From an optimization exercise on the open Yosys and OpenROAD flow, aimed at small area, a short achievable clock period and few clock cycles; shortcuts taken in it are not production practice.
At most, simulation tests tie the RTL to the original design; equivalence was not proved.
The series may have gaps, and a smaller design here may also do less where the tests do not look.
Only the layout flow was run in run 3; the RTL was not checked for function there.

$ cat run.sh
#!/bin/bash
# synth_recipe.tcl (not shown) runs the flow's synth.tcl, then flattens the netlist and writes it again
# the make line also repeats each setting of config.mk as NAME=value (left out here)
make -C /OpenROAD-flow-scripts/flow DESIGN_CONFIG=/design/flow/config.mk WORK_HOME=/design/flow/orfs CLKGATE_MAP_FILE= SYNTH_SCRIPT=/design/flow/synth_recipe.tcl finish
$ cat config.mk
export PLATFORM = sky130hd
export DESIGN_NAME = core
export DESIGN_NICKNAME = core
export VERILOG_FILES = /design/flow/design.v
export SDC_FILE = /design/flow/constraint.sdc
export NUM_CORES = 4
export LEC_CHECK = 0
export CAP_MARGIN = 20
export CORE_MARGIN = 2
export CORE_UTILIZATION = 40
export SLEW_MARGIN = 20
$ cat constraint.sdc
create_clock -name core_clock -period 12.0 [get_ports {i_clk}]
set_input_delay 2.4000 -clock core_clock [delete_from_list [all_inputs] [get_ports {i_clk}]]
set_output_delay 2.4000 -clock core_clock [all_outputs]
set_load 0.01 [all_outputs]
$ cat design.v
module core #(                              
	parameter ADDR_W = 32,
	parameter INST_W = 32,
	parameter DATA_W = 32
)(
	input                   i_clk,
	input                   i_rst_n,
	output reg [ ADDR_W-1 : 0 ] o_i_addr,
	input  [ INST_W-1 : 0 ] i_i_inst,
	output reg                 o_d_wen,
	output reg [ ADDR_W-1 : 0 ] o_d_addr,
	output reg [ DATA_W-1 : 0 ] o_d_wdata,
	input  [ DATA_W-1 : 0 ] i_d_rdata,
	output  [    1 : 0 ] o_status,
	output               o_status_valid 
);
parameter 	STATE_IDLE 		= 	3'd0, 
			STATE_FETCH		=	3'd1,  
			STATE_DECODE 	=	3'd2,  
			STATE_COMPUTE 	=	3'd3,  
			STATE_LOAD    	=   3'd4,  
			STATE_WRITE		=	3'd5,  
			STATE_PC 		=	3'd6,  
			STATE_FINISH 	=	3'd7;
integer idx;
reg [DATA_W-1:0] reg_file[0:DATA_W-1];
reg [DATA_W-1:0] reg_file_w;
wire [DATA_W-1:0] u_tmp1, u_tmp2;
wire signed[DATA_W-1:0] tmp1, tmp2;
wire [DATA_W:0] overflow ;
assign overflow = u_tmp1 + u_tmp2;
reg [2:0] cur_state, nx_state;
wire [5:0 ] opcode;
wire [4:0 ] rtype_s3, rtype_s2, rtype_s1;
wire [4:0 ] itype_s2, itype_s1;
wire [15:0] itype_im;
reg  [1:0 ] inst_type;
reg [1:0] o_status_w;
reg [ ADDR_W-1 : 0 ] o_i_addr_w;
reg [ ADDR_W-1 : 0 ] o_d_addr_w;
assign opcode = i_i_inst[31:26];
assign rtype_s2 = i_i_inst[25:21];
assign rtype_s3 = i_i_inst[20:16];
assign rtype_s1 = i_i_inst[15:11];
assign itype_s2 = i_i_inst[25:21];
assign itype_s1 = i_i_inst[20:16];
assign itype_im = i_i_inst[15:0];
assign tmp1 = ( inst_type == 0 )? reg_file[rtype_s2] : reg_file[itype_s2];
assign tmp2 = ( inst_type == 0 )? reg_file[rtype_s3] : ( itype_im[15] )? {16'hffff,itype_im} : itype_im ;
assign u_tmp1 = ( inst_type == 0 )? reg_file[rtype_s2] : reg_file[itype_s2];
assign u_tmp2 = ( inst_type == 0 )? reg_file[rtype_s3] : itype_im;
always @( * ) begin
	case( opcode ) 
	1, 2, 3, 4, 8, 9, 10, 13 : 	inst_type = 0;
	5, 6, 7, 11, 12  : 								inst_type = 1;
	14: 																	inst_type = 3;
	default: 																	inst_type = 3;
	endcase
end
always @( * ) begin
	case( opcode )
	1, 5 : reg_file_w = tmp1 + tmp2;
	2 : 			reg_file_w = tmp1 - tmp2;
	3 : 			reg_file_w = u_tmp1 + u_tmp2;
	4 : 			reg_file_w = u_tmp1 - u_tmp2;
	6 : 			reg_file_w = i_d_rdata;
	8 : 			reg_file_w = tmp1 & tmp2;
	9 : 			reg_file_w = tmp1 | tmp2;
	10 : 			reg_file_w = ~(tmp1 | tmp2);
	13 : 			reg_file_w = ( tmp1 < tmp2 )? 1 : 0; 
	default : 			reg_file_w = 0;
	endcase
end
always @( posedge i_clk or negedge i_rst_n ) begin
	if( !i_rst_n ) begin
		for( idx=0 ; idx<DATA_W ; idx=idx+1 ) reg_file[idx] <= 'd0;
	end
	else if( cur_state == STATE_COMPUTE && opcode != 6 && opcode != 7 ) begin
		if( inst_type == 0 ) reg_file[rtype_s1] <= reg_file_w;
		else if( inst_type == 1 ) reg_file[itype_s1] <= reg_file_w;
	end
	else if( cur_state == STATE_WRITE && opcode == 6 ) reg_file[itype_s1] <= reg_file_w;
end
always @( * ) begin
	case( opcode ) 
	11 : o_i_addr_w = ( reg_file[itype_s1] == reg_file[itype_s2] )? o_i_addr + itype_im + 4 : o_i_addr + 4;
	12 : o_i_addr_w = ( reg_file[itype_s1] != reg_file[itype_s2] )? o_i_addr + itype_im + 4 : o_i_addr + 4;
	default: o_i_addr_w = o_i_addr + 4;
	endcase
end
always @( * ) begin
	if( opcode == 6 || opcode == 7 ) o_d_addr_w = tmp1 + tmp2;
	else o_d_addr_w = 0;
end
assign o_status = o_status_w;
assign o_status_valid = ( cur_state == STATE_PC || cur_state == STATE_FINISH );
always @( * ) begin
	if( opcode == 14 ) o_status_w = 3;
	else o_status_w = ( cur_state == STATE_FINISH  )?2 : inst_type;
end
always @( posedge i_clk or negedge i_rst_n ) begin
	if( !i_rst_n ) o_i_addr <= 0;
	else if( cur_state == STATE_PC ) o_i_addr <= o_i_addr_w;
end
always @( posedge i_clk or negedge i_rst_n ) begin
	if( !i_rst_n ) o_d_addr <= 0;
	else if( nx_state == STATE_LOAD ) o_d_addr <= o_d_addr_w[7:0];
end
always @( posedge i_clk or negedge i_rst_n ) begin
	if( !i_rst_n ) begin
		o_d_wdata <= 0;
		o_d_wen <= 0;
	end
	else if( nx_state == STATE_WRITE && opcode == 7 )begin
		o_d_wdata <= reg_file[itype_s1];
		o_d_wen <= 1;
	end
	else begin
		o_d_wdata <= 0;
		o_d_wen <= 0;
	end
end
always @( posedge i_clk or negedge i_rst_n ) begin
	if( !i_rst_n ) cur_state <= STATE_IDLE;
	else cur_state <= nx_state;
end
always @( * ) begin
	case( cur_state )
	STATE_IDLE: 	nx_state = STATE_FETCH;
	STATE_FETCH: 	nx_state = STATE_DECODE;
	STATE_DECODE: 	begin
		case( opcode ) 
		1, 5 : begin
			if( (~tmp1[31] & ~tmp2[31] & reg_file_w[31]) || ( tmp1[31] & tmp2[31] & ~reg_file_w[31] )) 
				nx_state = STATE_FINISH;
			else 
				nx_state = STATE_COMPUTE;
		end
		2 : begin
			if( ( tmp1[31] & ~tmp2[31] & ~reg_file_w[31]) || (~tmp1[31] & tmp2[31] & reg_file_w[31]) ) 
				nx_state = STATE_FINISH;
			else 
				nx_state = STATE_COMPUTE;
		end
		3 : nx_state = ( overflow  > 32'hffffffff )? STATE_FINISH : STATE_COMPUTE;
		4 : nx_state = ( u_tmp1 < u_tmp2 )? STATE_FINISH : STATE_COMPUTE;
		6, 7: nx_state = ( ( u_tmp1 + u_tmp2 ) > 32'd255 )? STATE_FINISH : STATE_LOAD;
		11, 12: nx_state = STATE_PC;
		14: nx_state = STATE_FINISH;
		default: nx_state = STATE_COMPUTE;
		endcase
	end
	STATE_COMPUTE: nx_state = STATE_PC;
	STATE_LOAD: nx_state = STATE_WRITE;   
	STATE_WRITE: nx_state = STATE_PC;	
	STATE_PC: begin
		if( opcode == 11 || opcode == 12 )  nx_state = ( o_i_addr_w > 32'd1023 )? STATE_FINISH : STATE_FETCH;
		else nx_state = STATE_FETCH; 
	end
	STATE_FINISH: nx_state = STATE_FINISH; 
	endcase
end
endmodule
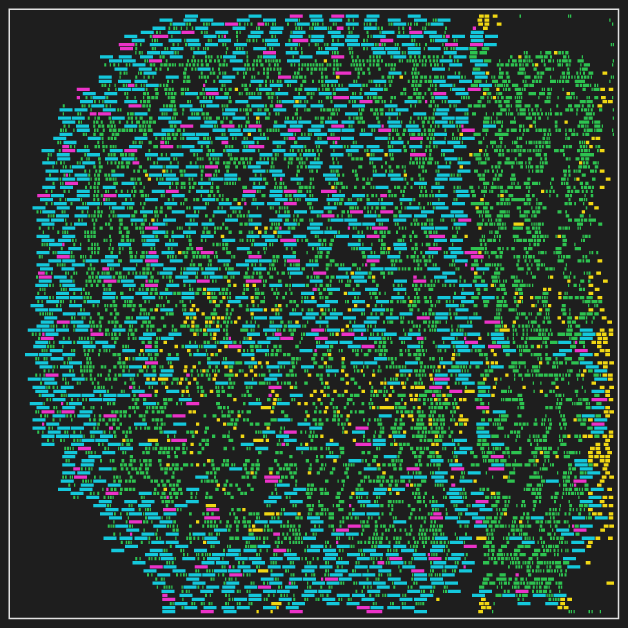
run_1/class_map.png
Drawn at 1.5 px/µm.
| colour | class | cells |
|---|---|---|
| yellow | remaining buffers and delay cells | 468 |
| green | remaining logic cells | 5,946 |
| magenta | clock drivers and dummy loads | 220 |
| cyan | registers | 1,100 |
Core Util, Final: 0.459
row count: 147
sequential share of cell area: 0.375

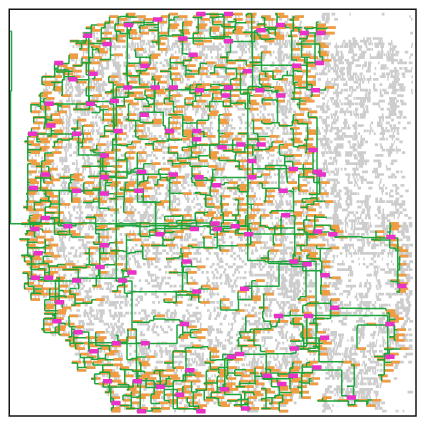
run_1/clock_wires.png
Drawn at 1 px/µm.
[green] clock wires | length: 15,500 µm
[orange] flip-flops | count: 1,100
[magenta] clock-net drivers | count: 120
routed clock nets: 121

==> reports/qor.yml, run 1 <==
run_status:
  status: "complete, no violations"
clock_tree:
  cts.htree.levels: 3
  clockBufferDepth: 3
  cts_setup_buffers: 0
  clockRootBuffer: "clkbuf_16"
  cts_tree: "yes"
global_route:
  first_global_vias: 64700
  grt_pass1_wl_mm: 521
  antenna_found_initial: 45
worst_setup_path:
  critPathCaptureType: "flip-flop"
  cp-start-kind: "input port"
  crit_top_cell: "buf_4"
  cpPeakStageDelay_ps: 730
  path_class: "input port to flip-flop"
  worstPathRequired_ps: 12690
  worst-path-max-fanout: 31
yosys:
  synth.area.mux_share: 0.00723
  synthArstFlopShare: 1.00
  synth-simple-area-share: 0.242
  synth_edf_count: 0
  syn_avg_cell_area_um2: 8.29
detailed_routing:
  wire_per_inst_um: 38.4
  drt_pass1_iterations: 10
  vias_per_cell: 7.15
final_layout:
  final_common_cell: "dfrtp_1"
  final_area_um2: 73500
  drive_gt1_frac: 0.100
timing:
  setup_viol: 0
  relSlewSlack: 0.155
  worst_pin_slew_ps: 1260
  hold_viol_final: 0
  grt_setup_unrepaired: "no"
  min_period_ps: 10600
floorplan:
  floorplan.initialDensity: 0.402
  design.core.area_um2: 160000
placement:
  hpwl_mm: 250
Testbench counts for the RTL of run 1, summed over its fixed seeds: cycles 145,171.
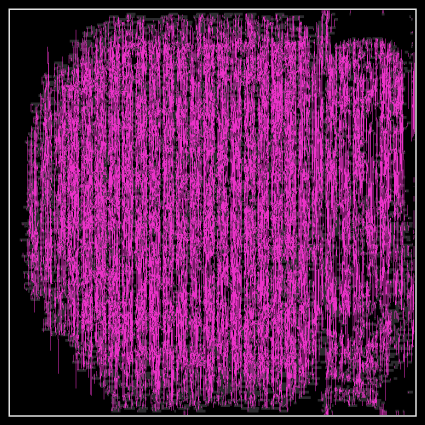
run_1/m2.png
Drawn at 1 px/µm.
main direction: vertical
nets with wire on the layer: 6,127
wire length on this layer: 151 mm
GRT met2 Usage: 0.627
final WL: 381 mm

## run 1: worst paths after layout
check,start,to,slack [ps],cells after the start
worst max-delay path,i_i_inst[16],o_d_wdata[19]$_DFF_PN0_,1400,20
worst min-delay path,o_d_addr[2]$_DFFE_PN0N_,o_d_addr[2]$_DFFE_PN0N_,500,1
worst max register to register,reg_file[21][5]$_DFFE_PN0P_,o_d_addr[5]$_DFFE_PN0N_,3940,26
worst min register to register,o_d_addr[2]$_DFFE_PN0N_,o_d_addr[2]$_DFFE_PN0N_,500,1
max in group asynchronous,i_rst_n,reg_file[4][9]$_DFFE_PN0P_,7780,3
min in group asynchronous,i_rst_n,o_i_addr[6]$_DFFE_PN0P_,1660,1
## run 1: Yosys cell counts, drive strengths merged, types with 34 or more instances
master,count
nor2,1166
dfrtp,1100
a21oi,1075
nand3,736
clkbuf,628
a22oi,354
nand2,340
and3,271
nand4,248
o21ai,246
ha,163
inv,163
buf,112
a2111oi,88
nor3,81
xnor2,68
a31oi,66
a22o,48
nand2b,43
nor4,42
a221o,38
and2,35
o32a,35
a221oi,34
## run 1: logic make-up after synthesis
kind of cell               Yosys count
and+or+nand+nor                   3180
AOI/OAI and AO/OA                 2268
DFF                               1100
buffers and inverters              904
adders and majority gates          166
xor gates and xnor gates           100
muxes                               44
other                                1
## run 1: area by class of cell
| class | count | area, µm² |
|---|---|---|
| flip-flops and latches | 1100 | 27500 |
| inverters | 164 | 616 |
| clock inverters | 60 | 901 |
| well taps | 2160 | 2700 |
| diodes | 34 | 85.1 |
| multi-input cells | 5782 | 34200 |
| clock buffers | 160 | 3360 |
| repair buffers | 468 | 4030 |
| fillers | 15700 | 86700 |
## run 1: flip-flops by register name, summed over array words and instances, names as in the netlist
name       count
o_d_wdata     32
o_i_addr      32
reg_file    1024
o_d_wen        1
cur_state      3
o_d_addr       8
## run 1: through the flow
stage | std cells | hold WS [ps] | setup WS, ps
final | 9928 | 505 | 1400
after global routing | 9898 | 516 | 1430
after detailed placement | 9673 | 495 | 1140
after floorplan | 7786 | 455 | 3070
after global placement | 9671 | 483 | 1250
after CTS | 9893 | 508 | 1950
## run 1: metal layers
layer	up-vias	wire length, µm	GRT usage
met4	46	35500	0.324
met3	2079	58900	0.198
met5	-	625	0.0122
met1	34100	135000	0.556
li1	28000	-	-
met2	6707	151000	0.627
## Run 2: files that changed since run 1, shown whole
==> design.v <==
module core #(                              
	parameter ADDR_W = 32,
	parameter INST_W = 32,
	parameter DATA_W = 32
)(
	input                   i_clk,
	input                   i_rst_n,
	output     [ ADDR_W-1 : 0 ] o_i_addr,
	input      [ INST_W-1 : 0 ] i_i_inst,
	output reg                  o_d_wen,
	output     [ ADDR_W-1 : 0 ] o_d_addr,
	output     [ DATA_W-1 : 0 ] o_d_wdata,
	input      [ DATA_W-1 : 0 ] i_d_rdata,
	output reg [    1 : 0 ] o_status,
	output reg              o_status_valid
);
reg  [9:0]  pc_f;           
reg         f_valid;
reg  [9:0]  pc_i;           
reg         i_valid;
reg         halt;
reg  [31:0] ir;
reg  [9:0]  pc_r;
reg         r_valid;
reg         x_valid;
reg  [31:0] x_a, x_b;
reg  [15:0] x_imm;
reg  [4:0]  x_rd;
reg         x_wr, x_lw, x_sw, x_eof, x_oor, x_itype;
reg         x_add, x_sub, x_addu, x_subu, x_and, x_or, x_nor, x_slt;
reg         x_fwd_a, x_fwd_b;
reg  [31:0] m_res;
reg  [4:0]  m_rd;
reg         m_wen, m_lw;
reg  [5:0]  d_addr;
reg  [31:0] w_res;
reg  [4:0]  w_rd;
reg         w_wen, w_lw;
reg         pend2;
reg  [31:0] rf [0:31];
reg  [31:0] rfv;
assign o_i_addr  = {22'd0, pc_f};
assign o_d_addr  = {24'd0, d_addr, 2'b00};
assign o_d_wdata = m_res;
wire [3:0]  op   = ir[29:26];
wire [4:0]  rs   = ir[25:21];
wire [4:0]  rt   = ir[20:16];
wire [4:0]  rdf  = ir[15:11];
wire [15:0] imm  = ir[15:0];
wire d_add  = (op == 4'd1);
wire d_sub  = (op == 4'd2);
wire d_addu = (op == 4'd3);
wire d_subu = (op == 4'd4);
wire d_addi = (op == 4'd5);
wire d_lw   = (op == 4'd6);
wire d_sw   = (op == 4'd7);
wire d_and  = (op == 4'd8);
wire d_or   = (op == 4'd9);
wire d_nor  = (op == 4'd10);
wire d_beq  = (op == 4'd11);
wire d_bne  = (op == 4'd12);
wire d_slt  = (op == 4'd13);
wire d_eof  = (op == 4'd14);
wire d_rtype  = d_add | d_sub | d_addu | d_subu | d_and | d_or | d_nor | d_slt;
wire d_br     = d_beq | d_bne;
wire d_use_rs = ~d_eof;
wire d_use_rt = d_rtype | d_sw | d_br;
wire d_wr     = d_rtype | d_addi | d_lw;
wire [4:0] d_rd = d_rtype ? rdf : rt;
wire [31:0] rd_rs = rf[rs] & {32{rfv[rs]}};
wire [31:0] rd_rt = rf[rt] & {32{rfv[rt]}};
wire m_hit_s = m_wen & ~m_lw & (m_rd == rs);
wire m_hit_t = m_wen & ~m_lw & (m_rd == rt);
wire w_hit_s = w_wen & (w_rd == rs);
wire w_hit_t = w_wen & (w_rd == rt);
wire [31:0] v_rs = m_hit_s ? m_res : (w_hit_s & ~w_lw) ? w_res : rd_rs;
wire [31:0] v_rt = m_hit_t ? m_res : (w_hit_t & ~w_lw) ? w_res : rd_rt;
wire [31:0] a_rs = (~m_hit_s & w_hit_s & w_lw) ? i_d_rdata : v_rs;
wire [31:0] a_rt = (~m_hit_t & w_hit_t & w_lw) ? i_d_rdata : v_rt;
wire x_hit_s = x_valid & x_wr & (x_rd == rs);
wire x_hit_t = x_valid & x_wr & (x_rd == rt);
wire ml_s    = m_wen & m_lw & (m_rd == rs);
wire ml_t    = m_wen & m_lw & (m_rd == rt);
wire wl_s    = w_wen & w_lw & (w_rd == rs);
wire wl_t    = w_wen & w_lw & (w_rd == rt);
wire hz_s = d_use_rs & ((x_hit_s & (x_lw | d_br)) | ml_s | (wl_s & d_br & ~m_hit_s));
wire hz_t = d_use_rt & ((x_hit_t & (x_lw | d_br)) | ml_t | (wl_t & d_br & ~m_hit_t));
wire stall = r_valid & (hz_s | hz_t);
wire        eq     = (v_rs == v_rt);
wire        taken  = d_beq ? eq : ~eq;
wire [16:0] tgt    = {7'd0, pc_r} + 17'd4 + {1'b0, imm};
wire [10:0] seq    = {1'b0, pc_r} + 11'd4;
wire        oor    = taken ? (tgt[16:10] != 7'd0) : seq[10];
wire [31:0] xa = x_fwd_a ? m_res : x_a;
wire [31:0] xb = x_fwd_b ? m_res : x_b;
wire        x_inv = x_sub | x_subu | x_slt;
wire [31:0] bop   = x_inv ? ~xb : xb;
wire [32:0] sum   = {1'b0, xa} + {1'b0, bop} + {32'd0, x_inv};
wire        sovf  = (xa[31] == bop[31]) & (sum[31] != xa[31]);
wire        lt    = (xa[31] != xb[31]) ? xa[31] : sum[31];
wire [8:0]  alo   = {1'b0, xa[7:0]} + {1'b0, x_imm[7:0]};
wire [31:0] bz    = {16'd0, x_imm};
wire [31:0] axb   = xa ^ bz;
wire [31:0] aob   = xa | bz;
wire        a_ok  = (axb[8] == alo[8]) & (axb[31:9] == aob[30:8]);
wire x_err = (x_add | x_sub) & sovf
           | x_addu & sum[32]
           | x_subu & ~sum[32]
           | (x_lw | x_sw) & ~a_ok;
reg [31:0] x_res;
always @(*) begin
	x_res = sum[31:0];
	if (x_and) x_res = xa & xb;
	if (x_or)  x_res = xa | xb;
	if (x_nor) x_res = ~(xa | xb);
	if (x_slt) x_res = {31'd0, lt};
	if (x_sw)  x_res = xb;
end
wire kill = x_valid & (x_eof | x_err);
wire r_go     = r_valid & ~stall & ~kill;
wire redirect = r_go & d_br & taken & (imm != 16'd0);
wire r_stop   = r_go & (d_eof | (d_br & oor));
wire stop     = kill | r_stop | halt;
wire refetch  = stall & i_valid;
always @(posedge i_clk or negedge i_rst_n) begin
	if (!i_rst_n) begin
		pc_f    <= 10'd0;
		f_valid <= 1'b1;
		pc_i    <= 10'd0;
		i_valid <= 1'b0;
		halt    <= 1'b0;
		r_valid <= 1'b0;
		x_valid <= 1'b0;
		m_wen   <= 1'b0;
		w_wen   <= 1'b0;
		o_d_wen <= 1'b0;
		o_status_valid <= 1'b0;
		pend2   <= 1'b0;
	end else begin
		halt    <= stop;
		f_valid <= ~stop;
		pc_i    <= pc_f;
		if (redirect)      pc_f <= tgt[9:0];
		else if (refetch)  pc_f <= pc_i;
		else               pc_f <= pc_f + 10'd4;
		i_valid <= f_valid & ~stop & ~redirect & ~refetch;
		if (stop)        r_valid <= 1'b0;
		else if (~stall) r_valid <= i_valid & ~redirect;
		x_valid <= r_go;
		m_wen   <= x_valid & x_wr & ~x_err;
		w_wen   <= m_wen;
		o_d_wen <= x_valid & x_sw & ~x_err;
		o_status_valid <= x_valid | pend2;
		pend2   <= x_valid & x_oor;
	end
end
always @(posedge i_clk) begin
	if (~stall) begin
		ir   <= i_i_inst;
		pc_r <= pc_i;
	end
	x_a     <= a_rs;
	x_b     <= d_addi ? {{16{imm[15]}}, imm} : a_rt;
	x_imm   <= imm;
	x_rd    <= d_rd;
	x_wr    <= d_wr;
	x_lw    <= d_lw;
	x_sw    <= d_sw;
	x_eof   <= d_eof;
	x_oor   <= d_br & oor;
	x_itype <= d_addi | d_lw | d_sw | d_br;
	x_add   <= d_add | d_addi;
	x_sub   <= d_sub;
	x_addu  <= d_addu;
	x_subu  <= d_subu;
	x_and   <= d_and;
	x_or    <= d_or;
	x_nor   <= d_nor;
	x_slt   <= d_slt;
	x_fwd_a <= x_hit_s;
	x_fwd_b <= x_hit_t & ~d_addi;
	m_res   <= x_res;
	m_rd    <= x_rd;
	m_lw    <= x_lw;
	d_addr  <= alo[7:2];
	w_res   <= m_res;
	w_rd    <= m_rd;
	w_lw    <= m_lw;
	if (x_valid)
		o_status <= x_err ? 2'd2 : x_eof ? 2'd3 : {1'b0, x_itype};
	else
		o_status <= 2'd2;
end
wire [31:0] w_data = w_lw ? i_d_rdata : w_res;
always @(posedge i_clk) begin
	if (w_wen) rf[w_rd] <= w_data;
end
always @(posedge i_clk or negedge i_rst_n) begin
	if (!i_rst_n) rfv <= 32'd0;
	else if (w_wen) rfv[w_rd] <= 1'b1;
end
endmodule
==> run 2 against run 1 <==
Still clean. Non-clock buffer count shrank 232. Final cell count shrank 35%. Synthesized cell count shrank 46%. Wire length down 47%. Core utilization shrank 0.16 points. Maximum frequency increased by 51%. Hold slack got worse by 130 ps. Critical path depth is 6 lower. Global-route usage decreased by 21 points. First-iteration DRC count down 65%. Highest routed layer unchanged.
==> reports/qor.yml, run 2 <==
worst_setup_path:
  cp-start-kind: "flip-flop"
  rrSetupSlack_ps: 5000  # +1060 ps
  critPathCaptureType: "flip-flop"
  r2r_cells: 14  # -46%
  cp-endpoint: "pc_f[1]$_DFFE_PN0P_"
  worstPathRequired_ps: 12670  # -20 ps
  cp_slowest_cell: "nor4_1"
  crit_top_cell: "nor4_1"
  cpPeakStageDelay_ps: 1050  # +320 ps
  r2r-end: "pc_f[1]$_DFFE_PN0P_"
timing:
  final.period_utilization: 0.583
  setup-tns-final_ps: 0
  relSlewSlack: 0.183  # +0.0277
  setup_viol: 0  # unchanged
  hold_viol_final: 0  # unchanged
  grt_setup_unrepaired: "no"
clock_tree:
  clockBufferDepth: 3  # unchanged
  cts_setup_buffers: 0  # unchanged
  cts.htree.levels: 4  # +1
  cts_tree: "yes"
  clockRootBuffer: "clkbuf_16"
detailed_routing:
  vias_per_cell: 6.23  # -13%
  drt_pass1_iterations: 6  # -4
  wire_per_inst_um: 31.2  # -19%
floorplan:
  rows: 146  # -0.68%
  design.core.area_um2: 159000  # -0.79%
  floorplan.initialDensity: 0.404  # +0.00181
yosys:
  syn_avg_cell_area_um2: 15.3  # +85%
  synth_edf_count: 1064  # +1,064
  synth_most_common_cell: "edfxtp_1"
  synth_cell_types: 86
  synthArstFlopShare: 0.0469  # -0.953
global_route:
  antenna_found_initial: 13  # -71%
  first_global_vias: 39800  # -39%
  grt_pass1_wl_mm: 286  # -45%
final_layout:
  drive_gt1_frac: 0.226  # +0.126
  top_register: "rf"
  fillers: 13700  # -13%
placement:
  hpwl_mm: 122  # -51%
run_status:
  status: "complete, no violations"
Testbench counts for the RTL of run 2, summed over its fixed seeds: cycles 41,967.
==> run 2: per-stage QoR <==
| step | hold slack (ps) | setup WS (ps) | std cells | utilization | instance area [µm²] |
|---|---|---|---|---|---|
| floorplan | 351 | 6800 | 4234 | - | 64300 |
| global placement | 361 | 5160 | 6206 | 0.427 | 67800 |
| detailed placement | 356 | 5150 | 6207 | 0.427 | 67900 |
| CTS | 372 | 5130 | 6462 | 0.457 | 72600 |
| global route | 380 | 4860 | 6464 | 0.457 | 72600 |
| finish | 376 | 5000 | 6465 | 0.457 | 72600 |
==> run 2: metal layers <==
metal / wire (µm) / share of wire / vias up / track usage
met5: 64 / 0.00032 / - / 0
met4: 8170 / 0.040 / 10 / 0.0993
met3: 16900 / 0.084 / 416 / 0.0443
met2: 97300 / 0.48 / 2007 / 0.398
met1: 79500 / 0.39 / 20900 / 0.323
li1: - / - / 17000 / -
==> run 2: worst min path at each step <==
stage                       startpoint            to  slack, ps  cells past startpoint
final                     m_lw$_DFF_P_  w_lw$_DFF_P_        380                      0
after floorplan           x_lw$_DFF_P_  m_lw$_DFF_P_        350                      0
after detailed placement  m_lw$_DFF_P_  w_lw$_DFF_P_        360                      0
after CTS                 m_lw$_DFF_P_  w_lw$_DFF_P_        370                      0
after global routing      m_lw$_DFF_P_  w_lw$_DFF_P_        380                      0
after global placement    m_lw$_DFF_P_  w_lw$_DFF_P_        360                      0
==> run 2: worst max-delay path, delay by kind of cell (launching register included) <==
family,cells,cell delay (ps)
multiplexers,1,420
buffers and inverters,2,950
flip-flops,1,710
XOR/XNOR,2,430
AND/OR/NAND/NOR,7,3660
AO/OA/AOI/OAI,2,520
==> run 2: cells by family (layout without fill, tap and decap cells) <==
family                     Yosys count  after routing  synth area share
buffers and inverters              429            585            0.0311
muxes                              847            847             0.222
other                                1             51         0.0000584
xor gates and xnor gates           150            150            0.0205
AOI/OAI and AO/OA                  739            739            0.0823
DFF                               1321           1321             0.583
adders and majority gates           76             76            0.0151
and+or+nand+nor                    624            624            0.0462
==> run 2: layout make-up <==
| cell class | instances | area [µm²] | area share |
|---|---|---|---|
| sequential | 1321 | 37400 | 0.515 |
| multi-input combinational | 2484 | 25400 | 0.350 |
| clock buffer | 200 | 4080 | 0.0562 |
| tap | 2072 | 2590 | 0.0357 |
| timing repair buffer | 236 | 2110 | 0.0290 |
| clock inverter | 55 | 643 | 0.00885 |
| inverter | 94 | 353 | 0.00486 |
| antenna | 3 | 7.51 | 0.000103 |
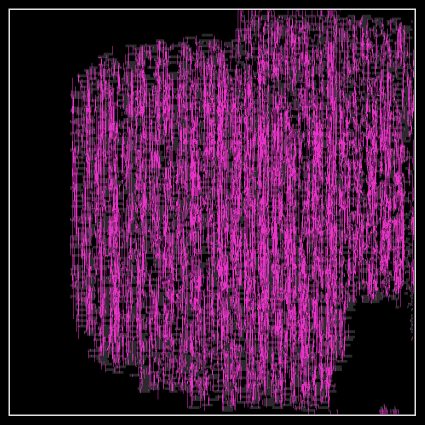
run_2/m2.png
Drawn at 1 px/µm.
main direction: vertical
wire length on this layer: 97.3 mm
longest straight run: 143 µm
share of all routed wire: 48%
GRT met2 Usage: 0.398
final WL: 202 mm
vias: 40,300

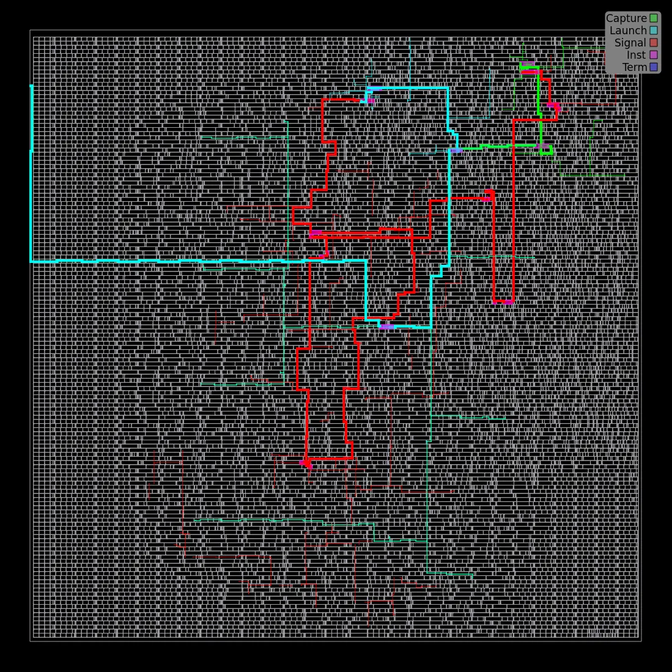
run_2/critical_path.png
Final Critical Period: 7000 ps
Post-Layout Cell Count: 6,465
Setup WS post-layout: 5000 ps

## Run 3: files that changed since run 2, shown whole
==> design.v <==
module core #(                              
	parameter ADDR_W = 32,
	parameter INST_W = 32,
	parameter DATA_W = 32
)(
	input                   i_clk,
	input                   i_rst_n,
	output     [ ADDR_W-1 : 0 ] o_i_addr,
	input      [ INST_W-1 : 0 ] i_i_inst,
	output reg                  o_d_wen,
	output     [ ADDR_W-1 : 0 ] o_d_addr,
	output     [ DATA_W-1 : 0 ] o_d_wdata,
	input      [ DATA_W-1 : 0 ] i_d_rdata,
	output reg [    1 : 0 ] o_status,
	output reg              o_status_valid
);
reg  [9:0]  pc_f;           
reg  [9:0]  pc_d;           
reg         d_valid;
reg  [9:0]  nxt_r;          
reg         halt;
reg         x_valid;
reg  [31:0] x_a, x_b;
reg  [15:0] x_imm;
reg  [4:0]  x_rd;
reg         x_wr, x_lw, x_sw, x_eof, x_itype;
reg         x_add, x_sub, x_addu, x_subu, x_and, x_or, x_nor, x_slt;
reg         x_br, x_beq;
reg  [9:0]  x_tgt, x_pc4;
reg         x_oor_t, x_oor_n;
reg         x_fwd_a, x_fwd_b;
reg  [31:0] m_res;
reg  [4:0]  m_rd;
reg         m_wen, m_lw;
reg  [5:0]  d_addr;
reg  [31:0] w_res;
reg  [4:0]  w_rd;
reg         w_wen, w_lw;
reg         pend2;
reg  [1023:0] rf;
reg  [31:0]   rfv;
assign o_i_addr  = {22'd0, pc_f};
assign o_d_addr  = {24'd0, d_addr, 2'b00};
assign o_d_wdata = m_res;
wire [3:0]  op   = i_i_inst[29:26];
wire [4:0]  rs   = i_i_inst[25:21];
wire [4:0]  rt   = i_i_inst[20:16];
wire [4:0]  rdf  = i_i_inst[15:11];
wire [15:0] imm  = i_i_inst[15:0];
wire d_add  = (op == 4'd1);
wire d_sub  = (op == 4'd2);
wire d_addu = (op == 4'd3);
wire d_subu = (op == 4'd4);
wire d_addi = (op == 4'd5);
wire d_lw   = (op == 4'd6);
wire d_sw   = (op == 4'd7);
wire d_and  = (op == 4'd8);
wire d_or   = (op == 4'd9);
wire d_nor  = (op == 4'd10);
wire d_beq  = (op == 4'd11);
wire d_bne  = (op == 4'd12);
wire d_slt  = (op == 4'd13);
wire d_eof  = (op == 4'd14);
wire d_rtype  = d_add | d_sub | d_addu | d_subu | d_and | d_or | d_nor | d_slt;
wire d_br     = d_beq | d_bne;
wire d_use_rs = ~d_eof;
wire d_use_rt = d_rtype | d_sw | d_br;
wire d_wr     = d_rtype | d_addi | d_lw;
wire [4:0] d_rd = d_rtype ? rdf : rt;
wire [31:0] sel_s = (32'd1 << rs) & rfv;
wire [31:0] sel_t = (32'd1 << rt) & rfv;
reg  [31:0] rd_rs, rd_rt;
integer k;
always @(*) begin
	rd_rs = 32'd0;
	rd_rt = 32'd0;
	for (k = 0; k < 32; k = k + 1) begin
		rd_rs = rd_rs | (rf[k*32 +: 32] & {32{sel_s[k]}});
		rd_rt = rd_rt | (rf[k*32 +: 32] & {32{sel_t[k]}});
	end
end
wire m_hit_s = m_wen & ~m_lw & (m_rd == rs);
wire m_hit_t = m_wen & ~m_lw & (m_rd == rt);
wire w_hit_s = w_wen & (w_rd == rs);
wire w_hit_t = w_wen & (w_rd == rt);
wire [31:0] w_data = w_lw ? i_d_rdata : w_res;
wire [31:0] a_rs = m_hit_s ? m_res : w_hit_s ? w_data : rd_rs;
wire [31:0] a_rt = m_hit_t ? m_res : w_hit_t ? w_data : rd_rt;
wire x_hit_s = x_valid & x_wr & (x_rd == rs);
wire x_hit_t = x_valid & x_wr & (x_rd == rt);
wire ml_s    = m_wen & m_lw & (m_rd == rs);
wire ml_t    = m_wen & m_lw & (m_rd == rt);
wire hz_s  = d_use_rs & ((x_hit_s & x_lw) | ml_s);
wire hz_t  = d_use_rt & ((x_hit_t & x_lw) | ml_t);
wire [16:0] tgt    = {7'd0, pc_d} + 17'd4 + {1'b0, imm};
wire [10:0] pc4    = {1'b0, pc_d} + 11'd4;
wire        same   = (rs == rt);
wire        guess  = d_br & (d_beq ? same : ~same);
wire [31:0] xa = x_fwd_a ? m_res : x_a;
wire [31:0] xb = x_fwd_b ? m_res : x_b;
wire        x_inv = x_sub | x_subu | x_slt;
wire [31:0] bop   = x_inv ? ~xb : xb;
wire [32:0] sum   = {1'b0, xa} + {1'b0, bop} + {32'd0, x_inv};
wire        sovf  = (xa[31] == bop[31]) & (sum[31] != xa[31]);
wire        lt    = (xa[31] != xb[31]) ? xa[31] : sum[31];
wire [8:0]  alo   = {1'b0, xa[7:0]} + {1'b0, x_imm[7:0]};
wire [31:0] bz    = {16'd0, x_imm};
wire [31:0] axb   = xa ^ bz;
wire [31:0] aob   = xa | bz;
wire        a_ok  = (axb[8] == alo[8]) & (axb[31:9] == aob[30:8]);
wire x_err = (x_add | x_sub) & sovf
           | x_addu & sum[32]
           | x_subu & ~sum[32]
           | (x_lw | x_sw) & ~a_ok;
reg [31:0] x_res;
always @(*) begin
	x_res = sum[31:0];
	if (x_and) x_res = xa & xb;
	if (x_or)  x_res = xa | xb;
	if (x_nor) x_res = ~(xa | xb);
	if (x_slt) x_res = {31'd0, lt};
	if (x_sw)  x_res = xb;
end
wire       eq     = (xa == xb);
wire       taken  = x_br & (x_beq ? eq : ~eq);
wire       x_oor  = x_br & (taken ? x_oor_t : x_oor_n);
wire [9:0] nxt    = ~x_valid ? nxt_r : taken ? x_tgt : x_pc4;
wire       xstop  = x_valid & (x_eof | x_err | x_oor);
wire d_right = d_valid & (pc_d == nxt);
wire stall   = hz_s | hz_t;
wire d_go    = d_right & ~stall & ~xstop & ~halt;
wire stop    = xstop | halt | (d_go & d_eof);
wire [9:0] want = d_go ? (guess ? tgt[9:0] : pc4[9:0])
                : d_right ? pc_d
                : nxt;
always @(posedge i_clk or negedge i_rst_n) begin
	if (!i_rst_n) begin
		pc_f    <= 10'd0;
		pc_d    <= 10'd0;
		d_valid <= 1'b0;
		nxt_r   <= 10'd0;
		halt    <= 1'b0;
		x_valid <= 1'b0;
		m_wen   <= 1'b0;
		w_wen   <= 1'b0;
		o_d_wen <= 1'b0;
		o_status_valid <= 1'b0;
		pend2   <= 1'b0;
	end else begin
		halt    <= stop;
		pc_d    <= pc_f;
		d_valid <= ~stop;
		pc_f    <= (pc_f == want) ? pc_f + 10'd4 : want;
		nxt_r   <= nxt;
		x_valid <= d_go;
		m_wen   <= x_valid & x_wr & ~x_err;
		w_wen   <= m_wen;
		o_d_wen <= x_valid & x_sw & ~x_err;
		o_status_valid <= x_valid | pend2;
		pend2   <= x_valid & x_oor;
	end
end
always @(posedge i_clk) begin
	x_a     <= a_rs;
	x_b     <= d_addi ? {{16{imm[15]}}, imm} : a_rt;
	x_imm   <= imm;
	x_rd    <= d_rd;
	x_wr    <= d_wr;
	x_lw    <= d_lw;
	x_sw    <= d_sw;
	x_eof   <= d_eof;
	x_itype <= d_addi | d_lw | d_sw | d_br;
	x_add   <= d_add | d_addi;
	x_sub   <= d_sub;
	x_addu  <= d_addu;
	x_subu  <= d_subu;
	x_and   <= d_and;
	x_or    <= d_or;
	x_nor   <= d_nor;
	x_slt   <= d_slt;
	x_br    <= d_br;
	x_beq   <= d_beq;
	x_tgt   <= tgt[9:0];
	x_pc4   <= pc4[9:0];
	x_oor_t <= (tgt[16:10] != 7'd0);
	x_oor_n <= pc4[10];
	x_fwd_a <= x_hit_s;
	x_fwd_b <= x_hit_t & ~d_addi;
	m_res   <= x_res;
	m_rd    <= x_rd;
	m_lw    <= x_lw;
	d_addr  <= alo[7:2];
	w_res   <= m_res;
	w_rd    <= m_rd;
	w_lw    <= m_lw;
	if (x_valid)
		o_status <= x_err ? 2'd2 : x_eof ? 2'd3 : {1'b0, x_itype};
	else
		o_status <= 2'd2;
end
genvar g;
generate
	for (g = 0; g < 32; g = g + 1) begin : regs
		always @(posedge i_clk) begin
			if (w_wen && w_rd == g) rf[g*32 +: 32] <= w_data;
		end
	end
endgenerate
always @(posedge i_clk or negedge i_rst_n) begin
	if (!i_rst_n) rfv <= 32'd0;
	else if (w_wen) rfv[w_rd] <= 1'b1;
end
endmodule
==> config.mk <==
export PLATFORM = sky130hd
export DESIGN_NAME = core
export DESIGN_NICKNAME = core
export VERILOG_FILES = /design/flow/design.v
export SDC_FILE = /design/flow/constraint.sdc
export NUM_CORES = 4
export LEC_CHECK = 0
export ABC_CLOCK_PERIOD_IN_PS = 3500
export CAP_MARGIN = 20
export CORE_MARGIN = 2
export CORE_UTILIZATION = 40
export SLEW_MARGIN = 20
==> run 3 against run 2 <==
Wire length up 32%. Via count up 22%. Design area down 7.1%. Register-to-register slack better by 840 ps. Final cell count up 3.9%. Maximum frequency up 13%. Synthesized cell count up 11%. Die area down 7.2%. Largest cell class unchanged.
==> reports/qor.yml, run 3 <==
min_path:
  min_to: "w_rd[0]$_DFF_P_"
  hold_path_depth: 0  # unchanged
  hp-class: "flip-flop to flip-flop"
  min_from: "m_rd[0]$_DFF_P_"
final_layout:
  drive_gt1_frac: 0.115  # -0.111
  largest_register_ff_count: 1024
  final_area_um2: 67400  # -7.1%
  top_register: "rf"
  fillers: 13000  # -5.0%
  multi_input_area_um2: 21100  # -17%
  regArea_um2: 36700  # -2.0%
timing:
  final.period_utilization: 0.518  # -0.0650
  grt_setup_unrepaired: "no"
  min_period_ps: 6220  # -780 ps
  hold_viol_final: 0  # unchanged
  relSlewSlack: 0.119  # -0.0640
  setup_viol: 0  # unchanged
floorplan:
  design.core.area_um2: 148000  # -7.1%
  io_pins: 166
  rows: 141  # -3.4%
  floorplan.initialDensity: 0.403  # -0.000899
placement:
  pre_cts_ws_ps: 5310  # +164 ps
  hpwl_mm: 147  # +21%
yosys:
  synth_edf_count: 1024  # -3.8%
  synth_cell_types: 88  # +2.3%
  synth_most_common_cell: "edfxtp_1"
  ys_warn_count: 1
  syn_avg_cell_area_um2: 12.8  # -16%
  synthArstFlopShare: 0.0538  # +0.00683
worst_setup_path:
  worstPathRequired_ps: 12600  # -70 ps
  worst-path-max-fanout: 17
  critPathCaptureType: "flip-flop"
  rrSetupSlack_ps: 5840  # +840 ps
  cp-start-kind: "input port"
  r2r-end: "pc_f[3]$_DFF_PN0_"
global_route:
  grt_pass1_wl_mm: 362  # +27%
  antenna_found_initial: 12  # -1
clock_tree:
  clk_pin_slew_ps: 60
  cts.htree.levels: 4  # unchanged
  clockBufferDepth: 3  # unchanged
  clockRootBuffer: "clkbuf_16"
  cts_tree: "yes"
  cts_setup_buffers: 0  # unchanged
detailed_routing:
  wire_per_inst_um: 39.7  # +27%
  finalWirelength_mm: 267  # +32%
  vias_per_cell: 7.32  # +18%
  vias: 49200  # +22%
  drt_pass1_iterations: 10  # +4
run_status:
  status: "complete, no violations"
## run 3: cell type report
cell class	instances	share of cell area
sequential	1302	0.544
antenna	14	0.000519
clock inverter	85	0.0129
timing repair buffer	240	0.0312
multi-input combinational	2863	0.313
inverter	120	0.00668
clock buffer	164	0.0557
tap	1930	0.0358
## run 3: per-stage QoR
stage,utilization,instances,hold WS (ps)
after floorplan,-,4694,355
after global placement,0.425,6454,388
after detailed placement,0.425,6454,383
after CTS,0.456,6703,398
after global routing,0.457,6705,405
final,0.457,6718,394
## run 3: per-layer routing
layer	vias up	GRT usage	part of all wire
li1	18800	-	-
met1	23700	0.415	0.34
met2	5199	0.496	0.42
met3	1542	0.142	0.16
met4	27	0.219	0.081
met5	-	0.00797	0.0015
## run 3: cells by family after synthesis
kind of cell	count (synthesis)	share of synthesized area
adder cells (fa/ha/maj)	140	0.0297
multiplexers	128	0.0227
AO/OA/AOI/OAI	1543	0.198
AND/OR/NAND/NOR	868	0.0767
flip-flops	1302	0.616
other	1	0.0000630
XOR/XNOR	136	0.0200
buffers and inverters	529	0.0367
## run 3: worst max path at each step
| stage | to | slack (ps) | cells after the start | startpoint |
|---|---|---|---|---|
| 3_3_place_gp | x_b[28]$_DFF_P_ | 5330 | 13 | i_i_inst[18] |
| 3_5_place_dp | x_b[28]$_DFF_P_ | 5310 | 14 | i_i_inst[16] |
| 2_1_floorplan | pc_f[3]$_DFF_PN0_ | 6540 | 12 | i_i_inst[1] |
| 5_1_grt | pc_f[3]$_DFF_PN0_ | 5530 | 16 | x_fwd_b$_DFF_P_ |
| 6_report | x_b[27]$_DFF_P_ | 5780 | 11 | i_i_inst[18] |
| 4_1_cts | pc_f[3]$_DFF_PN0_ | 5890 | 16 | x_fwd_b$_DFF_P_ |
## run 3: worst max-delay path: stages
cell and delay [ps]:
clkdlybuf4s50_1 790, and2_1 400, and4b_2 580, buf_4 470, a22o_1 260, a221oi_1 260
nand4_1 160, nor3_1 1020, nand2_1 140, o211ai_1 150, a31oi_1 140
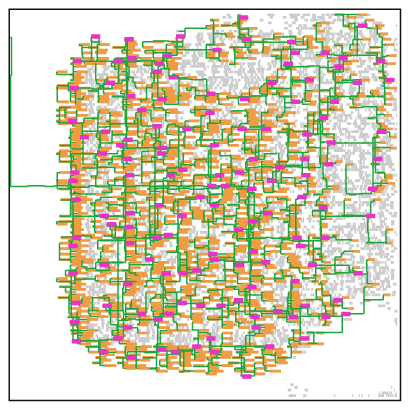
run_3/clock_wires.png
Drawn at 1 px/µm.
[orange] flip-flops | count: 1,302
[green] clock wires | length: 15,900 µm
[magenta] clock-net drivers | count: 141
flops lie: spread over the die
Setup Skew: 38.8 ps

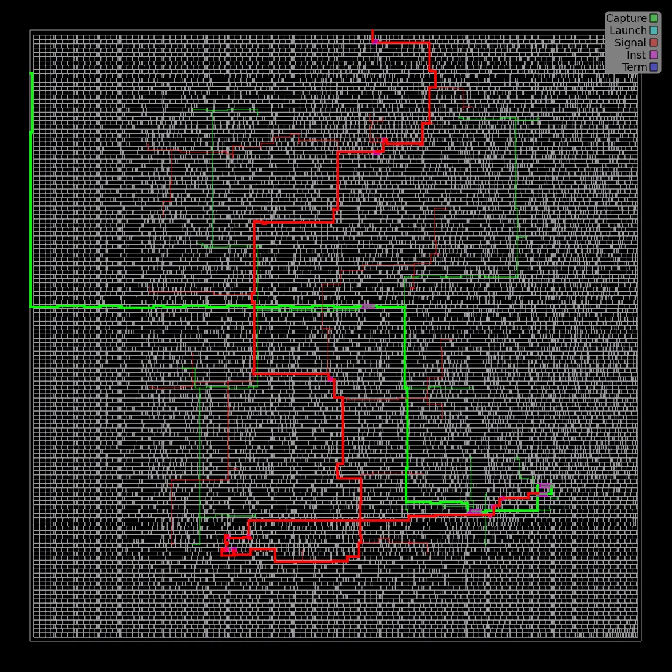
run_3/critical_path.png
setup TNS: 0 ps
Post-Layout Cell Count: 6,718
Core Util, Final: 0.457
Setup WS post-layout: 5780 ps

==> run 3 -> run 4 <==
--- a/design.v
+++ b/design.v
@@ -124,15 +124,27 @@
 wire       eq     = (xa == xb);
 wire       taken  = x_br & (x_beq ? eq : ~eq);
 wire       x_oor  = x_br & (taken ? x_oor_t : x_oor_n);
-wire [9:0] nxt    = ~x_valid ? nxt_r : taken ? x_tgt : x_pc4;
 wire       xstop  = x_valid & (x_eof | x_err | x_oor);
-wire d_right = d_valid & (pc_d == nxt);
-wire stall   = hz_s | hz_t;
-wire d_go    = d_right & ~stall & ~xstop & ~halt;
-wire stop    = xstop | halt | (d_go & d_eof);
-wire [9:0] want = d_go ? (guess ? tgt[9:0] : pc4[9:0])
-                : d_right ? pc_d
-                : nxt;
+wire [9:0] nxt     = ~x_valid ? nxt_r : taken ? x_tgt : x_pc4;
+wire       dq_tgt  = (pc_d == x_tgt);
+wire       dq_pc4  = (pc_d == x_pc4);
+wire       dq_nxr  = (pc_d == nxt_r);
+wire       d_right = d_valid & (~x_valid ? dq_nxr : taken ? dq_tgt : dq_pc4);
+wire       stall   = hz_s | hz_t;
+wire       d_go    = d_right & ~stall & ~xstop & ~halt;
+wire       stop    = xstop | halt | (d_go & d_eof);
+wire       fq_tgt  = (pc_f == tgt[9:0]);
+wire       fq_pc4  = (pc_f == pc4[9:0]);
+wire       fq_pcd  = (pc_f == pc_d);
+wire       fq_xtgt = (pc_f == x_tgt);
+wire       fq_xpc4 = (pc_f == x_pc4);
+wire       fq_nxr  = (pc_f == nxt_r);
+wire [9:0] pc_f4   = pc_f + 10'd4;
+wire [9:0] nf_a    = guess ? (fq_tgt ? pc_f4 : tgt[9:0]) : (fq_pc4 ? pc_f4 : pc4[9:0]);
+wire [9:0] nf_b    = fq_pcd ? pc_f4 : pc_d;
+wire [9:0] nf_c    = ~x_valid ? (fq_nxr ? pc_f4 : nxt_r)
+                   : taken ? (fq_xtgt ? pc_f4 : x_tgt) : (fq_xpc4 ? pc_f4 : x_pc4);
+wire [9:0] nf      = d_right ? (stall ? nf_b : nf_a) : nf_c;
 always @(posedge i_clk or negedge i_rst_n) begin
 	if (!i_rst_n) begin
 		pc_f    <= 10'd0;
@@ -150,7 +162,7 @@
 		halt    <= stop;
 		pc_d    <= pc_f;
 		d_valid <= ~stop;
-		pc_f    <= (pc_f == want) ? pc_f + 10'd4 : want;
+		pc_f    <= nf;
 		nxt_r   <= nxt;
 		x_valid <= d_go;
 		m_wen   <= x_valid & x_wr & ~x_err;
==> flow/run.sh (new file) <==
#!/bin/bash
# Standard ORFS layout (standard.sh), with repair_timing asked to
# leave extra setup slack so that the design runs well below the clock period.
set -euo pipefail
bash standard.sh SETUP_SLACK_MARGIN=7.5 finish > flow_make.log 2>&1
==> standard.sh (new file) <==
#!/bin/bash
# synth_recipe.tcl (not shown) runs the flow's synth.tcl, then flattens the netlist and writes it again
# the make line also repeats each setting of config.mk as NAME=value (left out here)
make -C /OpenROAD-flow-scripts/flow DESIGN_CONFIG=/design/flow/config.mk WORK_HOME=/design/flow/orfs CLKGATE_MAP_FILE= SYNTH_SCRIPT=/design/flow/synth_recipe.tcl "${@:-finish}"
--- a/config.mk
+++ b/config.mk
@@ -5,7 +5,7 @@
 export SDC_FILE = /design/flow/constraint.sdc
 export NUM_CORES = 4
 export LEC_CHECK = 0
-export ABC_CLOCK_PERIOD_IN_PS = 3500
+export ABC_CLOCK_PERIOD_IN_PS = 4000
 export CAP_MARGIN = 20
 export CORE_MARGIN = 2
 export CORE_UTILIZATION = 40
removed: run.sh
==> run 4 against run 3 <==
Still clean on timing, DRC and antenna. Final cell count increased by 1.9%. Hold slack got worse by 29 ps. Wire length increased by 3.7%. Maximum frequency increased by 30%. Clock skew increased by 1.7 ps. Global-route usage increased by 0.55 points. Synthesized cell count decreased by 0.30%. Die area increased by 1.6%. Largest cell class unchanged.
==> reports/qor.yml, run 4 <==
yosys:
  synth_most_common_cell: "edfxtp_1"
  synth_cell_types: 91  # +3.4%
placement:
  dp.cells: 6507  # +0.82%
detailed_routing:
  route.met2.wl_mm: 114  # +2.6%
  wire_per_inst_um: 40.4  # +1.8%
  vias: 49900  # +1.5%
clock_tree:
  cts.htree.levels: 4  # unchanged
  cts_tree: "yes"
  clockRootBuffer: "clkbuf_16"
  clk_pin_slew_ps: 60  # about the same
run_status:
  status: "complete, no violations"
floorplan:
  floorplan.initialDensity: 0.403  # +0.000454
  rows: 142  # +0.71%
timing:
  final.period_utilization: 0.399  # -0.119
  worst_hold_slack_ps: 365  # -29.2 ps
  min_period_ps: 4790  # -1430 ps
  setup-tns-final_ps: 0  # unchanged
final_layout:
  regArea_um2: 36700  # about the same
  fillers: 13100  # +0.81%
  instances_no_fill: 6847  # +1.9%
  largest_register_ff_count: 1024  # unchanged
  drive_gt1_frac: 0.163  # +0.0480
min_path:
  hp-class: "flip-flop to flip-flop"
global_route:
  grt_pass1_wl_mm: 372  # +2.7%
worst_setup_path:
  worst-path-max-fanout: 4  # -13
Testbench counts for the RTL of run 4, summed over its fixed seeds: cycles 39,584.
-- run 4: layout make-up --
type,instances,share of cell area
Multi-Input combinational cell,2813,0.328
Antenna cell,9,0.000318
Clock inverter,92,0.0160
Inverter,146,0.00773
Tap cell,2016,0.0356
Clock buffer,163,0.0511
Timing Repair Buffer,306,0.0437
Sequential cell,1302,0.518
-- run 4: worst max-delay path, cell delays in order --
cell	delay [ps]
buf_4	150
ha_2	200
ha_4	160
inv_2	50
fa_2	230
nor2b_2	60
o31a_1	340
and3_4	200
or3b_4	360
or4b_1	470
nand3b_1	290
buf_4	210
a32oi_1	170
a31oi_1	140
-- run 4: worst min-delay path by stage --
stage / from / to / slack [ps]
floorplan: m_lw$_DFF_P_ / w_lw$_DFF_P_ / 350
global placement: m_lw$_DFF_P_ / w_lw$_DFF_P_ / 360
global route: m_lw$_DFF_P_ / w_lw$_DFF_P_ / 380
finish: m_lw$_DFF_P_ / w_lw$_DFF_P_ / 370
CTS: m_lw$_DFF_P_ / w_lw$_DFF_P_ / 360
detailed placement: m_lw$_DFF_P_ / w_lw$_DFF_P_ / 370
-- run 4: cell families (layout without fill, tap and decap cells) --
group,after synthesis,count (layout),share of synthesized area
fa+ha+maj,140,140,0.0292
flops,1302,1302,0.606
mux,171,171,0.0297
xor+xnor,187,187,0.0273
other cells,1,57,0.0000620
compound gates,1539,1539,0.204
simple gates,725,728,0.0644
buf+inv,568,707,0.0392
-- run 4: through the flow --
step                      instance area (µm²)
final                                   70900
after global placement                  63800
after detailed placement                63800
after floorplan                         60800
after global routing                    70800
after CTS                               69800
-- run 4: repair_timing --
item,4_1_cts,5_1_grt
endpoints found under the setup margin,95,81
cloned,2,4
pin swaps,45,43
gates resized for setup,319,160
buffers inserted,25,45
-- run 4: routing by layer --
| metal | up-vias | global-route usage |
|---|---|---|
| li1 | 19000 | - |
| met1 | 24100 | 0.420 |
| met2 | 5241 | 0.493 |
| met3 | 1569 | 0.156 |
| met4 | 20 | 0.231 |
| met5 | - | 0.00287 |
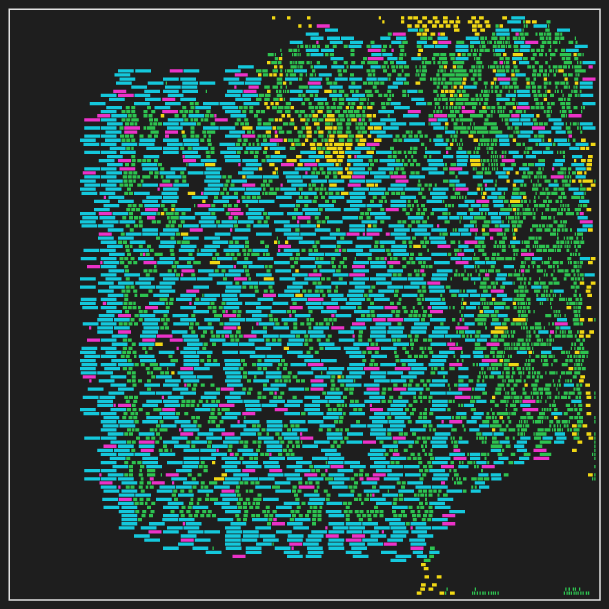
run_4/class_map.png
Drawn at 1.5 px/µm.
| colour | class | cells |
|---|---|---|
| magenta | clock drivers and dummy loads | 255 |
| cyan | registers | 1,302 |
| green | remaining logic cells | 2,959 |
| yellow | remaining buffers and delay cells | 306 |

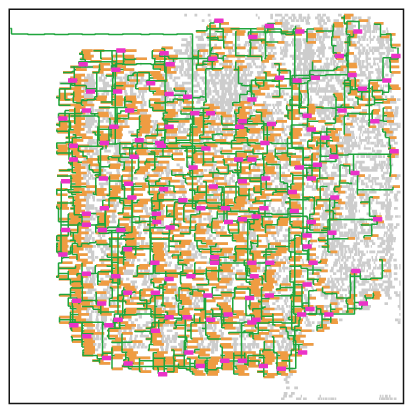
run_4/clock_wires.png
Drawn at 1 px/µm.
[orange] flip-flops | count: 1,302
[green] clock wires | length: 16,000 µm
[magenta] clock-net drivers | count: 138
flops lie: spread over the die
routed clock nets: 139
Setup Skew: 40.4 ps

==> run 4 -> run 5 <==
--- a/design.v
+++ b/design.v
@@ -37,7 +37,7 @@
 reg  [4:0]  w_rd;
 reg         w_wen, w_lw;
 reg         pend2;
-reg  [1023:0] rf;
+reg  [31:0] rf [0:31];
 reg  [31:0]   rfv;
 assign o_i_addr  = {22'd0, pc_f};
 assign o_d_addr  = {24'd0, d_addr, 2'b00};
@@ -67,18 +67,8 @@
 wire d_use_rt = d_rtype | d_sw | d_br;
 wire d_wr     = d_rtype | d_addi | d_lw;
 wire [4:0] d_rd = d_rtype ? rdf : rt;
-wire [31:0] sel_s = (32'd1 << rs) & rfv;
-wire [31:0] sel_t = (32'd1 << rt) & rfv;
-reg  [31:0] rd_rs, rd_rt;
-integer k;
-always @(*) begin
-	rd_rs = 32'd0;
-	rd_rt = 32'd0;
-	for (k = 0; k < 32; k = k + 1) begin
-		rd_rs = rd_rs | (rf[k*32 +: 32] & {32{sel_s[k]}});
-		rd_rt = rd_rt | (rf[k*32 +: 32] & {32{sel_t[k]}});
-	end
-end
+wire [31:0] rd_rs = rf[rs] & {32{rfv[rs]}};
+wire [31:0] rd_rt = rf[rt] & {32{rfv[rt]}};
 wire m_hit_s = m_wen & ~m_lw & (m_rd == rs);
 wire m_hit_t = m_wen & ~m_lw & (m_rd == rt);
 wire w_hit_s = w_wen & (w_rd == rs);
@@ -210,14 +200,9 @@
 	else
 		o_status <= 2'd2;
 end
-genvar g;
-generate
-	for (g = 0; g < 32; g = g + 1) begin : regs
-		always @(posedge i_clk) begin
-			if (w_wen && w_rd == g) rf[g*32 +: 32] <= w_data;
-		end
-	end
-endgenerate
+always @(posedge i_clk) begin
+	if (w_wen) rf[w_rd] <= w_data;
+end
 always @(posedge i_clk or negedge i_rst_n) begin
 	if (!i_rst_n) rfv <= 32'd0;
 	else if (w_wen) rfv[w_rd] <= 1'b1;
==> run 5 against run 4 <==
Final cell count is 6.1% lower. Synthesized area is 7.7% higher. Critical path type unchanged. Global-route usage is 11 points lower. Clock skew is 13 ps lower. Sequential share of layout area is 2.8 points lower. Register-to-register slack worse by 130 ps.
==> reports/qor.yml, run 5 <==
timing:
  final.period_utilization: 0.394  # -0.00496
  worst_hold_slack_ps: 401  # +35.6 ps
  setup-tns-final_ps: 0  # unchanged
  skew_ps: 27.3  # -13.2 ps
floorplan:
  dieArea_um2: 166000
  fp.dieH_um: 407
  rows: 148  # +4.2%
  die_x_um: 407
  floorplan.initialDensity: 0.401  # -0.00187
detailed_routing:
  wire_per_inst_um: 31.2  # -23%
  vias: 39600  # -21%
yosys:
  synth_most_common_cell: "edfxtp_1"
  synth_cell_types: 86  # -5.5%
  synth_top_area_frac: 0.472
  yosysSeqAreaShare: 0.563
min_path:
  min_from: "m_lw$_DFF_P_"
  hp-class: "flip-flop to flip-flop"
  min_to: "w_lw$_DFF_P_"
clock_tree:
  cts.sinks: 1302
  cts_tree: "yes"
  clk_pin_slew_ps: 60  # about the same
  cts.htree.levels: 4  # unchanged
  clockRootBuffer: "clkbuf_16"
final_layout:
  drive_gt1_frac: 0.285  # +0.122
  largest_register_ff_count: 1024  # unchanged
placement:
  dp.cells: 6111  # -6.1%
run_status:
  status: "complete, no violations"
worst_setup_path:
  worst-path-max-fanout: 6  # +2
global_route:
  grt_pass1_wl_mm: 287  # -23%
  track_usage: 0.238
Testbench counts for the RTL of run 5, summed over its fixed seeds: cycles 39,584.
-- run 5: cell count changes after synthesis, sizes merged, moves of 73 or more --
cell	change
nand4	-123
and3	-73
clkbuf	-160
a22o	-488
a221oi	-510
mux4	+660
-- run 5: kinds of logic after synthesis --
logic type	count (synthesis)	share of synthesized area
flops	1302	0.563
mux	836	0.256
compound gates	589	0.0621
buf+inv	486	0.0321
simple gates	485	0.0349
xor+xnor	187	0.0252
fa+ha+maj	138	0.0267
other cells	1	0.0000576
-- run 5: worst max-delay path by stage --
stage | from | end | slack, ps | cells past startpoint
final | i_i_inst[6] | pc_f[4]$_DFF_PN0_ | 7270 | 13
after global routing | i_i_inst[1] | pc_f[5]$_DFF_PN0_ | 7140 | 16
after CTS | i_i_inst[1] | pc_f[5]$_DFF_PN0_ | 7330 | 16
after detailed placement | i_i_inst[16] | x_b[17]$_DFF_P_ | 5130 | 10
after global placement | i_i_inst[16] | x_b[25]$_DFF_P_ | 5130 | 10
after floorplan | i_i_inst[1] | pc_f[4]$_DFF_PN0_ | 6900 | 14
-- run 5: routing by layer --
metal,vias to the layer above,global-route usage
met3,349,0.0467
met1,20800,0.319
met4,2,0.0813
met2,1931,0.390
li1,16400,-
met5,-,0
-- run 5: timing repair --
action,4_1_cts,5_1_grt
pin swaps,20,7
resized for setup,157,67
setup buffers,19,22
gates cloned,14,4
endpoints found under the setup margin,100,58
hold buffers,0,0
-- run 5: area by class of cell --
cell class	instances	area (µm²)
antenna	1	2.50
clock buffer	190	3900
clock inverter	66	611
fill	13900	87300
inverter	160	603
multi-input combinational	2283	27400
sequential	1302	36700
tap	2175	2720
timing repair buffer	251	2960
-- run 5: critical path: stages --
cell and delay, ps:
dlygate4sd2_1 330, ha_1 370, ha_4 330, and2_1 150, o221ai_2 130, a31oi_4 220
xor2_2 200, xnor2_1 150, nand4_1 240, buf_6 220, mux2_4 300, a221oi_2 230
a21oi_1 90
-- run 5: stage by stage --
| stage | area, µm² | utilization |
|---|---|---|
| final | 74900 | 0.462 |
| after global routing | 74900 | 0.462 |
| after CTS | 74300 | 0.458 |
| after detailed placement | 68600 | 0.423 |
| after global placement | 68600 | 0.423 |
| after floorplan | 66100 | - |
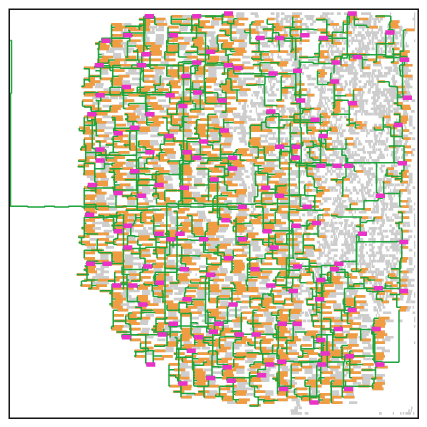
run_5/clock_wires.png
Drawn at 1 px/µm.
[magenta] clock-net drivers | count: 140
[orange] flip-flops | count: 1,302
[green] clock wires | length: 16,400 µm
routed clock nets: 141

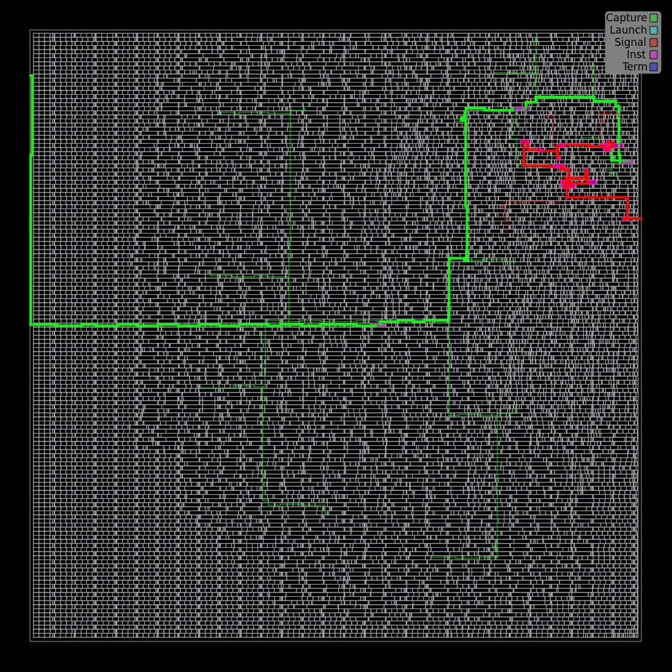
run_5/critical_path.png
Core Util, Final: 0.462
Post-Layout Cell Count: 6,428
Setup WS post-layout: 7270 ps
Final Critical Period: 4730 ps

## Run 6: files that changed since run 5, shown whole
==> design.v <==
module core #(                              
	parameter ADDR_W = 32,
	parameter INST_W = 32,
	parameter DATA_W = 32
)(
	input                   i_clk,
	input                   i_rst_n,
	output     [ ADDR_W-1 : 0 ] o_i_addr,
	input      [ INST_W-1 : 0 ] i_i_inst,
	output reg                  o_d_wen,
	output     [ ADDR_W-1 : 0 ] o_d_addr,
	output     [ DATA_W-1 : 0 ] o_d_wdata,
	input      [ DATA_W-1 : 0 ] i_d_rdata,
	output reg [    1 : 0 ] o_status,
	output reg              o_status_valid
);
reg  [9:0]  pc_f;           
reg  [9:0]  pc_d;           
reg  [10:0] d_pc4;          
reg         d_valid;
reg  [9:0]  nxt_r;          
reg         stopped;        
reg         x_valid;
reg         x_ok_t, x_ok_n;  
reg         p_br, p_taken;   
reg  [31:0] x_a, x_b;
reg  [15:0] x_imm;
reg  [4:0]  x_rd;
reg         x_wr, x_lw, x_sw, x_eof, x_itype;
reg         x_add, x_sub, x_addu, x_subu, x_and, x_or, x_nor, x_slt;
reg         x_br, x_beq;
reg  [9:0]  x_tgt, x_pc4;
reg         x_oor_t, x_oor_n;
reg         x_fwd_a, x_fwd_b;
reg  [31:0] m_res;
reg  [4:0]  m_rd;
reg         m_wen, m_lw;
reg  [5:0]  d_addr;
reg  [31:0] w_res;
reg  [4:0]  w_rd;
reg         w_wen, w_lw;
reg         pend2;
reg  [31:0] rf [0:31];
reg  [31:0]   rfv;
assign o_i_addr  = {22'd0, pc_f};
assign o_d_addr  = {24'd0, d_addr, 2'b00};
assign o_d_wdata = m_res;
wire x_live = x_valid & ~stopped & (p_br ? (p_taken ? x_ok_t : x_ok_n) : x_ok_n);
wire [3:0]  op   = i_i_inst[29:26];
wire [4:0]  rs   = i_i_inst[25:21];
wire [4:0]  rt   = i_i_inst[20:16];
wire [4:0]  rdf  = i_i_inst[15:11];
wire [15:0] imm  = i_i_inst[15:0];
wire d_add  = (op == 4'd1);
wire d_sub  = (op == 4'd2);
wire d_addu = (op == 4'd3);
wire d_subu = (op == 4'd4);
wire d_addi = (op == 4'd5);
wire d_lw   = (op == 4'd6);
wire d_sw   = (op == 4'd7);
wire d_and  = (op == 4'd8);
wire d_or   = (op == 4'd9);
wire d_nor  = (op == 4'd10);
wire d_beq  = (op == 4'd11);
wire d_bne  = (op == 4'd12);
wire d_slt  = (op == 4'd13);
wire d_eof  = (op == 4'd14);
wire d_rtype  = d_add | d_sub | d_addu | d_subu | d_and | d_or | d_nor | d_slt;
wire d_br     = d_beq | d_bne;
wire d_use_rs = ~d_eof;
wire d_use_rt = d_rtype | d_sw | d_br;
wire d_wr     = d_rtype | d_addi | d_lw;
wire [4:0] d_rd = d_rtype ? rdf : rt;
wire [31:0] rd_rs = rf[rs] & {32{rfv[rs]}};
wire [31:0] rd_rt = rf[rt] & {32{rfv[rt]}};
wire m_hit_s = m_wen & ~m_lw & (m_rd == rs);
wire m_hit_t = m_wen & ~m_lw & (m_rd == rt);
wire w_hit_s = w_wen & (w_rd == rs);
wire w_hit_t = w_wen & (w_rd == rt);
wire [31:0] w_data = w_lw ? i_d_rdata : w_res;
wire [31:0] a_rs = m_hit_s ? m_res : w_hit_s ? w_data : rd_rs;
wire [31:0] a_rt = m_hit_t ? m_res : w_hit_t ? w_data : rd_rt;
wire x_hit_s = x_live & x_wr & (x_rd == rs);
wire x_hit_t = x_live & x_wr & (x_rd == rt);
wire ml_s    = m_wen & m_lw & (m_rd == rs);
wire ml_t    = m_wen & m_lw & (m_rd == rt);
wire hz_s  = d_use_rs & ((x_hit_s & x_lw) | ml_s);
wire hz_t  = d_use_rt & ((x_hit_t & x_lw) | ml_t);
wire stall = hz_s | hz_t;
wire [16:0] tgt    = {6'd0, d_pc4} + {1'b0, imm};
wire        same   = (rs == rt);
wire        guess  = d_br & (d_beq ? same : ~same);
wire [31:0] xa = x_fwd_a ? m_res : x_a;
wire [31:0] xb = x_fwd_b ? m_res : x_b;
wire        x_inv = x_sub | x_subu | x_slt;
wire [31:0] bop   = x_fwd_b ? (m_res ^ {32{x_inv}}) : (x_b ^ {32{x_inv}});
wire [33:0] sum2  = {1'b0, xa, 1'b1} + {1'b0, bop, x_inv};
wire [32:0] sum   = sum2[33:1];
wire        sovf  = (xa[31] == bop[31]) & (sum[31] != xa[31]);
wire        lt    = (xa[31] != xb[31]) ? xa[31] : sum[31];
wire [8:0]  alo   = {1'b0, xa[7:0]} + {1'b0, x_imm[7:0]};
wire [31:0] bz    = {16'd0, x_imm};
wire [31:0] axb   = xa ^ bz;
wire [31:0] aob   = xa | bz;
wire        a_ok  = (axb[8] == alo[8]) & (axb[31:9] == aob[30:8]);
wire x_err = (x_add | x_sub) & sovf
           | x_addu & sum[32]
           | x_subu & ~sum[32]
           | (x_lw | x_sw) & ~a_ok;
reg [31:0] x_res;
always @(*) begin
	x_res = sum[31:0];
	if (x_and) x_res = xa & xb;
	if (x_or)  x_res = xa | xb;
	if (x_nor) x_res = ~(xa | xb);
	if (x_slt) x_res = {31'd0, lt};
	if (x_sw)  x_res = xb;
end
wire       eq     = (xa == xb);
wire       taken  = x_beq ? eq : ~eq;    
wire       x_oor  = x_br & (taken ? x_oor_t : x_oor_n);
wire       xstop  = x_live & (x_eof | x_err | x_oor);
wire       xb_live = x_live & x_br;
wire       dq_tgt  = (pc_d == x_tgt);
wire       dq_pc4  = (pc_d == x_pc4);
wire       dq_nxr  = (pc_d == nxt_r);
wire       dr_n    = d_valid & (x_live ? dq_pc4 : dq_nxr);
wire       dr_t    = d_valid & (x_live ? (x_br ? dq_tgt : dq_pc4) : dq_nxr);
wire [9:0] pc_f4   = pc_f + 10'd4;
wire [9:0] d_fdiff = pc_f - d_pc4[9:0];
wire       fq_tgt  = (imm[9:0] == d_fdiff);
wire       fq_pc4  = (pc_f == d_pc4[9:0]);
wire       fq_pcd  = (pc_f == pc_d);
wire       fq_xtgt = (pc_f == x_tgt);
wire       fq_xpc4 = (pc_f == x_pc4);
wire       fq_nxr  = (pc_f == nxt_r);
wire [9:0] nf_a    = guess ? (fq_tgt ? pc_f4 : tgt[9:0]) : (fq_pc4 ? pc_f4 : d_pc4[9:0]);
wire [9:0] nf_b    = fq_pcd ? pc_f4 : pc_d;
wire [9:0] nf_d    = stall ? nf_b : nf_a;
wire [9:0] nf_cn   = ~x_live ? (fq_nxr ? pc_f4 : nxt_r) : (fq_xpc4 ? pc_f4 : x_pc4);
wire [9:0] nf_ct   = ~x_live ? (fq_nxr ? pc_f4 : nxt_r)
                   : x_br ? (fq_xtgt ? pc_f4 : x_tgt) : (fq_xpc4 ? pc_f4 : x_pc4);
wire [9:0] nf_n    = dr_n ? nf_d : nf_cn;
wire [9:0] nf_t    = dr_t ? nf_d : nf_ct;
wire [9:0] nf      = taken ? nf_t : nf_n;
wire [9:0] nxt     = ~x_live ? nxt_r : (x_br & taken) ? x_tgt : x_pc4;
always @(posedge i_clk or negedge i_rst_n) begin
	if (!i_rst_n) begin
		pc_f    <= 10'd0;
		pc_d    <= 10'd0;
		d_pc4   <= 11'd4;
		d_valid <= 1'b0;
		nxt_r   <= 10'd0;
		stopped <= 1'b0;
		x_valid <= 1'b0;
		p_br    <= 1'b0;
		m_wen   <= 1'b0;
		w_wen   <= 1'b0;
		o_d_wen <= 1'b0;
		o_status_valid <= 1'b0;
		pend2   <= 1'b0;
	end else begin
		stopped <= stopped | xstop;
		pc_f    <= nf;
		pc_d    <= pc_f;
		d_pc4   <= {1'b0, pc_f} + 11'd4;
		d_valid <= 1'b1;
		nxt_r   <= nxt;
		x_valid <= d_valid & ~stall;
		p_br    <= xb_live;
		m_wen   <= x_live & x_wr & ~x_err;
		w_wen   <= m_wen;
		o_d_wen <= x_live & x_sw & ~x_err;
		o_status_valid <= x_live | pend2;
		pend2   <= x_live & x_oor;
	end
end
always @(posedge i_clk) begin
	x_ok_t  <= dr_t;
	x_ok_n  <= dr_n;
	p_taken <= taken;
	x_a     <= a_rs;
	x_b     <= d_addi ? {{16{imm[15]}}, imm} : a_rt;
	x_imm   <= imm;
	x_rd    <= d_rd;
	x_wr    <= d_wr;
	x_lw    <= d_lw;
	x_sw    <= d_sw;
	x_eof   <= d_eof;
	x_itype <= d_addi | d_lw | d_sw | d_br;
	x_add   <= d_add | d_addi;
	x_sub   <= d_sub;
	x_addu  <= d_addu;
	x_subu  <= d_subu;
	x_and   <= d_and;
	x_or    <= d_or;
	x_nor   <= d_nor;
	x_slt   <= d_slt;
	x_br    <= d_br;
	x_beq   <= d_beq;
	x_tgt   <= tgt[9:0];
	x_pc4   <= d_pc4[9:0];
	x_oor_t <= (tgt[16:10] != 7'd0);
	x_oor_n <= d_pc4[10];
	x_fwd_a <= x_hit_s;
	x_fwd_b <= x_hit_t & ~d_addi;
	m_res   <= x_res;
	m_rd    <= x_rd;
	m_lw    <= x_lw;
	d_addr  <= alo[7:2];
	w_res   <= m_res;
	w_rd    <= m_rd;
	w_lw    <= m_lw;
	o_status <= ~x_live ? 2'd2 : x_err ? 2'd2 : x_eof ? 2'd3 : {1'b0, x_itype};
end
always @(posedge i_clk) begin
	if (w_wen) rf[w_rd] <= w_data;
end
always @(posedge i_clk or negedge i_rst_n) begin
	if (!i_rst_n) rfv <= 32'd0;
	else if (w_wen) rfv[w_rd] <= 1'b1;
end
endmodule
==> flow/run.sh <==
#!/bin/bash
# Standard ORFS layout (standard.sh) with:
#  - repair_timing asked to leave extra setup slack, so the design runs well
#    below the clock period;
#  - port buffers of a small fast cell (buf_2) rather than the default pick;
#  - a clock tree of clkbuf_8 cells.
set -euo pipefail
bash standard.sh SETUP_SLACK_MARGIN=8.0 \
  "BUFFER_PORTS_ARGS=-buffer_cell sky130_fd_sc_hd__buf_2" \
  finish > flow_make.log 2>&1
==> config.mk <==
export PLATFORM = sky130hd
export DESIGN_NAME = core
export DESIGN_NICKNAME = core
export VERILOG_FILES = /design/flow/design.v
export SDC_FILE = /design/flow/constraint.sdc
export NUM_CORES = 4
export LEC_CHECK = 0
export ABC_CLOCK_PERIOD_IN_PS = 4000
export CAP_MARGIN = 20
export CORE_MARGIN = 2
export CORE_UTILIZATION = 40
export CTS_CLUSTER_DIAMETER = 100
export CTS_CLUSTER_SIZE = 30
export SLEW_MARGIN = 20
==> run 6 against run 5 <==
Highest routed layer unchanged. Still clean on timing, DRC and antenna. Sequential share of layout area is 0.074 points higher. Flip-flop and latch count grew 13. Global-route usage up 1.1 points. Count of clock-buffer cells in the layout fell by 113.
==> reports/qor.yml, run 6 <==
run_status:
  status: "complete, no violations"
detailed_routing:
  vias_per_cell: 6.32
  wire_per_inst_um: 33.0  # +5.5%
  drtAntennaViolNets: 0
  finalWirelength_mm: 217
  drt_pass1_iterations: 6
  vias: 41600  # +5.0%
  drcViolationCount: 0
yosys:
  syn_area_um2: 66400
  synth.area.mux_share: 0.253  # -0.00320
  synth_compound_area_frac: 0.0589  # -0.00324
  synthArstFlopShare: 0.0608
  synth_top_family_by_area: "multiplexers"
  yosysSeqAreaShare: 0.557  # -0.00591
  synth-simple-area-share: 0.0432  # +0.00832
  yosys.area.top_type: "edfxtp_1"
  synth_xor_area_frac: 0.0281  # +0.00290
  synth_cell_types: 84  # -2.3%
  synth-adder-area-share: 0.0264  # -0.000315
  synth_most_common_cell: "edfxtp_1"
  synth_top_area_frac: 0.463  # -0.00889
final_layout:
  final_common_cell: "edfxtp_1"
  layout_common_cells: "edfxtp_1 (1,024), mux4_2 (660), nor2_1 (196)"
  drive_gt1_frac: 0.316  # +0.0309
  nets: 4549
  largest_register_ff_count: 1024  # unchanged
floorplan:
  floorplan.initialDensity: 0.403  # +0.00128
  fp.dieH_um: 411  # +0.95%
  dieArea_um2: 169000  # +1.9%
  io_pins: 166
  die_x_um: 411  # +0.95%
  rows: 149  # +0.68%
worst_setup_path:
  startpoint: "i_i_inst[16]"
  r2r_cells: 13
  critPathCaptureType: "flip-flop"
  worstPathArrival_ps: 4790
  r2r-start: "x_fwd_b$_DFF_P_"
  worst-path-max-fanout: 32  # +26
min_path:
  min_from: "m_lw$_DFF_P_"
  hp-class: "flip-flop to flip-flop"
timing:
  worst_pin_slew_ps: 1090
  skew_ps: 24.2  # -3.04 ps
  setup-tns-final_ps: 0  # unchanged
  hold_viol_final: 0
  min_period_ps: 4210  # -522 ps
  final.period_utilization: 0.351  # -0.0435
  grt_setup_unrepaired: "yes"
global_route:
  gr-total-overflow: 0
  grt_pass1_wl_mm: 302  # +5.2%
  track_usage: 0.249  # +0.0110
clock_tree:
  clkLatencyLatePin_ps: 730
  clockRootBuffer: "clkbuf_16"
  cts.sinks: 1315  # +1.0%
  cts.htree.levels: 2  # -2
  cts_tree: "yes"
  numCtsBuffers: 52
  clk_pin_slew_ps: 110  # +50 ps
placement:
  io_buffers: 115
Testbench counts for the RTL of run 6, summed over its fixed seeds: cycles 39,584.
==> run 6: what timing repair did <==
item,in CTS,in global routing
gates cloned,53,11
resized for setup,278,135
setup buffers,36,41
endpoints found under the setup margin,110,84
hold endpoints to repair,0,0
hold buffers,0,0
pin swaps,30,46
==> run 6: worst max-delay path, cell delays in order <==
cell and delay (ps):
buf_16 140, buf_12 120, mux4_2 500, mux4_2 500, buf_12 240, nand3_2 180
o21ai_2 100, a21oi_2 230, nor2_1 80, a21oi_1 160, a21oi_1 90
==> run 6: area by class of cell <==
type | count | area [µm²]
Multi-Input combinational cell | 2473 | 29100
Fill cell | 14100 | 89300
Timing Repair Buffer | 328 | 4350
Tap cell | 2189 | 2740
Clock inverter | 11 | 153
Sequential cell | 1315 | 37000
Clock buffer | 77 | 1480
Inverter | 174 | 653
Antenna cell | 4 | 10.0
==> run 6: stage by stage <==
step	area (µm²)	worst slack [ps]	cells	hold WS (ps)
floorplan	67400	7570	4299	351
global placement	69400	5280	6338	366
detailed placement	69400	5290	6338	361
CTS	74200	7840	6515	377
global route	75500	7800	6569	392
finish	75500	7790	6571	382
==> run 6: kinds of logic after synthesis <==
| family | count (synthesis) |
|---|---|
| flops | 1315 |
| mux | 842 |
| simple gates | 615 |
| compound gates | 611 |
| buf+inv | 517 |
| xor+xnor | 211 |
| fa+ha+maj | 139 |
| other cells | 2 |
==> run 6: final timing paths <==
| path | end | slack (ps) |
|---|---|---|
| min | w_lw$_DFF_P_ | 380 |
| max reg2reg | o_status[1]$_SDFF_PP1_ | 8060 |
| min reg2reg | w_lw$_DFF_P_ | 380 |
| max in group asynchronous | pc_f[9]$_DFF_PN0_ | 9260 |
| max | x_b[15]$_DFF_P_ | 7790 |
| min in group asynchronous | o_d_wen$_DFF_PN0_ | 1550 |
==> run 6: per-layer routing <==
metal / vias to the layer above / wire length [µm] / track usage
li1: 17000 / - / -
met1: 22000 / 83500 / 0.331
met2: 2165 / 105000 / 0.415
met3: 416 / 18000 / 0.0348
met4: 2 / 10400 / 0.0992
met5: - / 13 / 0
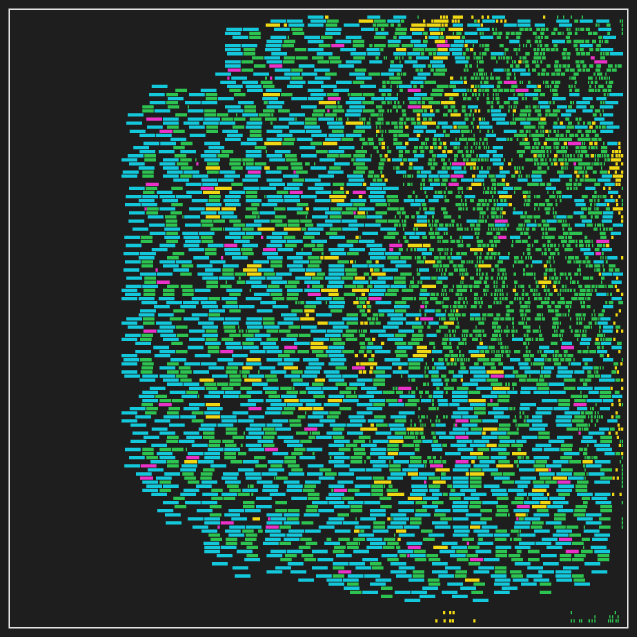
run_6/class_map.png
Drawn at 1.5 px/µm.
| colour | class | cells |
|---|---|---|
| green | remaining logic cells | 2,647 |
| yellow | remaining buffers and delay cells | 328 |
| cyan | registers | 1,315 |
| magenta | clock drivers and dummy loads | 88 |
sequential share of cell area: 0.490
Core Footprint: 165,000 µm²

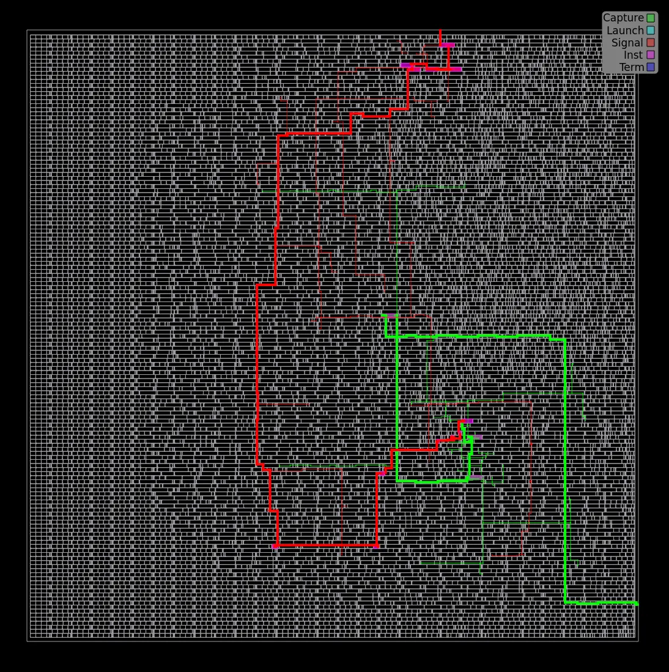
run_6/critical_path.png
Post-Layout Cell Count: 6,571
Core Util, Final: 0.458

==> run 6 -> run 7 <==
--- a/config.mk
+++ b/config.mk
@@ -9,6 +9,5 @@
 export CAP_MARGIN = 20
 export CORE_MARGIN = 2
 export CORE_UTILIZATION = 40
-export CTS_CLUSTER_DIAMETER = 100
-export CTS_CLUSTER_SIZE = 30
+export CTS_BUF_LIST = sky130_fd_sc_hd__clkbuf_8
 export SLEW_MARGIN = 20
==> run 7 against run 6 <==
Sequential share of layout area down 0.72 points. Non-clock buffer count shrank 14. Wire length grew 1.1%. Final cell count grew 4.2%. Critical path type unchanged.
==> reports/qor.yml, run 7 <==
run_status:
  status: "complete, no violations"
yosys:
  synth_most_common_cell: "edfxtp_1"
  yosysSeqAreaShare: 0.557  # unchanged
  syn_area_um2: 66400  # unchanged
  synth_cell_types: 84  # unchanged
  synthArstFlopShare: 0.0608  # unchanged
min_path:
  min_to: "w_lw$_DFF_P_"
clock_tree:
  clk_pin_slew_ps: 60  # -50 ps
  numCtsBuffers: 209  # +300%
worst_setup_path:
  r2r_cells: 14  # +1
  cp_slowest_cell: "mux4_2"
floorplan:
  floorplan.initialDensity: 0.403  # unchanged
global_route:
  use_met1: 0.322  # -0.00859
  grt_pass1_wl_mm: 299  # -0.93%
  use_met3: 0.0433  # +0.00852
detailed_routing:
  drcViolationCount: 0  # unchanged
  vias_per_cell: 6.21  # -1.8%
placement:
  dpl_cell_area_um2: 69400  # unchanged
timing:
  setup-tns-final_ps: 0  # unchanged
  final.period_utilization: 0.337  # -0.0140
final_layout:
  drive_gt1_frac: 0.329  # +0.0138
## run 7: metrics by stage
stage                     utilization  hold WS [ps]
after floorplan                     -           351
after global placement          0.421           366
after detailed placement        0.421           361
after CTS                       0.457           375
after global routing            0.466           388
final                           0.466           378
## run 7: cell families (layout without fill, tap and decap cells)
family / count (synthesis) / after routing / share of synthesized area
DFF: 1315 / 1315 / 0.557
muxes: 842 / 842 / 0.253
and+or+nand+nor: 615 / 619 / 0.0432
AOI/OAI and AO/OA: 611 / 611 / 0.0589
buffers and inverters: 517 / 867 / 0.0335
xor gates and xnor gates: 211 / 211 / 0.0281
adders and majority gates: 139 / 139 / 0.0264
other: 2 / 55 / 0.000113
## run 7: what timing repair did
item	CTS	global route
buffers inserted	33	40
hold endpoints to repair	0	0
resized for setup	220	121
setup endpoints to repair	130	79
pin swaps	6	35
cloned	30	22
## run 7: worst max path at each step
stage	cells after the start	endpoint	start
after floorplan	11	x_b[15]$_DFF_P_	i_i_inst[16]
after detailed placement	8	x_a[12]$_DFF_P_	i_i_inst[21]
after CTS	2	o_i_addr[2]	pc_f[2]$_DFF_PN0_
after global routing	15	pc_f[1]$_DFFE_PN0P_	x_fwd_a$_DFF_P_
after global placement	8	x_a[9]$_DFF_P_	i_i_inst[21]
final	7	x_a[17]$_DFF_P_	i_i_inst[22]
## run 7: metal layers
layer | share of wire | vias to the layer above
met5 | 0.00016 | -
met3 | 0.087 | 555
met2 | 0.48 | 2301
li1 | - | 17400
met4 | 0.051 | 4
met1 | 0.38 | 22300
## run 7: area by class of cell
type,count,area [µm²]
Sequential cell,1315,37100
Inverter,174,653
Multi-Input combinational cell,2471,28500
Fill cell,14100,88000
Antenna cell,6,15.0
Clock inverter,152,768
Timing Repair Buffer,314,3900
Tap cell,2189,2740
Clock buffer,227,3120
## run 7: critical path, delay by kind of cell
family / cells / cell delay [ps]
muxes: 3 / 1290
buffers and inverters: 2 / 690
AOI/OAI and AO/OA: 2 / 330
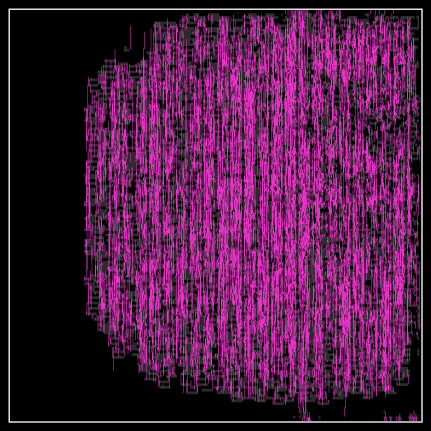
run_7/m2.png
Drawn at 1 px/µm.
longest straight run: 150 µm
main direction: vertical
share of all routed wire: 48%
GRT met2 Usage: 0.409
vias: 42,500
final WL: 219 mm

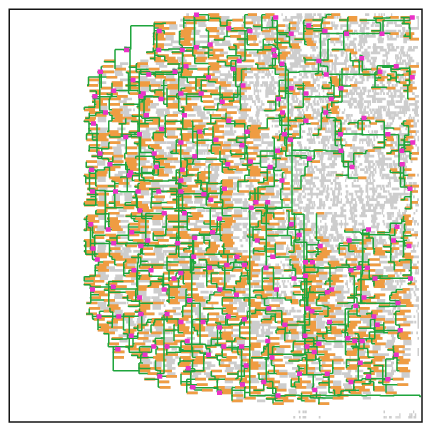
run_7/clock_wires.png
Drawn at 1 px/µm.
[magenta] clock-net drivers | count: 209
[green] clock wires | length: 17,300 µm
[orange] flip-flops | count: 1,315
routed clock nets: 210
flops lie: spread over the die
worst skew pair latency: 950 ps
Setup Skew: 51.0 ps

==> run 7 -> run 8 <==
==> flow/run.sh (replaced) <==
#!/bin/bash
# Standard ORFS layout (standard.sh) with:
#  - repair_timing asked to leave extra setup slack, so the design runs well
#    below the clock period;
#  - port buffers of a small fast cell (buf_2) rather than the default pick.
# Clock tree sink clusters are set in config.mk.
# make's own output goes to flow_make.log; ORFS keeps each step's log under orfs/logs.
set -euo pipefail
bash standard.sh SETUP_SLACK_MARGIN=8.2 \
  "BUFFER_PORTS_ARGS=-buffer_cell sky130_fd_sc_hd__buf_2" \
  finish > flow_make.log 2>&1
--- a/config.mk
+++ b/config.mk
@@ -9,5 +9,6 @@
 export CAP_MARGIN = 20
 export CORE_MARGIN = 2
 export CORE_UTILIZATION = 40
-export CTS_BUF_LIST = sky130_fd_sc_hd__clkbuf_8
+export CTS_CLUSTER_DIAMETER = 80
+export CTS_CLUSTER_SIZE = 20
 export SLEW_MARGIN = 20
==> run 8 against run 7 <==
Still clean on timing, DRC and antenna. Final cell count down 2.5%. Critical path depth grew 5.
==> reports/qor.yml, run 8 <==
run_status:
  status: "complete, no violations"
timing:
  min_period_ps: 4350
  final.period_utilization: 0.362  # +0.0257
  setup-tns-final_ps: 0  # unchanged
  worst_hold_slack_ps: 385  # +6.91 ps
  skew_ps: 43.0  # -8.04 ps
yosys:
  yosysSeqAreaShare: 0.557  # unchanged
  synth_cell_types: 84  # unchanged
  syn_area_um2: 66400  # unchanged
  synth_most_common_cell: "edfxtp_1"
detailed_routing:
  finalWirelength_mm: 221  # +0.92%
  vias: 42100  # -0.93%
  drcViolationCount: 0  # unchanged
  vias_per_cell: 6.31  # +1.7%
final_layout:
  fillers: 13900  # -1.5%
  utilization: 0.473  # +0.00768
  multi_input_area_um2: 29900  # +5.1%
  layout_common_cells: "edfxtp_1 (1,024), mux4_2 (660), nor2_1 (188)"
  regArea_um2: 37100  # about the same
  drive_gt1_frac: 0.355  # +0.0259
  nets: 4641
clock_tree:
  clk_pin_slew_ps: 100  # +40 ps
worst_setup_path:
  cp_slowest_cell: "mux4_2"
global_route:
  grt_pass1_wl_mm: 309  # +3.3%
floorplan:
  floorplan.initialDensity: 0.403  # unchanged
  design.core.area_um2: 165000
run 8: cell counts after synthesis:
No cell type changed its count.
run 8: cell type report:
| class | instances | area share |
|---|---|---|
| clock inverters | 22 | 0.00351 |
| clock buffers | 108 | 0.0280 |
| diodes | 2 | 0.0000641 |
| well taps | 2189 | 0.0351 |
| repair buffers | 393 | 0.0663 |
| multi-input cells | 2471 | 0.384 |
| flip-flops and latches | 1315 | 0.475 |
| inverters | 174 | 0.00837 |
run 8: what timing repair did:
action                                  in CTS  in global routing
setup buffers                               98                 30
cloned                                      58                 12
pin swaps                                  119                 82
gates resized for setup                    508                132
endpoints found under the setup margin     143                127
run 8: worst paths after layout:
check                           depth (start not counted)                      to  slack (ps)       startpoint
worst max-delay path                                   12         x_b[13]$_DFF_P_        7650     i_i_inst[16]
worst min-delay path                                    0            w_lw$_DFF_P_         390     m_lw$_DFF_P_
worst max register to register                         14  o_status[1]$_SDFF_PP1_        8220  x_fwd_b$_DFF_P_
worst min register to register                          0            w_lw$_DFF_P_         390     m_lw$_DFF_P_
max in group asynchronous                               2       pc_f[8]$_DFF_PN0_        9230          i_rst_n
min in group asynchronous                               1       o_d_wen$_DFF_PN0_        1580          i_rst_n
run 8: cells by family (layout without fill, tap and decap cells):
group / after synthesis / count (layout) / synth area share
buffers and inverters: 517 / 697 / 0.0335
multiplexers: 842 / 842 / 0.253
other: 2 / 51 / 0.000113
XOR/XNOR: 211 / 211 / 0.0281
flip-flops: 1315 / 1315 / 0.557
adder cells (fa/ha/maj): 139 / 139 / 0.0264
AO/OA/AOI/OAI: 611 / 611 / 0.0589
AND/OR/NAND/NOR: 615 / 619 / 0.0432
run 8: worst max-delay path: cells and delay by family:
family          cells  cell delay, ps
mux                 2            1010
simple gates        2             250
buf+inv             4             580
compound gates      4             600
run 8: metal layers:
| layer | share of wire | GRT usage |
|---|---|---|
| met1 | 0.38 | 0.340 |
| met5 | 0.00012 | 0 |
| met4 | 0.049 | 0.112 |
| met3 | 0.089 | 0.0383 |
| met2 | 0.48 | 0.422 |
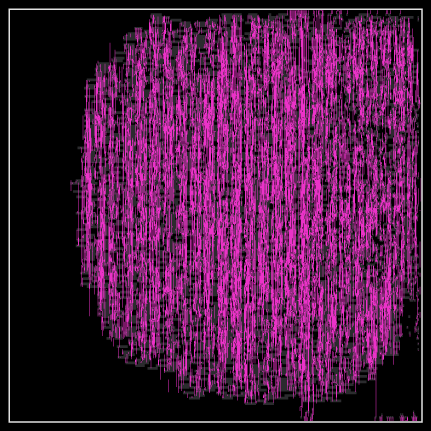
run_8/m2.png
Drawn at 1 px/µm.
main direction: vertical
longest straight run: 155 µm
wire length on this layer: 107 mm

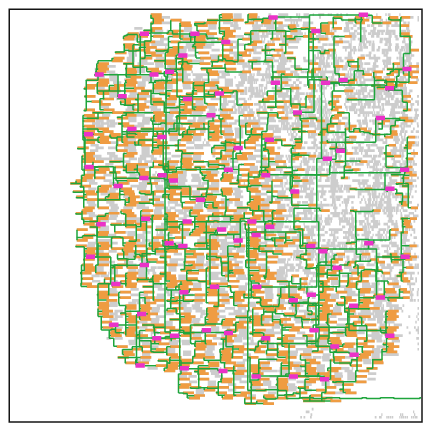
run_8/clock_wires.png
Drawn at 1 px/µm.
[orange] flip-flops | count: 1,315
[green] clock wires | length: 15,200 µm
[magenta] clock-net drivers | count: 81
routed clock nets: 82
worst skew pair latency: 720 ps

==> run 8 -> run 9 <==
--- a/design.v
+++ b/design.v
@@ -40,7 +40,7 @@
 reg  [4:0]  w_rd;
 reg         w_wen, w_lw;
 reg         pend2;
-reg  [31:0] rf [0:31];
+reg  [1023:0] rf;
 reg  [31:0]   rfv;
 assign o_i_addr  = {22'd0, pc_f};
 assign o_d_addr  = {24'd0, d_addr, 2'b00};
@@ -71,8 +71,18 @@
 wire d_use_rt = d_rtype | d_sw | d_br;
 wire d_wr     = d_rtype | d_addi | d_lw;
 wire [4:0] d_rd = d_rtype ? rdf : rt;
-wire [31:0] rd_rs = rf[rs] & {32{rfv[rs]}};
-wire [31:0] rd_rt = rf[rt] & {32{rfv[rt]}};
+wire [31:0] sel_s = (32'd1 << rs) & rfv;
+wire [31:0] sel_t = (32'd1 << rt) & rfv;
+reg  [31:0] rd_rs, rd_rt;
+integer k;
+always @(*) begin
+	rd_rs = 32'd0;
+	rd_rt = 32'd0;
+	for (k = 0; k < 32; k = k + 1) begin
+		rd_rs = rd_rs | (rf[k*32 +: 32] & {32{sel_s[k]}});
+		rd_rt = rd_rt | (rf[k*32 +: 32] & {32{sel_t[k]}});
+	end
+end
 wire m_hit_s = m_wen & ~m_lw & (m_rd == rs);
 wire m_hit_t = m_wen & ~m_lw & (m_rd == rt);
 wire w_hit_s = w_wen & (w_rd == rs);
@@ -213,9 +223,14 @@
 	w_lw    <= m_lw;
 	o_status <= ~x_live ? 2'd2 : x_err ? 2'd2 : x_eof ? 2'd3 : {1'b0, x_itype};
 end
-always @(posedge i_clk) begin
-	if (w_wen) rf[w_rd] <= w_data;
-end
+genvar g;
+generate
+	for (g = 0; g < 32; g = g + 1) begin : regs
+		always @(posedge i_clk) begin
+			if (w_wen && w_rd == g) rf[g*32 +: 32] <= w_data;
+		end
+	end
+endgenerate
 always @(posedge i_clk or negedge i_rst_n) begin
 	if (!i_rst_n) rfv <= 32'd0;
 	else if (w_wen) rfv[w_rd] <= 1'b1;
==> flow/run.sh (replaced) <==
#!/bin/bash
# Standard ORFS layout (standard.sh) with:
#  - repair_timing asked to leave extra setup slack, so the design runs well
#    below the clock period;
#  - port buffers of a small fast cell (buf_2) rather than the default pick;
#  - a clock tree of clkbuf_8 cells.
set -euo pipefail
bash standard.sh SETUP_SLACK_MARGIN=8.0 \
  "BUFFER_PORTS_ARGS=-buffer_cell sky130_fd_sc_hd__buf_2" \
  finish > flow_make.log 2>&1
--- a/config.mk
+++ b/config.mk
@@ -9,6 +9,4 @@
 export CAP_MARGIN = 20
 export CORE_MARGIN = 2
 export CORE_UTILIZATION = 40
-export CTS_CLUSTER_DIAMETER = 80
-export CTS_CLUSTER_SIZE = 20
 export SLEW_MARGIN = 20
==> run 9 against run 8 <==
Clock skew is 11 ps lower. Register-to-register slack worse by 160 ps. Hold slack better by 6.3 ps. Critical path depth is 6 lower. Non-clock buffer count is 173 higher. Synthesized area is 7.4% lower. Flip-flop and latch count stayed put. Synthesized cell count is 16% higher.
==> reports/qor.yml, run 9 <==
timing:
  setup_viol: 0
  setup-tns-final_ps: 0  # unchanged
  worst_hold_slack_ps: 392  # +6.29 ps
  final.period_utilization: 0.351  # -0.0109
  slew_violations: 0
  skew_ps: 32.3  # -10.7 ps
  grt_setup_unrepaired: "yes"
worst_setup_path:
  path_class: "input port to flip-flop"
  worstPathRequired_ps: 12650
  critPathCaptureType: "flip-flop"
clock_tree:
  holdBufCountCts: 0
  cts.htree.levels: 4
  clockBufferDepth: 3
  clkLatencyLatePin_ps: 830  # +110 ps
  clk_pin_slew_ps: 60  # -40 ps
  cts.sinks: 1315
detailed_routing:
  finalWirelength_mm: 312  # +41%
  drtAntennaViolNets: 0
  wire_per_inst_um: 42.0
  drcViolationCount: 0  # unchanged
  drt_pass1_iterations: 17
  vias_per_cell: 7.38  # +17%
  vias: 54800  # +30%
global_route:
  track_usage: 0.361
  grt_pass1_wl_mm: 395  # +28%
  grt_start_max_net_pins: 65
  gr-total-overflow: 0
yosys:
  ys_warn_count: 1
  synthArstFlopShare: 0.0608
  ys_ff_latch: 1315
  synthFlopType: "edfxtp_1"
  synth_area_leaders: "edfxtp_1 (50%), dfxtp_1 (6.9%), a22oi_1 (6.4%)"
  syn_area_um2: 61400  # -7.4%
  synth_most_common_cell: "edfxtp_1"
  yosysSeqAreaShare: 0.602  # +0.0446
  syn_inst: 4941
  synth_cell_types: 81  # -3.6%
  yosys.area.top_type: "edfxtp_1"
  ys_top_cells_by_count: "edfxtp_1 (1,024), a22oi_1 (527), clkbuf_1 (325), a221oi_1 (270), a22o_1 (254)"
floorplan:
  io_pins: 166
  die_x_um: 396
  floorplan.initialDensity: 0.404  # +0.000849
  dieArea_um2: 157000
final_layout:
  regArea_um2: 37000  # -0.11%
  final_common_cell: "edfxtp_1"
  multi_input_area_um2: 26200  # -12%
  drive_gt1_frac: 0.276  # -0.0794
  layout_common_cells: "edfxtp_1 (1,024), a22oi_1 (467), buf_4 (287)"
  nets: 5465  # +18%
  fillers: 12700  # -8.8%
  top_register: "rf"
run_status:
  status: "complete, no violations"
flow_run:
  maxCapViolations: 0
placement:
  dp.cells: 6810
min_path:
  hp-class: "flip-flop to flip-flop"
Testbench counts for the RTL of run 9, summed over its fixed seeds: cycles 39,584.
## run 9: changes by cell type after synthesis, sizes merged, moves of 65 or more
cell	previous run	this run
a21oi	205	109
a221oi	4	270
a22o	6	254
a22oi	4	527
and3	11	76
clkbuf	174	325
mux4	660	0
nand2	135	206
nand4	28	213
nor3	33	106
## run 9: kinds of logic (layout without fill, tap and decap cells)
kind of cell / count (synthesis) / count (layout) / synth area share
fa+ha+maj: 140 / 140 / 0.0288
compound gates: 1582 / 1583 / 0.194
buf+inv: 565 / 942 / 0.0383
xor+xnor: 208 / 208 / 0.0296
other cells: 2 / 80 / 0.000122
simple gates: 982 / 987 / 0.0821
flops: 1315 / 1315 / 0.602
mux: 147 / 147 / 0.0254
## run 9: timing repair
item	4_1_cts	5_1_grt
buffers inserted	84	194
gates cloned	23	38
gates resized for setup	442	368
pin swaps	53	186
setup endpoints to repair	124	98
## run 9: cell type report
type / instances / area share
well taps: 2030 / 0.0328
clock buffers: 167 / 0.0469
multi-input cells: 3114 / 0.338
flip-flops and latches: 1315 / 0.478
repair buffers: 566 / 0.0866
inverters: 124 / 0.00605
clock inverters: 85 / 0.0105
diodes: 31 / 0.00100
## run 9: routing by layer
metal / track usage / wire (µm) / vias to the layer above / part of all wire
met3: 0.163 / 53600 / 2137 / 0.17
met1: 0.428 / 101000 / 26100 / 0.32
met4: 0.255 / 33200 / 30 / 0.11
met5: 0.0135 / 850 / - / 0.0027
li1: - / - / 20400 / -
met2: 0.519 / 124000 / 6136 / 0.40
## run 9: final timing paths
path | cells after the start | start | slack, ps | to
setup reg to reg | 14 | x_fwd_b$_DFF_P_ | 8060 | o_status[1]$_SDFF_PP1_
max in group asynchronous | 2 | i_rst_n | 9350 | pc_f[9]$_DFF_PN0_
min in group asynchronous | 1 | i_rst_n | 1510 | o_status_valid$_DFF_PN0_
hold reg to reg | 0 | m_rd[3]$_DFF_P_ | 390 | w_rd[3]$_DFF_P_
setup / recovery | 6 | i_i_inst[23] | 7780 | x_a[6]$_DFF_P_
hold / removal | 0 | m_rd[3]$_DFF_P_ | 390 | w_rd[3]$_DFF_P_
## run 9: worst max-delay path, cell delays in order
cell     delay [ps]
buf_16          130
xor2_1          140
nor4_1          590
nand3_4         670
o21ai_0         750
o21ai_0         140
## run 9: per-stage QoR
step                      instance area [µm²]
after floorplan                         64300
after global placement                  65300
after detailed placement                65300
after CTS                               73200
after global routing                    77400
final                                   77500
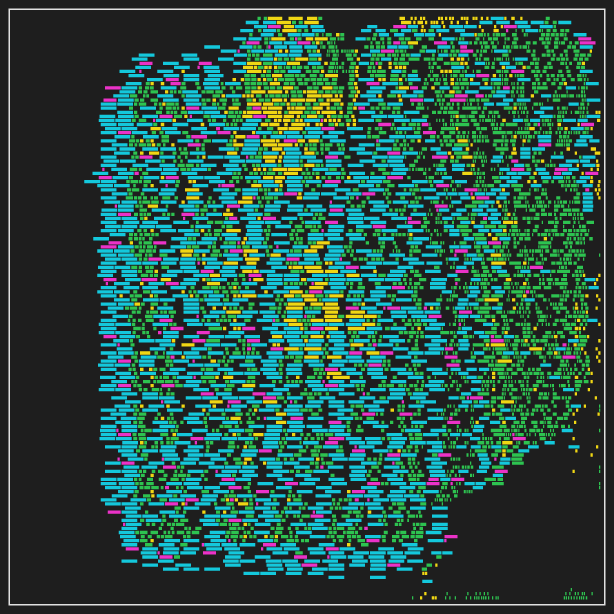
run_9/class_map.png
Drawn at 1.5 px/µm.
| colour | class | cells |
|---|---|---|
| green | remaining logic cells | 3,238 |
| magenta | clock drivers and dummy loads | 252 |
| cyan | registers | 1,315 |
| yellow | remaining buffers and delay cells | 566 |
post-route cell area: 77,500 µm²
Core Footprint: 152,000 µm²
row count: 143
sequential share of cell area: 0.478
Core Util, Final: 0.509

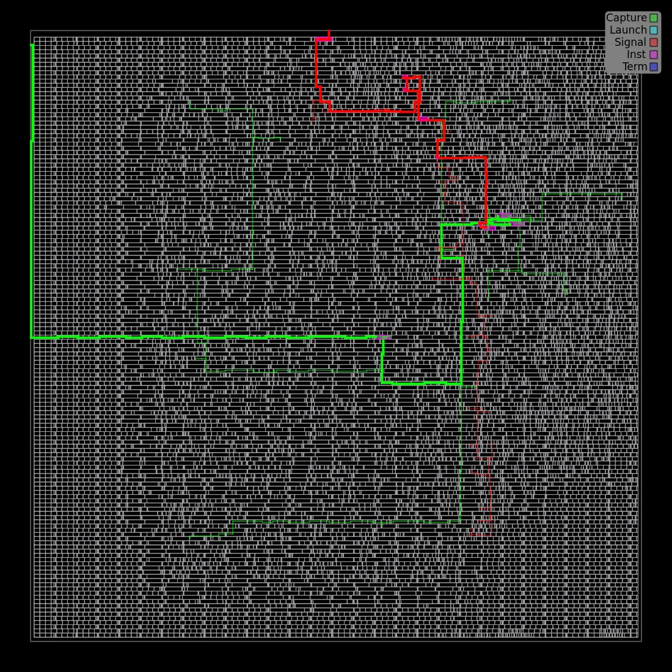
run_9/critical_path.png
Post-Layout Cell Count: 7,432
Setup WS post-layout: 7780 ps
Final Critical Period: 4220 ps

==> run 9 -> run 10 <==
--- a/design.v
+++ b/design.v
@@ -31,7 +31,8 @@
 reg         x_br, x_beq;
 reg  [9:0]  x_tgt, x_pc4;
 reg         x_oor_t, x_oor_n;
-reg         x_fwd_a, x_fwd_b;
+reg         x_sm_a, x_sw_a, x_sb_a, x_sr_a;
+reg         x_sm_b, x_sw_b, x_sb_b, x_sr_b, x_si_b;
 reg  [31:0] m_res;
 reg  [4:0]  m_rd;
 reg         m_wen, m_lw;
@@ -39,8 +40,9 @@
 reg  [31:0] w_res;
 reg  [4:0]  w_rd;
 reg         w_wen, w_lw;
+reg  [31:0] b_res;
 reg         pend2;
-reg  [1023:0] rf;
+reg  [31:0] rf [0:31];
 reg  [31:0]   rfv;
 assign o_i_addr  = {22'd0, pc_f};
 assign o_d_addr  = {24'd0, d_addr, 2'b00};
@@ -71,25 +73,13 @@
 wire d_use_rt = d_rtype | d_sw | d_br;
 wire d_wr     = d_rtype | d_addi | d_lw;
 wire [4:0] d_rd = d_rtype ? rdf : rt;
-wire [31:0] sel_s = (32'd1 << rs) & rfv;
-wire [31:0] sel_t = (32'd1 << rt) & rfv;
-reg  [31:0] rd_rs, rd_rt;
-integer k;
-always @(*) begin
-	rd_rs = 32'd0;
-	rd_rt = 32'd0;
-	for (k = 0; k < 32; k = k + 1) begin
-		rd_rs = rd_rs | (rf[k*32 +: 32] & {32{sel_s[k]}});
-		rd_rt = rd_rt | (rf[k*32 +: 32] & {32{sel_t[k]}});
-	end
-end
-wire m_hit_s = m_wen & ~m_lw & (m_rd == rs);
-wire m_hit_t = m_wen & ~m_lw & (m_rd == rt);
+wire [31:0] rd_rs = rf[rs];
+wire [31:0] rd_rt = rf[rt];
+wire [31:0] w_data = w_lw ? i_d_rdata : w_res;
+wire m_hit_s = m_wen & (m_rd == rs);
+wire m_hit_t = m_wen & (m_rd == rt);
 wire w_hit_s = w_wen & (w_rd == rs);
 wire w_hit_t = w_wen & (w_rd == rt);
-wire [31:0] w_data = w_lw ? i_d_rdata : w_res;
-wire [31:0] a_rs = m_hit_s ? m_res : w_hit_s ? w_data : rd_rs;
-wire [31:0] a_rt = m_hit_t ? m_res : w_hit_t ? w_data : rd_rt;
 wire x_hit_s = x_live & x_wr & (x_rd == rs);
 wire x_hit_t = x_live & x_wr & (x_rd == rt);
 wire ml_s    = m_wen & m_lw & (m_rd == rs);
@@ -98,12 +88,15 @@
 wire hz_t  = d_use_rt & ((x_hit_t & x_lw) | ml_t);
 wire stall = hz_s | hz_t;
 wire [16:0] tgt    = {6'd0, d_pc4} + {1'b0, imm};
-wire        same   = (rs == rt);
+wire        same   = (rs == rt) | ~(rfv[rs] | rfv[rt]);
 wire        guess  = d_br & (d_beq ? same : ~same);
-wire [31:0] xa = x_fwd_a ? m_res : x_a;
-wire [31:0] xb = x_fwd_b ? m_res : x_b;
+wire [31:0] xa = ({32{x_sm_a}} & m_res) | ({32{x_sw_a}} & w_res)
+               | ({32{x_sb_a}} & b_res) | ({32{x_sr_a}} & x_a);
+wire [31:0] xb = ({32{x_sm_b}} & m_res) | ({32{x_sw_b}} & w_res)
+               | ({32{x_sb_b}} & b_res) | ({32{x_sr_b}} & x_b)
+               | ({32{x_si_b}} & {{16{x_imm[15]}}, x_imm});
 wire        x_inv = x_sub | x_subu | x_slt;
-wire [31:0] bop   = x_fwd_b ? (m_res ^ {32{x_inv}}) : (x_b ^ {32{x_inv}});
+wire [31:0] bop   = xb ^ {32{x_inv}};
 wire [33:0] sum2  = {1'b0, xa, 1'b1} + {1'b0, bop, x_inv};
 wire [32:0] sum   = sum2[33:1];
 wire        sovf  = (xa[31] == bop[31]) & (sum[31] != xa[31]);
@@ -189,8 +182,8 @@
 	x_ok_t  <= dr_t;
 	x_ok_n  <= dr_n;
 	p_taken <= taken;
-	x_a     <= a_rs;
-	x_b     <= d_addi ? {{16{imm[15]}}, imm} : a_rt;
+	x_a     <= rd_rs;
+	x_b     <= rd_rt;
 	x_imm   <= imm;
 	x_rd    <= d_rd;
 	x_wr    <= d_wr;
@@ -212,8 +205,15 @@
 	x_pc4   <= d_pc4[9:0];
 	x_oor_t <= (tgt[16:10] != 7'd0);
 	x_oor_n <= d_pc4[10];
-	x_fwd_a <= x_hit_s;
-	x_fwd_b <= x_hit_t & ~d_addi;
+	x_sm_a  <= x_hit_s;
+	x_sw_a  <= ~x_hit_s & m_hit_s;
+	x_sb_a  <= ~x_hit_s & ~m_hit_s & w_hit_s;
+	x_sr_a  <= ~x_hit_s & ~m_hit_s & ~w_hit_s & rfv[rs];
+	x_sm_b  <= ~d_addi & x_hit_t;
+	x_sw_b  <= ~d_addi & ~x_hit_t & m_hit_t;
+	x_sb_b  <= ~d_addi & ~x_hit_t & ~m_hit_t & w_hit_t;
+	x_sr_b  <= ~d_addi & ~x_hit_t & ~m_hit_t & ~w_hit_t & rfv[rt];
+	x_si_b  <= d_addi;
 	m_res   <= x_res;
 	m_rd    <= x_rd;
 	m_lw    <= x_lw;
@@ -221,16 +221,12 @@
 	w_res   <= m_res;
 	w_rd    <= m_rd;
 	w_lw    <= m_lw;
+	b_res   <= w_data;
 	o_status <= ~x_live ? 2'd2 : x_err ? 2'd2 : x_eof ? 2'd3 : {1'b0, x_itype};
 end
-genvar g;
-generate
-	for (g = 0; g < 32; g = g + 1) begin : regs
-		always @(posedge i_clk) begin
-			if (w_wen && w_rd == g) rf[g*32 +: 32] <= w_data;
-		end
-	end
-endgenerate
+always @(posedge i_clk) begin
+	if (w_wen) rf[w_rd] <= w_data;
+end
 always @(posedge i_clk or negedge i_rst_n) begin
 	if (!i_rst_n) rfv <= 32'd0;
 	else if (w_wen) rfv[w_rd] <= 1'b1;
==> flow/run.sh (replaced) <==
#!/bin/bash
# Standard ORFS layout (standard.sh) with:
#  - repair_timing asked to leave extra setup slack, so the design runs well
#    below the clock period;
#  - port buffers of a small fast cell (buf_2) rather than the default pick.
# make's own output goes to flow_make.log; ORFS keeps each step's log under orfs/logs.
set -euo pipefail
bash standard.sh SETUP_SLACK_MARGIN=8.3 \
  "BUFFER_PORTS_ARGS=-buffer_cell sky130_fd_sc_hd__buf_2" \
  finish > flow_make.log 2>&1
==> run 10 against run 9 <==
Hold slack got worse by 28 ps. Still clean on timing, DRC and antenna. Non-clock buffer count decreased by 150. Largest cell class unchanged.
==> reports/qor.yml, run 10 <==
yosys:
  synth_most_common_cell: "edfxtp_1"
  ys_warn_count: 1  # unchanged
  synthFlopType: "edfxtp_1"
  synthArstFlopShare: 0.0591  # -0.00175
  syn_inst: 4033  # -18%
  yosys.area.top_type: "edfxtp_1"
placement:
  dpl_cell_area_um2: 69000  # +5.6%
floorplan:
  die_x_um: 410  # +3.6%
  dieArea_um2: 168000  # +7.3%
  rows: 149  # +4.2%
final_layout:
  final_common_cell: "edfxtp_1"
  regArea_um2: 37900  # +2.4%
  top_register: "rf"
timing:
  min_period_ps: 4370  # +149 ps
  setup_viol: 0  # unchanged
  grt_setup_unrepaired: "yes"
clock_tree:
  clkLatencyLatePin_ps: 800  # -30 ps
  clockBufferDepth: 3  # unchanged
flow_run:
  maxCapViolations: 0  # unchanged
worst_setup_path:
  worstPathRequired_ps: 12670  # +20 ps
  path_class: "input port to flip-flop"
detailed_routing:
  drt_pass1_iterations: 6  # -11
run_status:
  status: "complete, no violations"
global_route:
  grt_pass1_wl_mm: 304  # -23%
Testbench counts for the RTL of run 10, summed over its fixed seeds: cycles 39,205.
==> run 10: changes by cell type in the layout (fill, tap and decap cells not counted), sizes merged, moves of 70 or more <==
cell    before  now
buf        522  372
a22oi      527  114
a22o       254   14
nor3       106   32
mux4         0  654
nand4      213   29
a221oi     270   10
and3        79    9
o21ai      158   83
==> run 10: critical path, stage by stage <==
cell	delay [ps]
buf_16	130
buf_16	150
mux2i_1	120
a311o_1	290
nor3_2	210
a211oi_2	80
a21oi_2	300
mux2i_4	430
nor2b_4	130
buf_4	160
a221o_1	330
o211ai_1	170
a22oi_1	110
==> run 10: layout make-up <==
class	count	area share
sequential	1354	0.478
multi-input combinational	2287	0.352
timing repair buffer	416	0.0708
clock buffer	203	0.0510
tap	2189	0.0345
clock inverter	54	0.00782
inverter	122	0.00621
timing repair inverter	1	0.000110
antenna	3	0.0000946
==> run 10: repair_timing <==
item	4_1_cts	5_1_grt
pin swaps	72	79
setup buffers	103	49
resized for setup	379	154
gates cloned	57	22
endpoints found under the setup margin	170	124
==> run 10: cell families after synthesis <==
logic type / Yosys count / synth area share
muxes: 809 / 0.249
and+or+nand+nor: 547 / 0.0390
other: 2 / 0.000114
xor gates and xnor gates: 212 / 0.0283
AOI/OAI and AO/OA: 532 / 0.0567
buffers and inverters: 439 / 0.0284
adders and majority gates: 138 / 0.0264
DFF: 1354 / 0.572
==> run 10: final timing paths <==
check	cells past startpoint	endpoint	slack, ps	from
worst max-delay path	13	pc_f[1]$_DFFE_PN0P_	7630	i_i_inst[20]
worst min-delay path	0	w_lw$_DFF_P_	360	m_lw$_DFF_P_
worst max register to register	15	pc_f[1]$_DFFE_PN0P_	7760	x_si_b$_DFF_P_
worst min register to register	0	w_lw$_DFF_P_	360	m_lw$_DFF_P_
max in group asynchronous	2	pc_f[2]$_DFF_PN0_	9300	i_rst_n
min in group asynchronous	1	d_pc4[1]$_DFF_PN0_	1460	i_rst_n
==> run 10: routing by layer <==
layer  vias up  GRT usage  wire, µm
li1      16900          -         -
met1     21800      0.340     82300
met2      2460      0.418    107000
met3       447     0.0449     21900
met4         0     0.0897      9050
met5         -          0         0
==> run 10: through the flow <==
| stage | setup slack [ps] | hold slack [ps] | cells | utilization |
|---|---|---|---|---|
| finish | 7630 | 364 | 6629 | 0.483 |
| global route | 7550 | 374 | 6626 | 0.483 |
| CTS | 7720 | 363 | 6555 | 0.472 |
| detailed placement | 5010 | 356 | 6138 | 0.420 |
| global placement | 5000 | 351 | 6138 | 0.420 |
| floorplan | 7160 | 351 | 4080 | - |
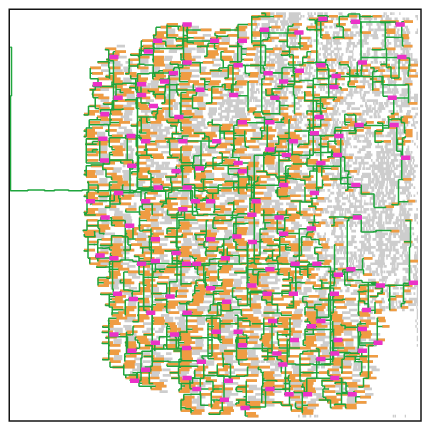
run_10/clock_wires.png
Drawn at 1 px/µm.
[green] clock wires | length: 17,000 µm
[magenta] clock-net drivers | count: 141
[orange] flip-flops | count: 1,354
routed clock nets: 142

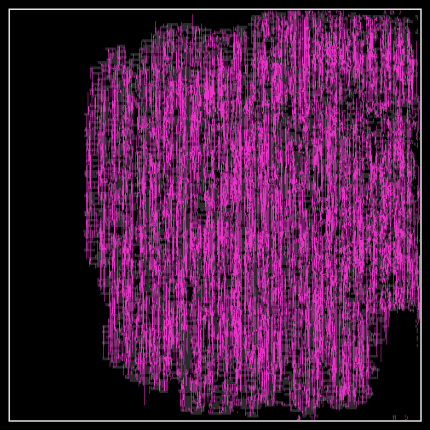
run_10/m2.png
Drawn at 1 px/µm.
share of all routed wire: 48%
nets with wire on the layer: 4,053
GRT met2 Usage: 0.418
final WL: 220 mm
vias: 41,700


## Gallery

Clock distribution.
Drawn at 1 px/µm.
(a)
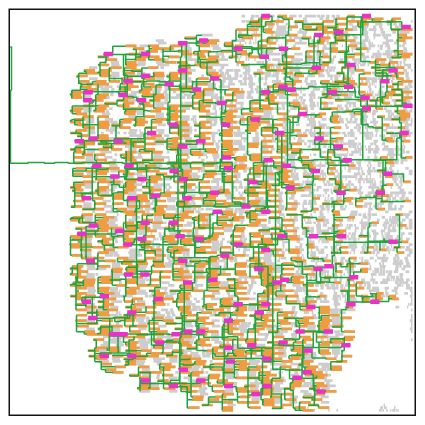
(b)
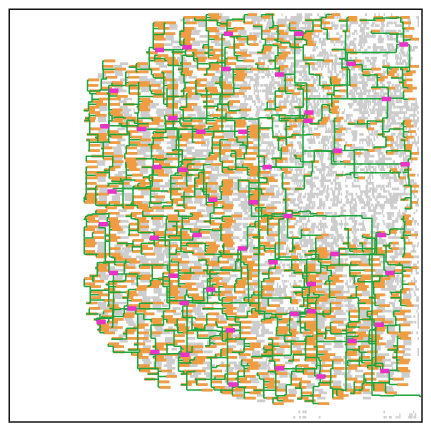
- run 6 = (b)
- run 2 = (a)

Key to (b):
[orange] flip-flops | count: 1,315
[green] clock wires | length: 14,600 µm
[magenta] clock-net drivers | count: 52
flops lie: spread over the die

==> port drivers added, routing unchanged <==
Ports are ideal in the flow. The routed layouts listed here were re-timed in OpenROAD.
Step 1 (the two cells are an assumption about what drives the block):
set clk [get_ports {i_clk}]
set_driving_cell -lib_cell sky130_fd_sc_hd__clkbuf_16 $clk
set_driving_cell -lib_cell sky130_fd_sc_hd__buf_2 [delete_from_list [all_inputs] $clk]
Step 2 times the ports against the registers' clock, not the clock port: input delays grow and output delays shrink by t, the midpoint of the rising clock arrivals with the driver on.
a / b / c = ideal / step 1 / step 2; a / b = the first two.
| run | t, ns | slack for setup (ns) | worst register clock-pin slew, ns |
|---|---|---|---|
| run 1 | 0.871 | 1.399 / 1.325 / 0.454 | 0.07 / 0.07 |
| run 2 | 0.857 | 4.998 / 4.998 / 4.998 | 0.06 / 0.06 |
| run 3 | 0.854 | 5.778 / 5.832 / 4.978 | 0.07 / 0.07 |
| run 4 | 0.885 | 7.212 / 7.252 / 6.367 | 0.07 / 0.07 |
| run 5 | 0.853 | 7.271 / 7.307 / 6.454 | 0.07 / 0.07 |
| run 6 | 0.800 | 7.793 / 7.529 / 6.729 | 0.12 / 0.12 |
| run 7 | 1.011 | 7.961 / 7.742 / 6.731 | 0.07 / 0.07 |
| run 8 | 0.782 | 7.653 / 7.467 / 6.684 | 0.10 / 0.10 |
| run 9 | 0.896 | 7.784 / 7.743 / 6.847 | 0.07 / 0.07 |
| run 10 | 0.857 | 7.635 / 7.441 / 6.584 | 0.07 / 0.07 |
After both steps every run listed still meets setup and hold. The setup slack of run 7, which loses most, moves by -0.219 ns with the drivers and by -1.230 ns with both steps.
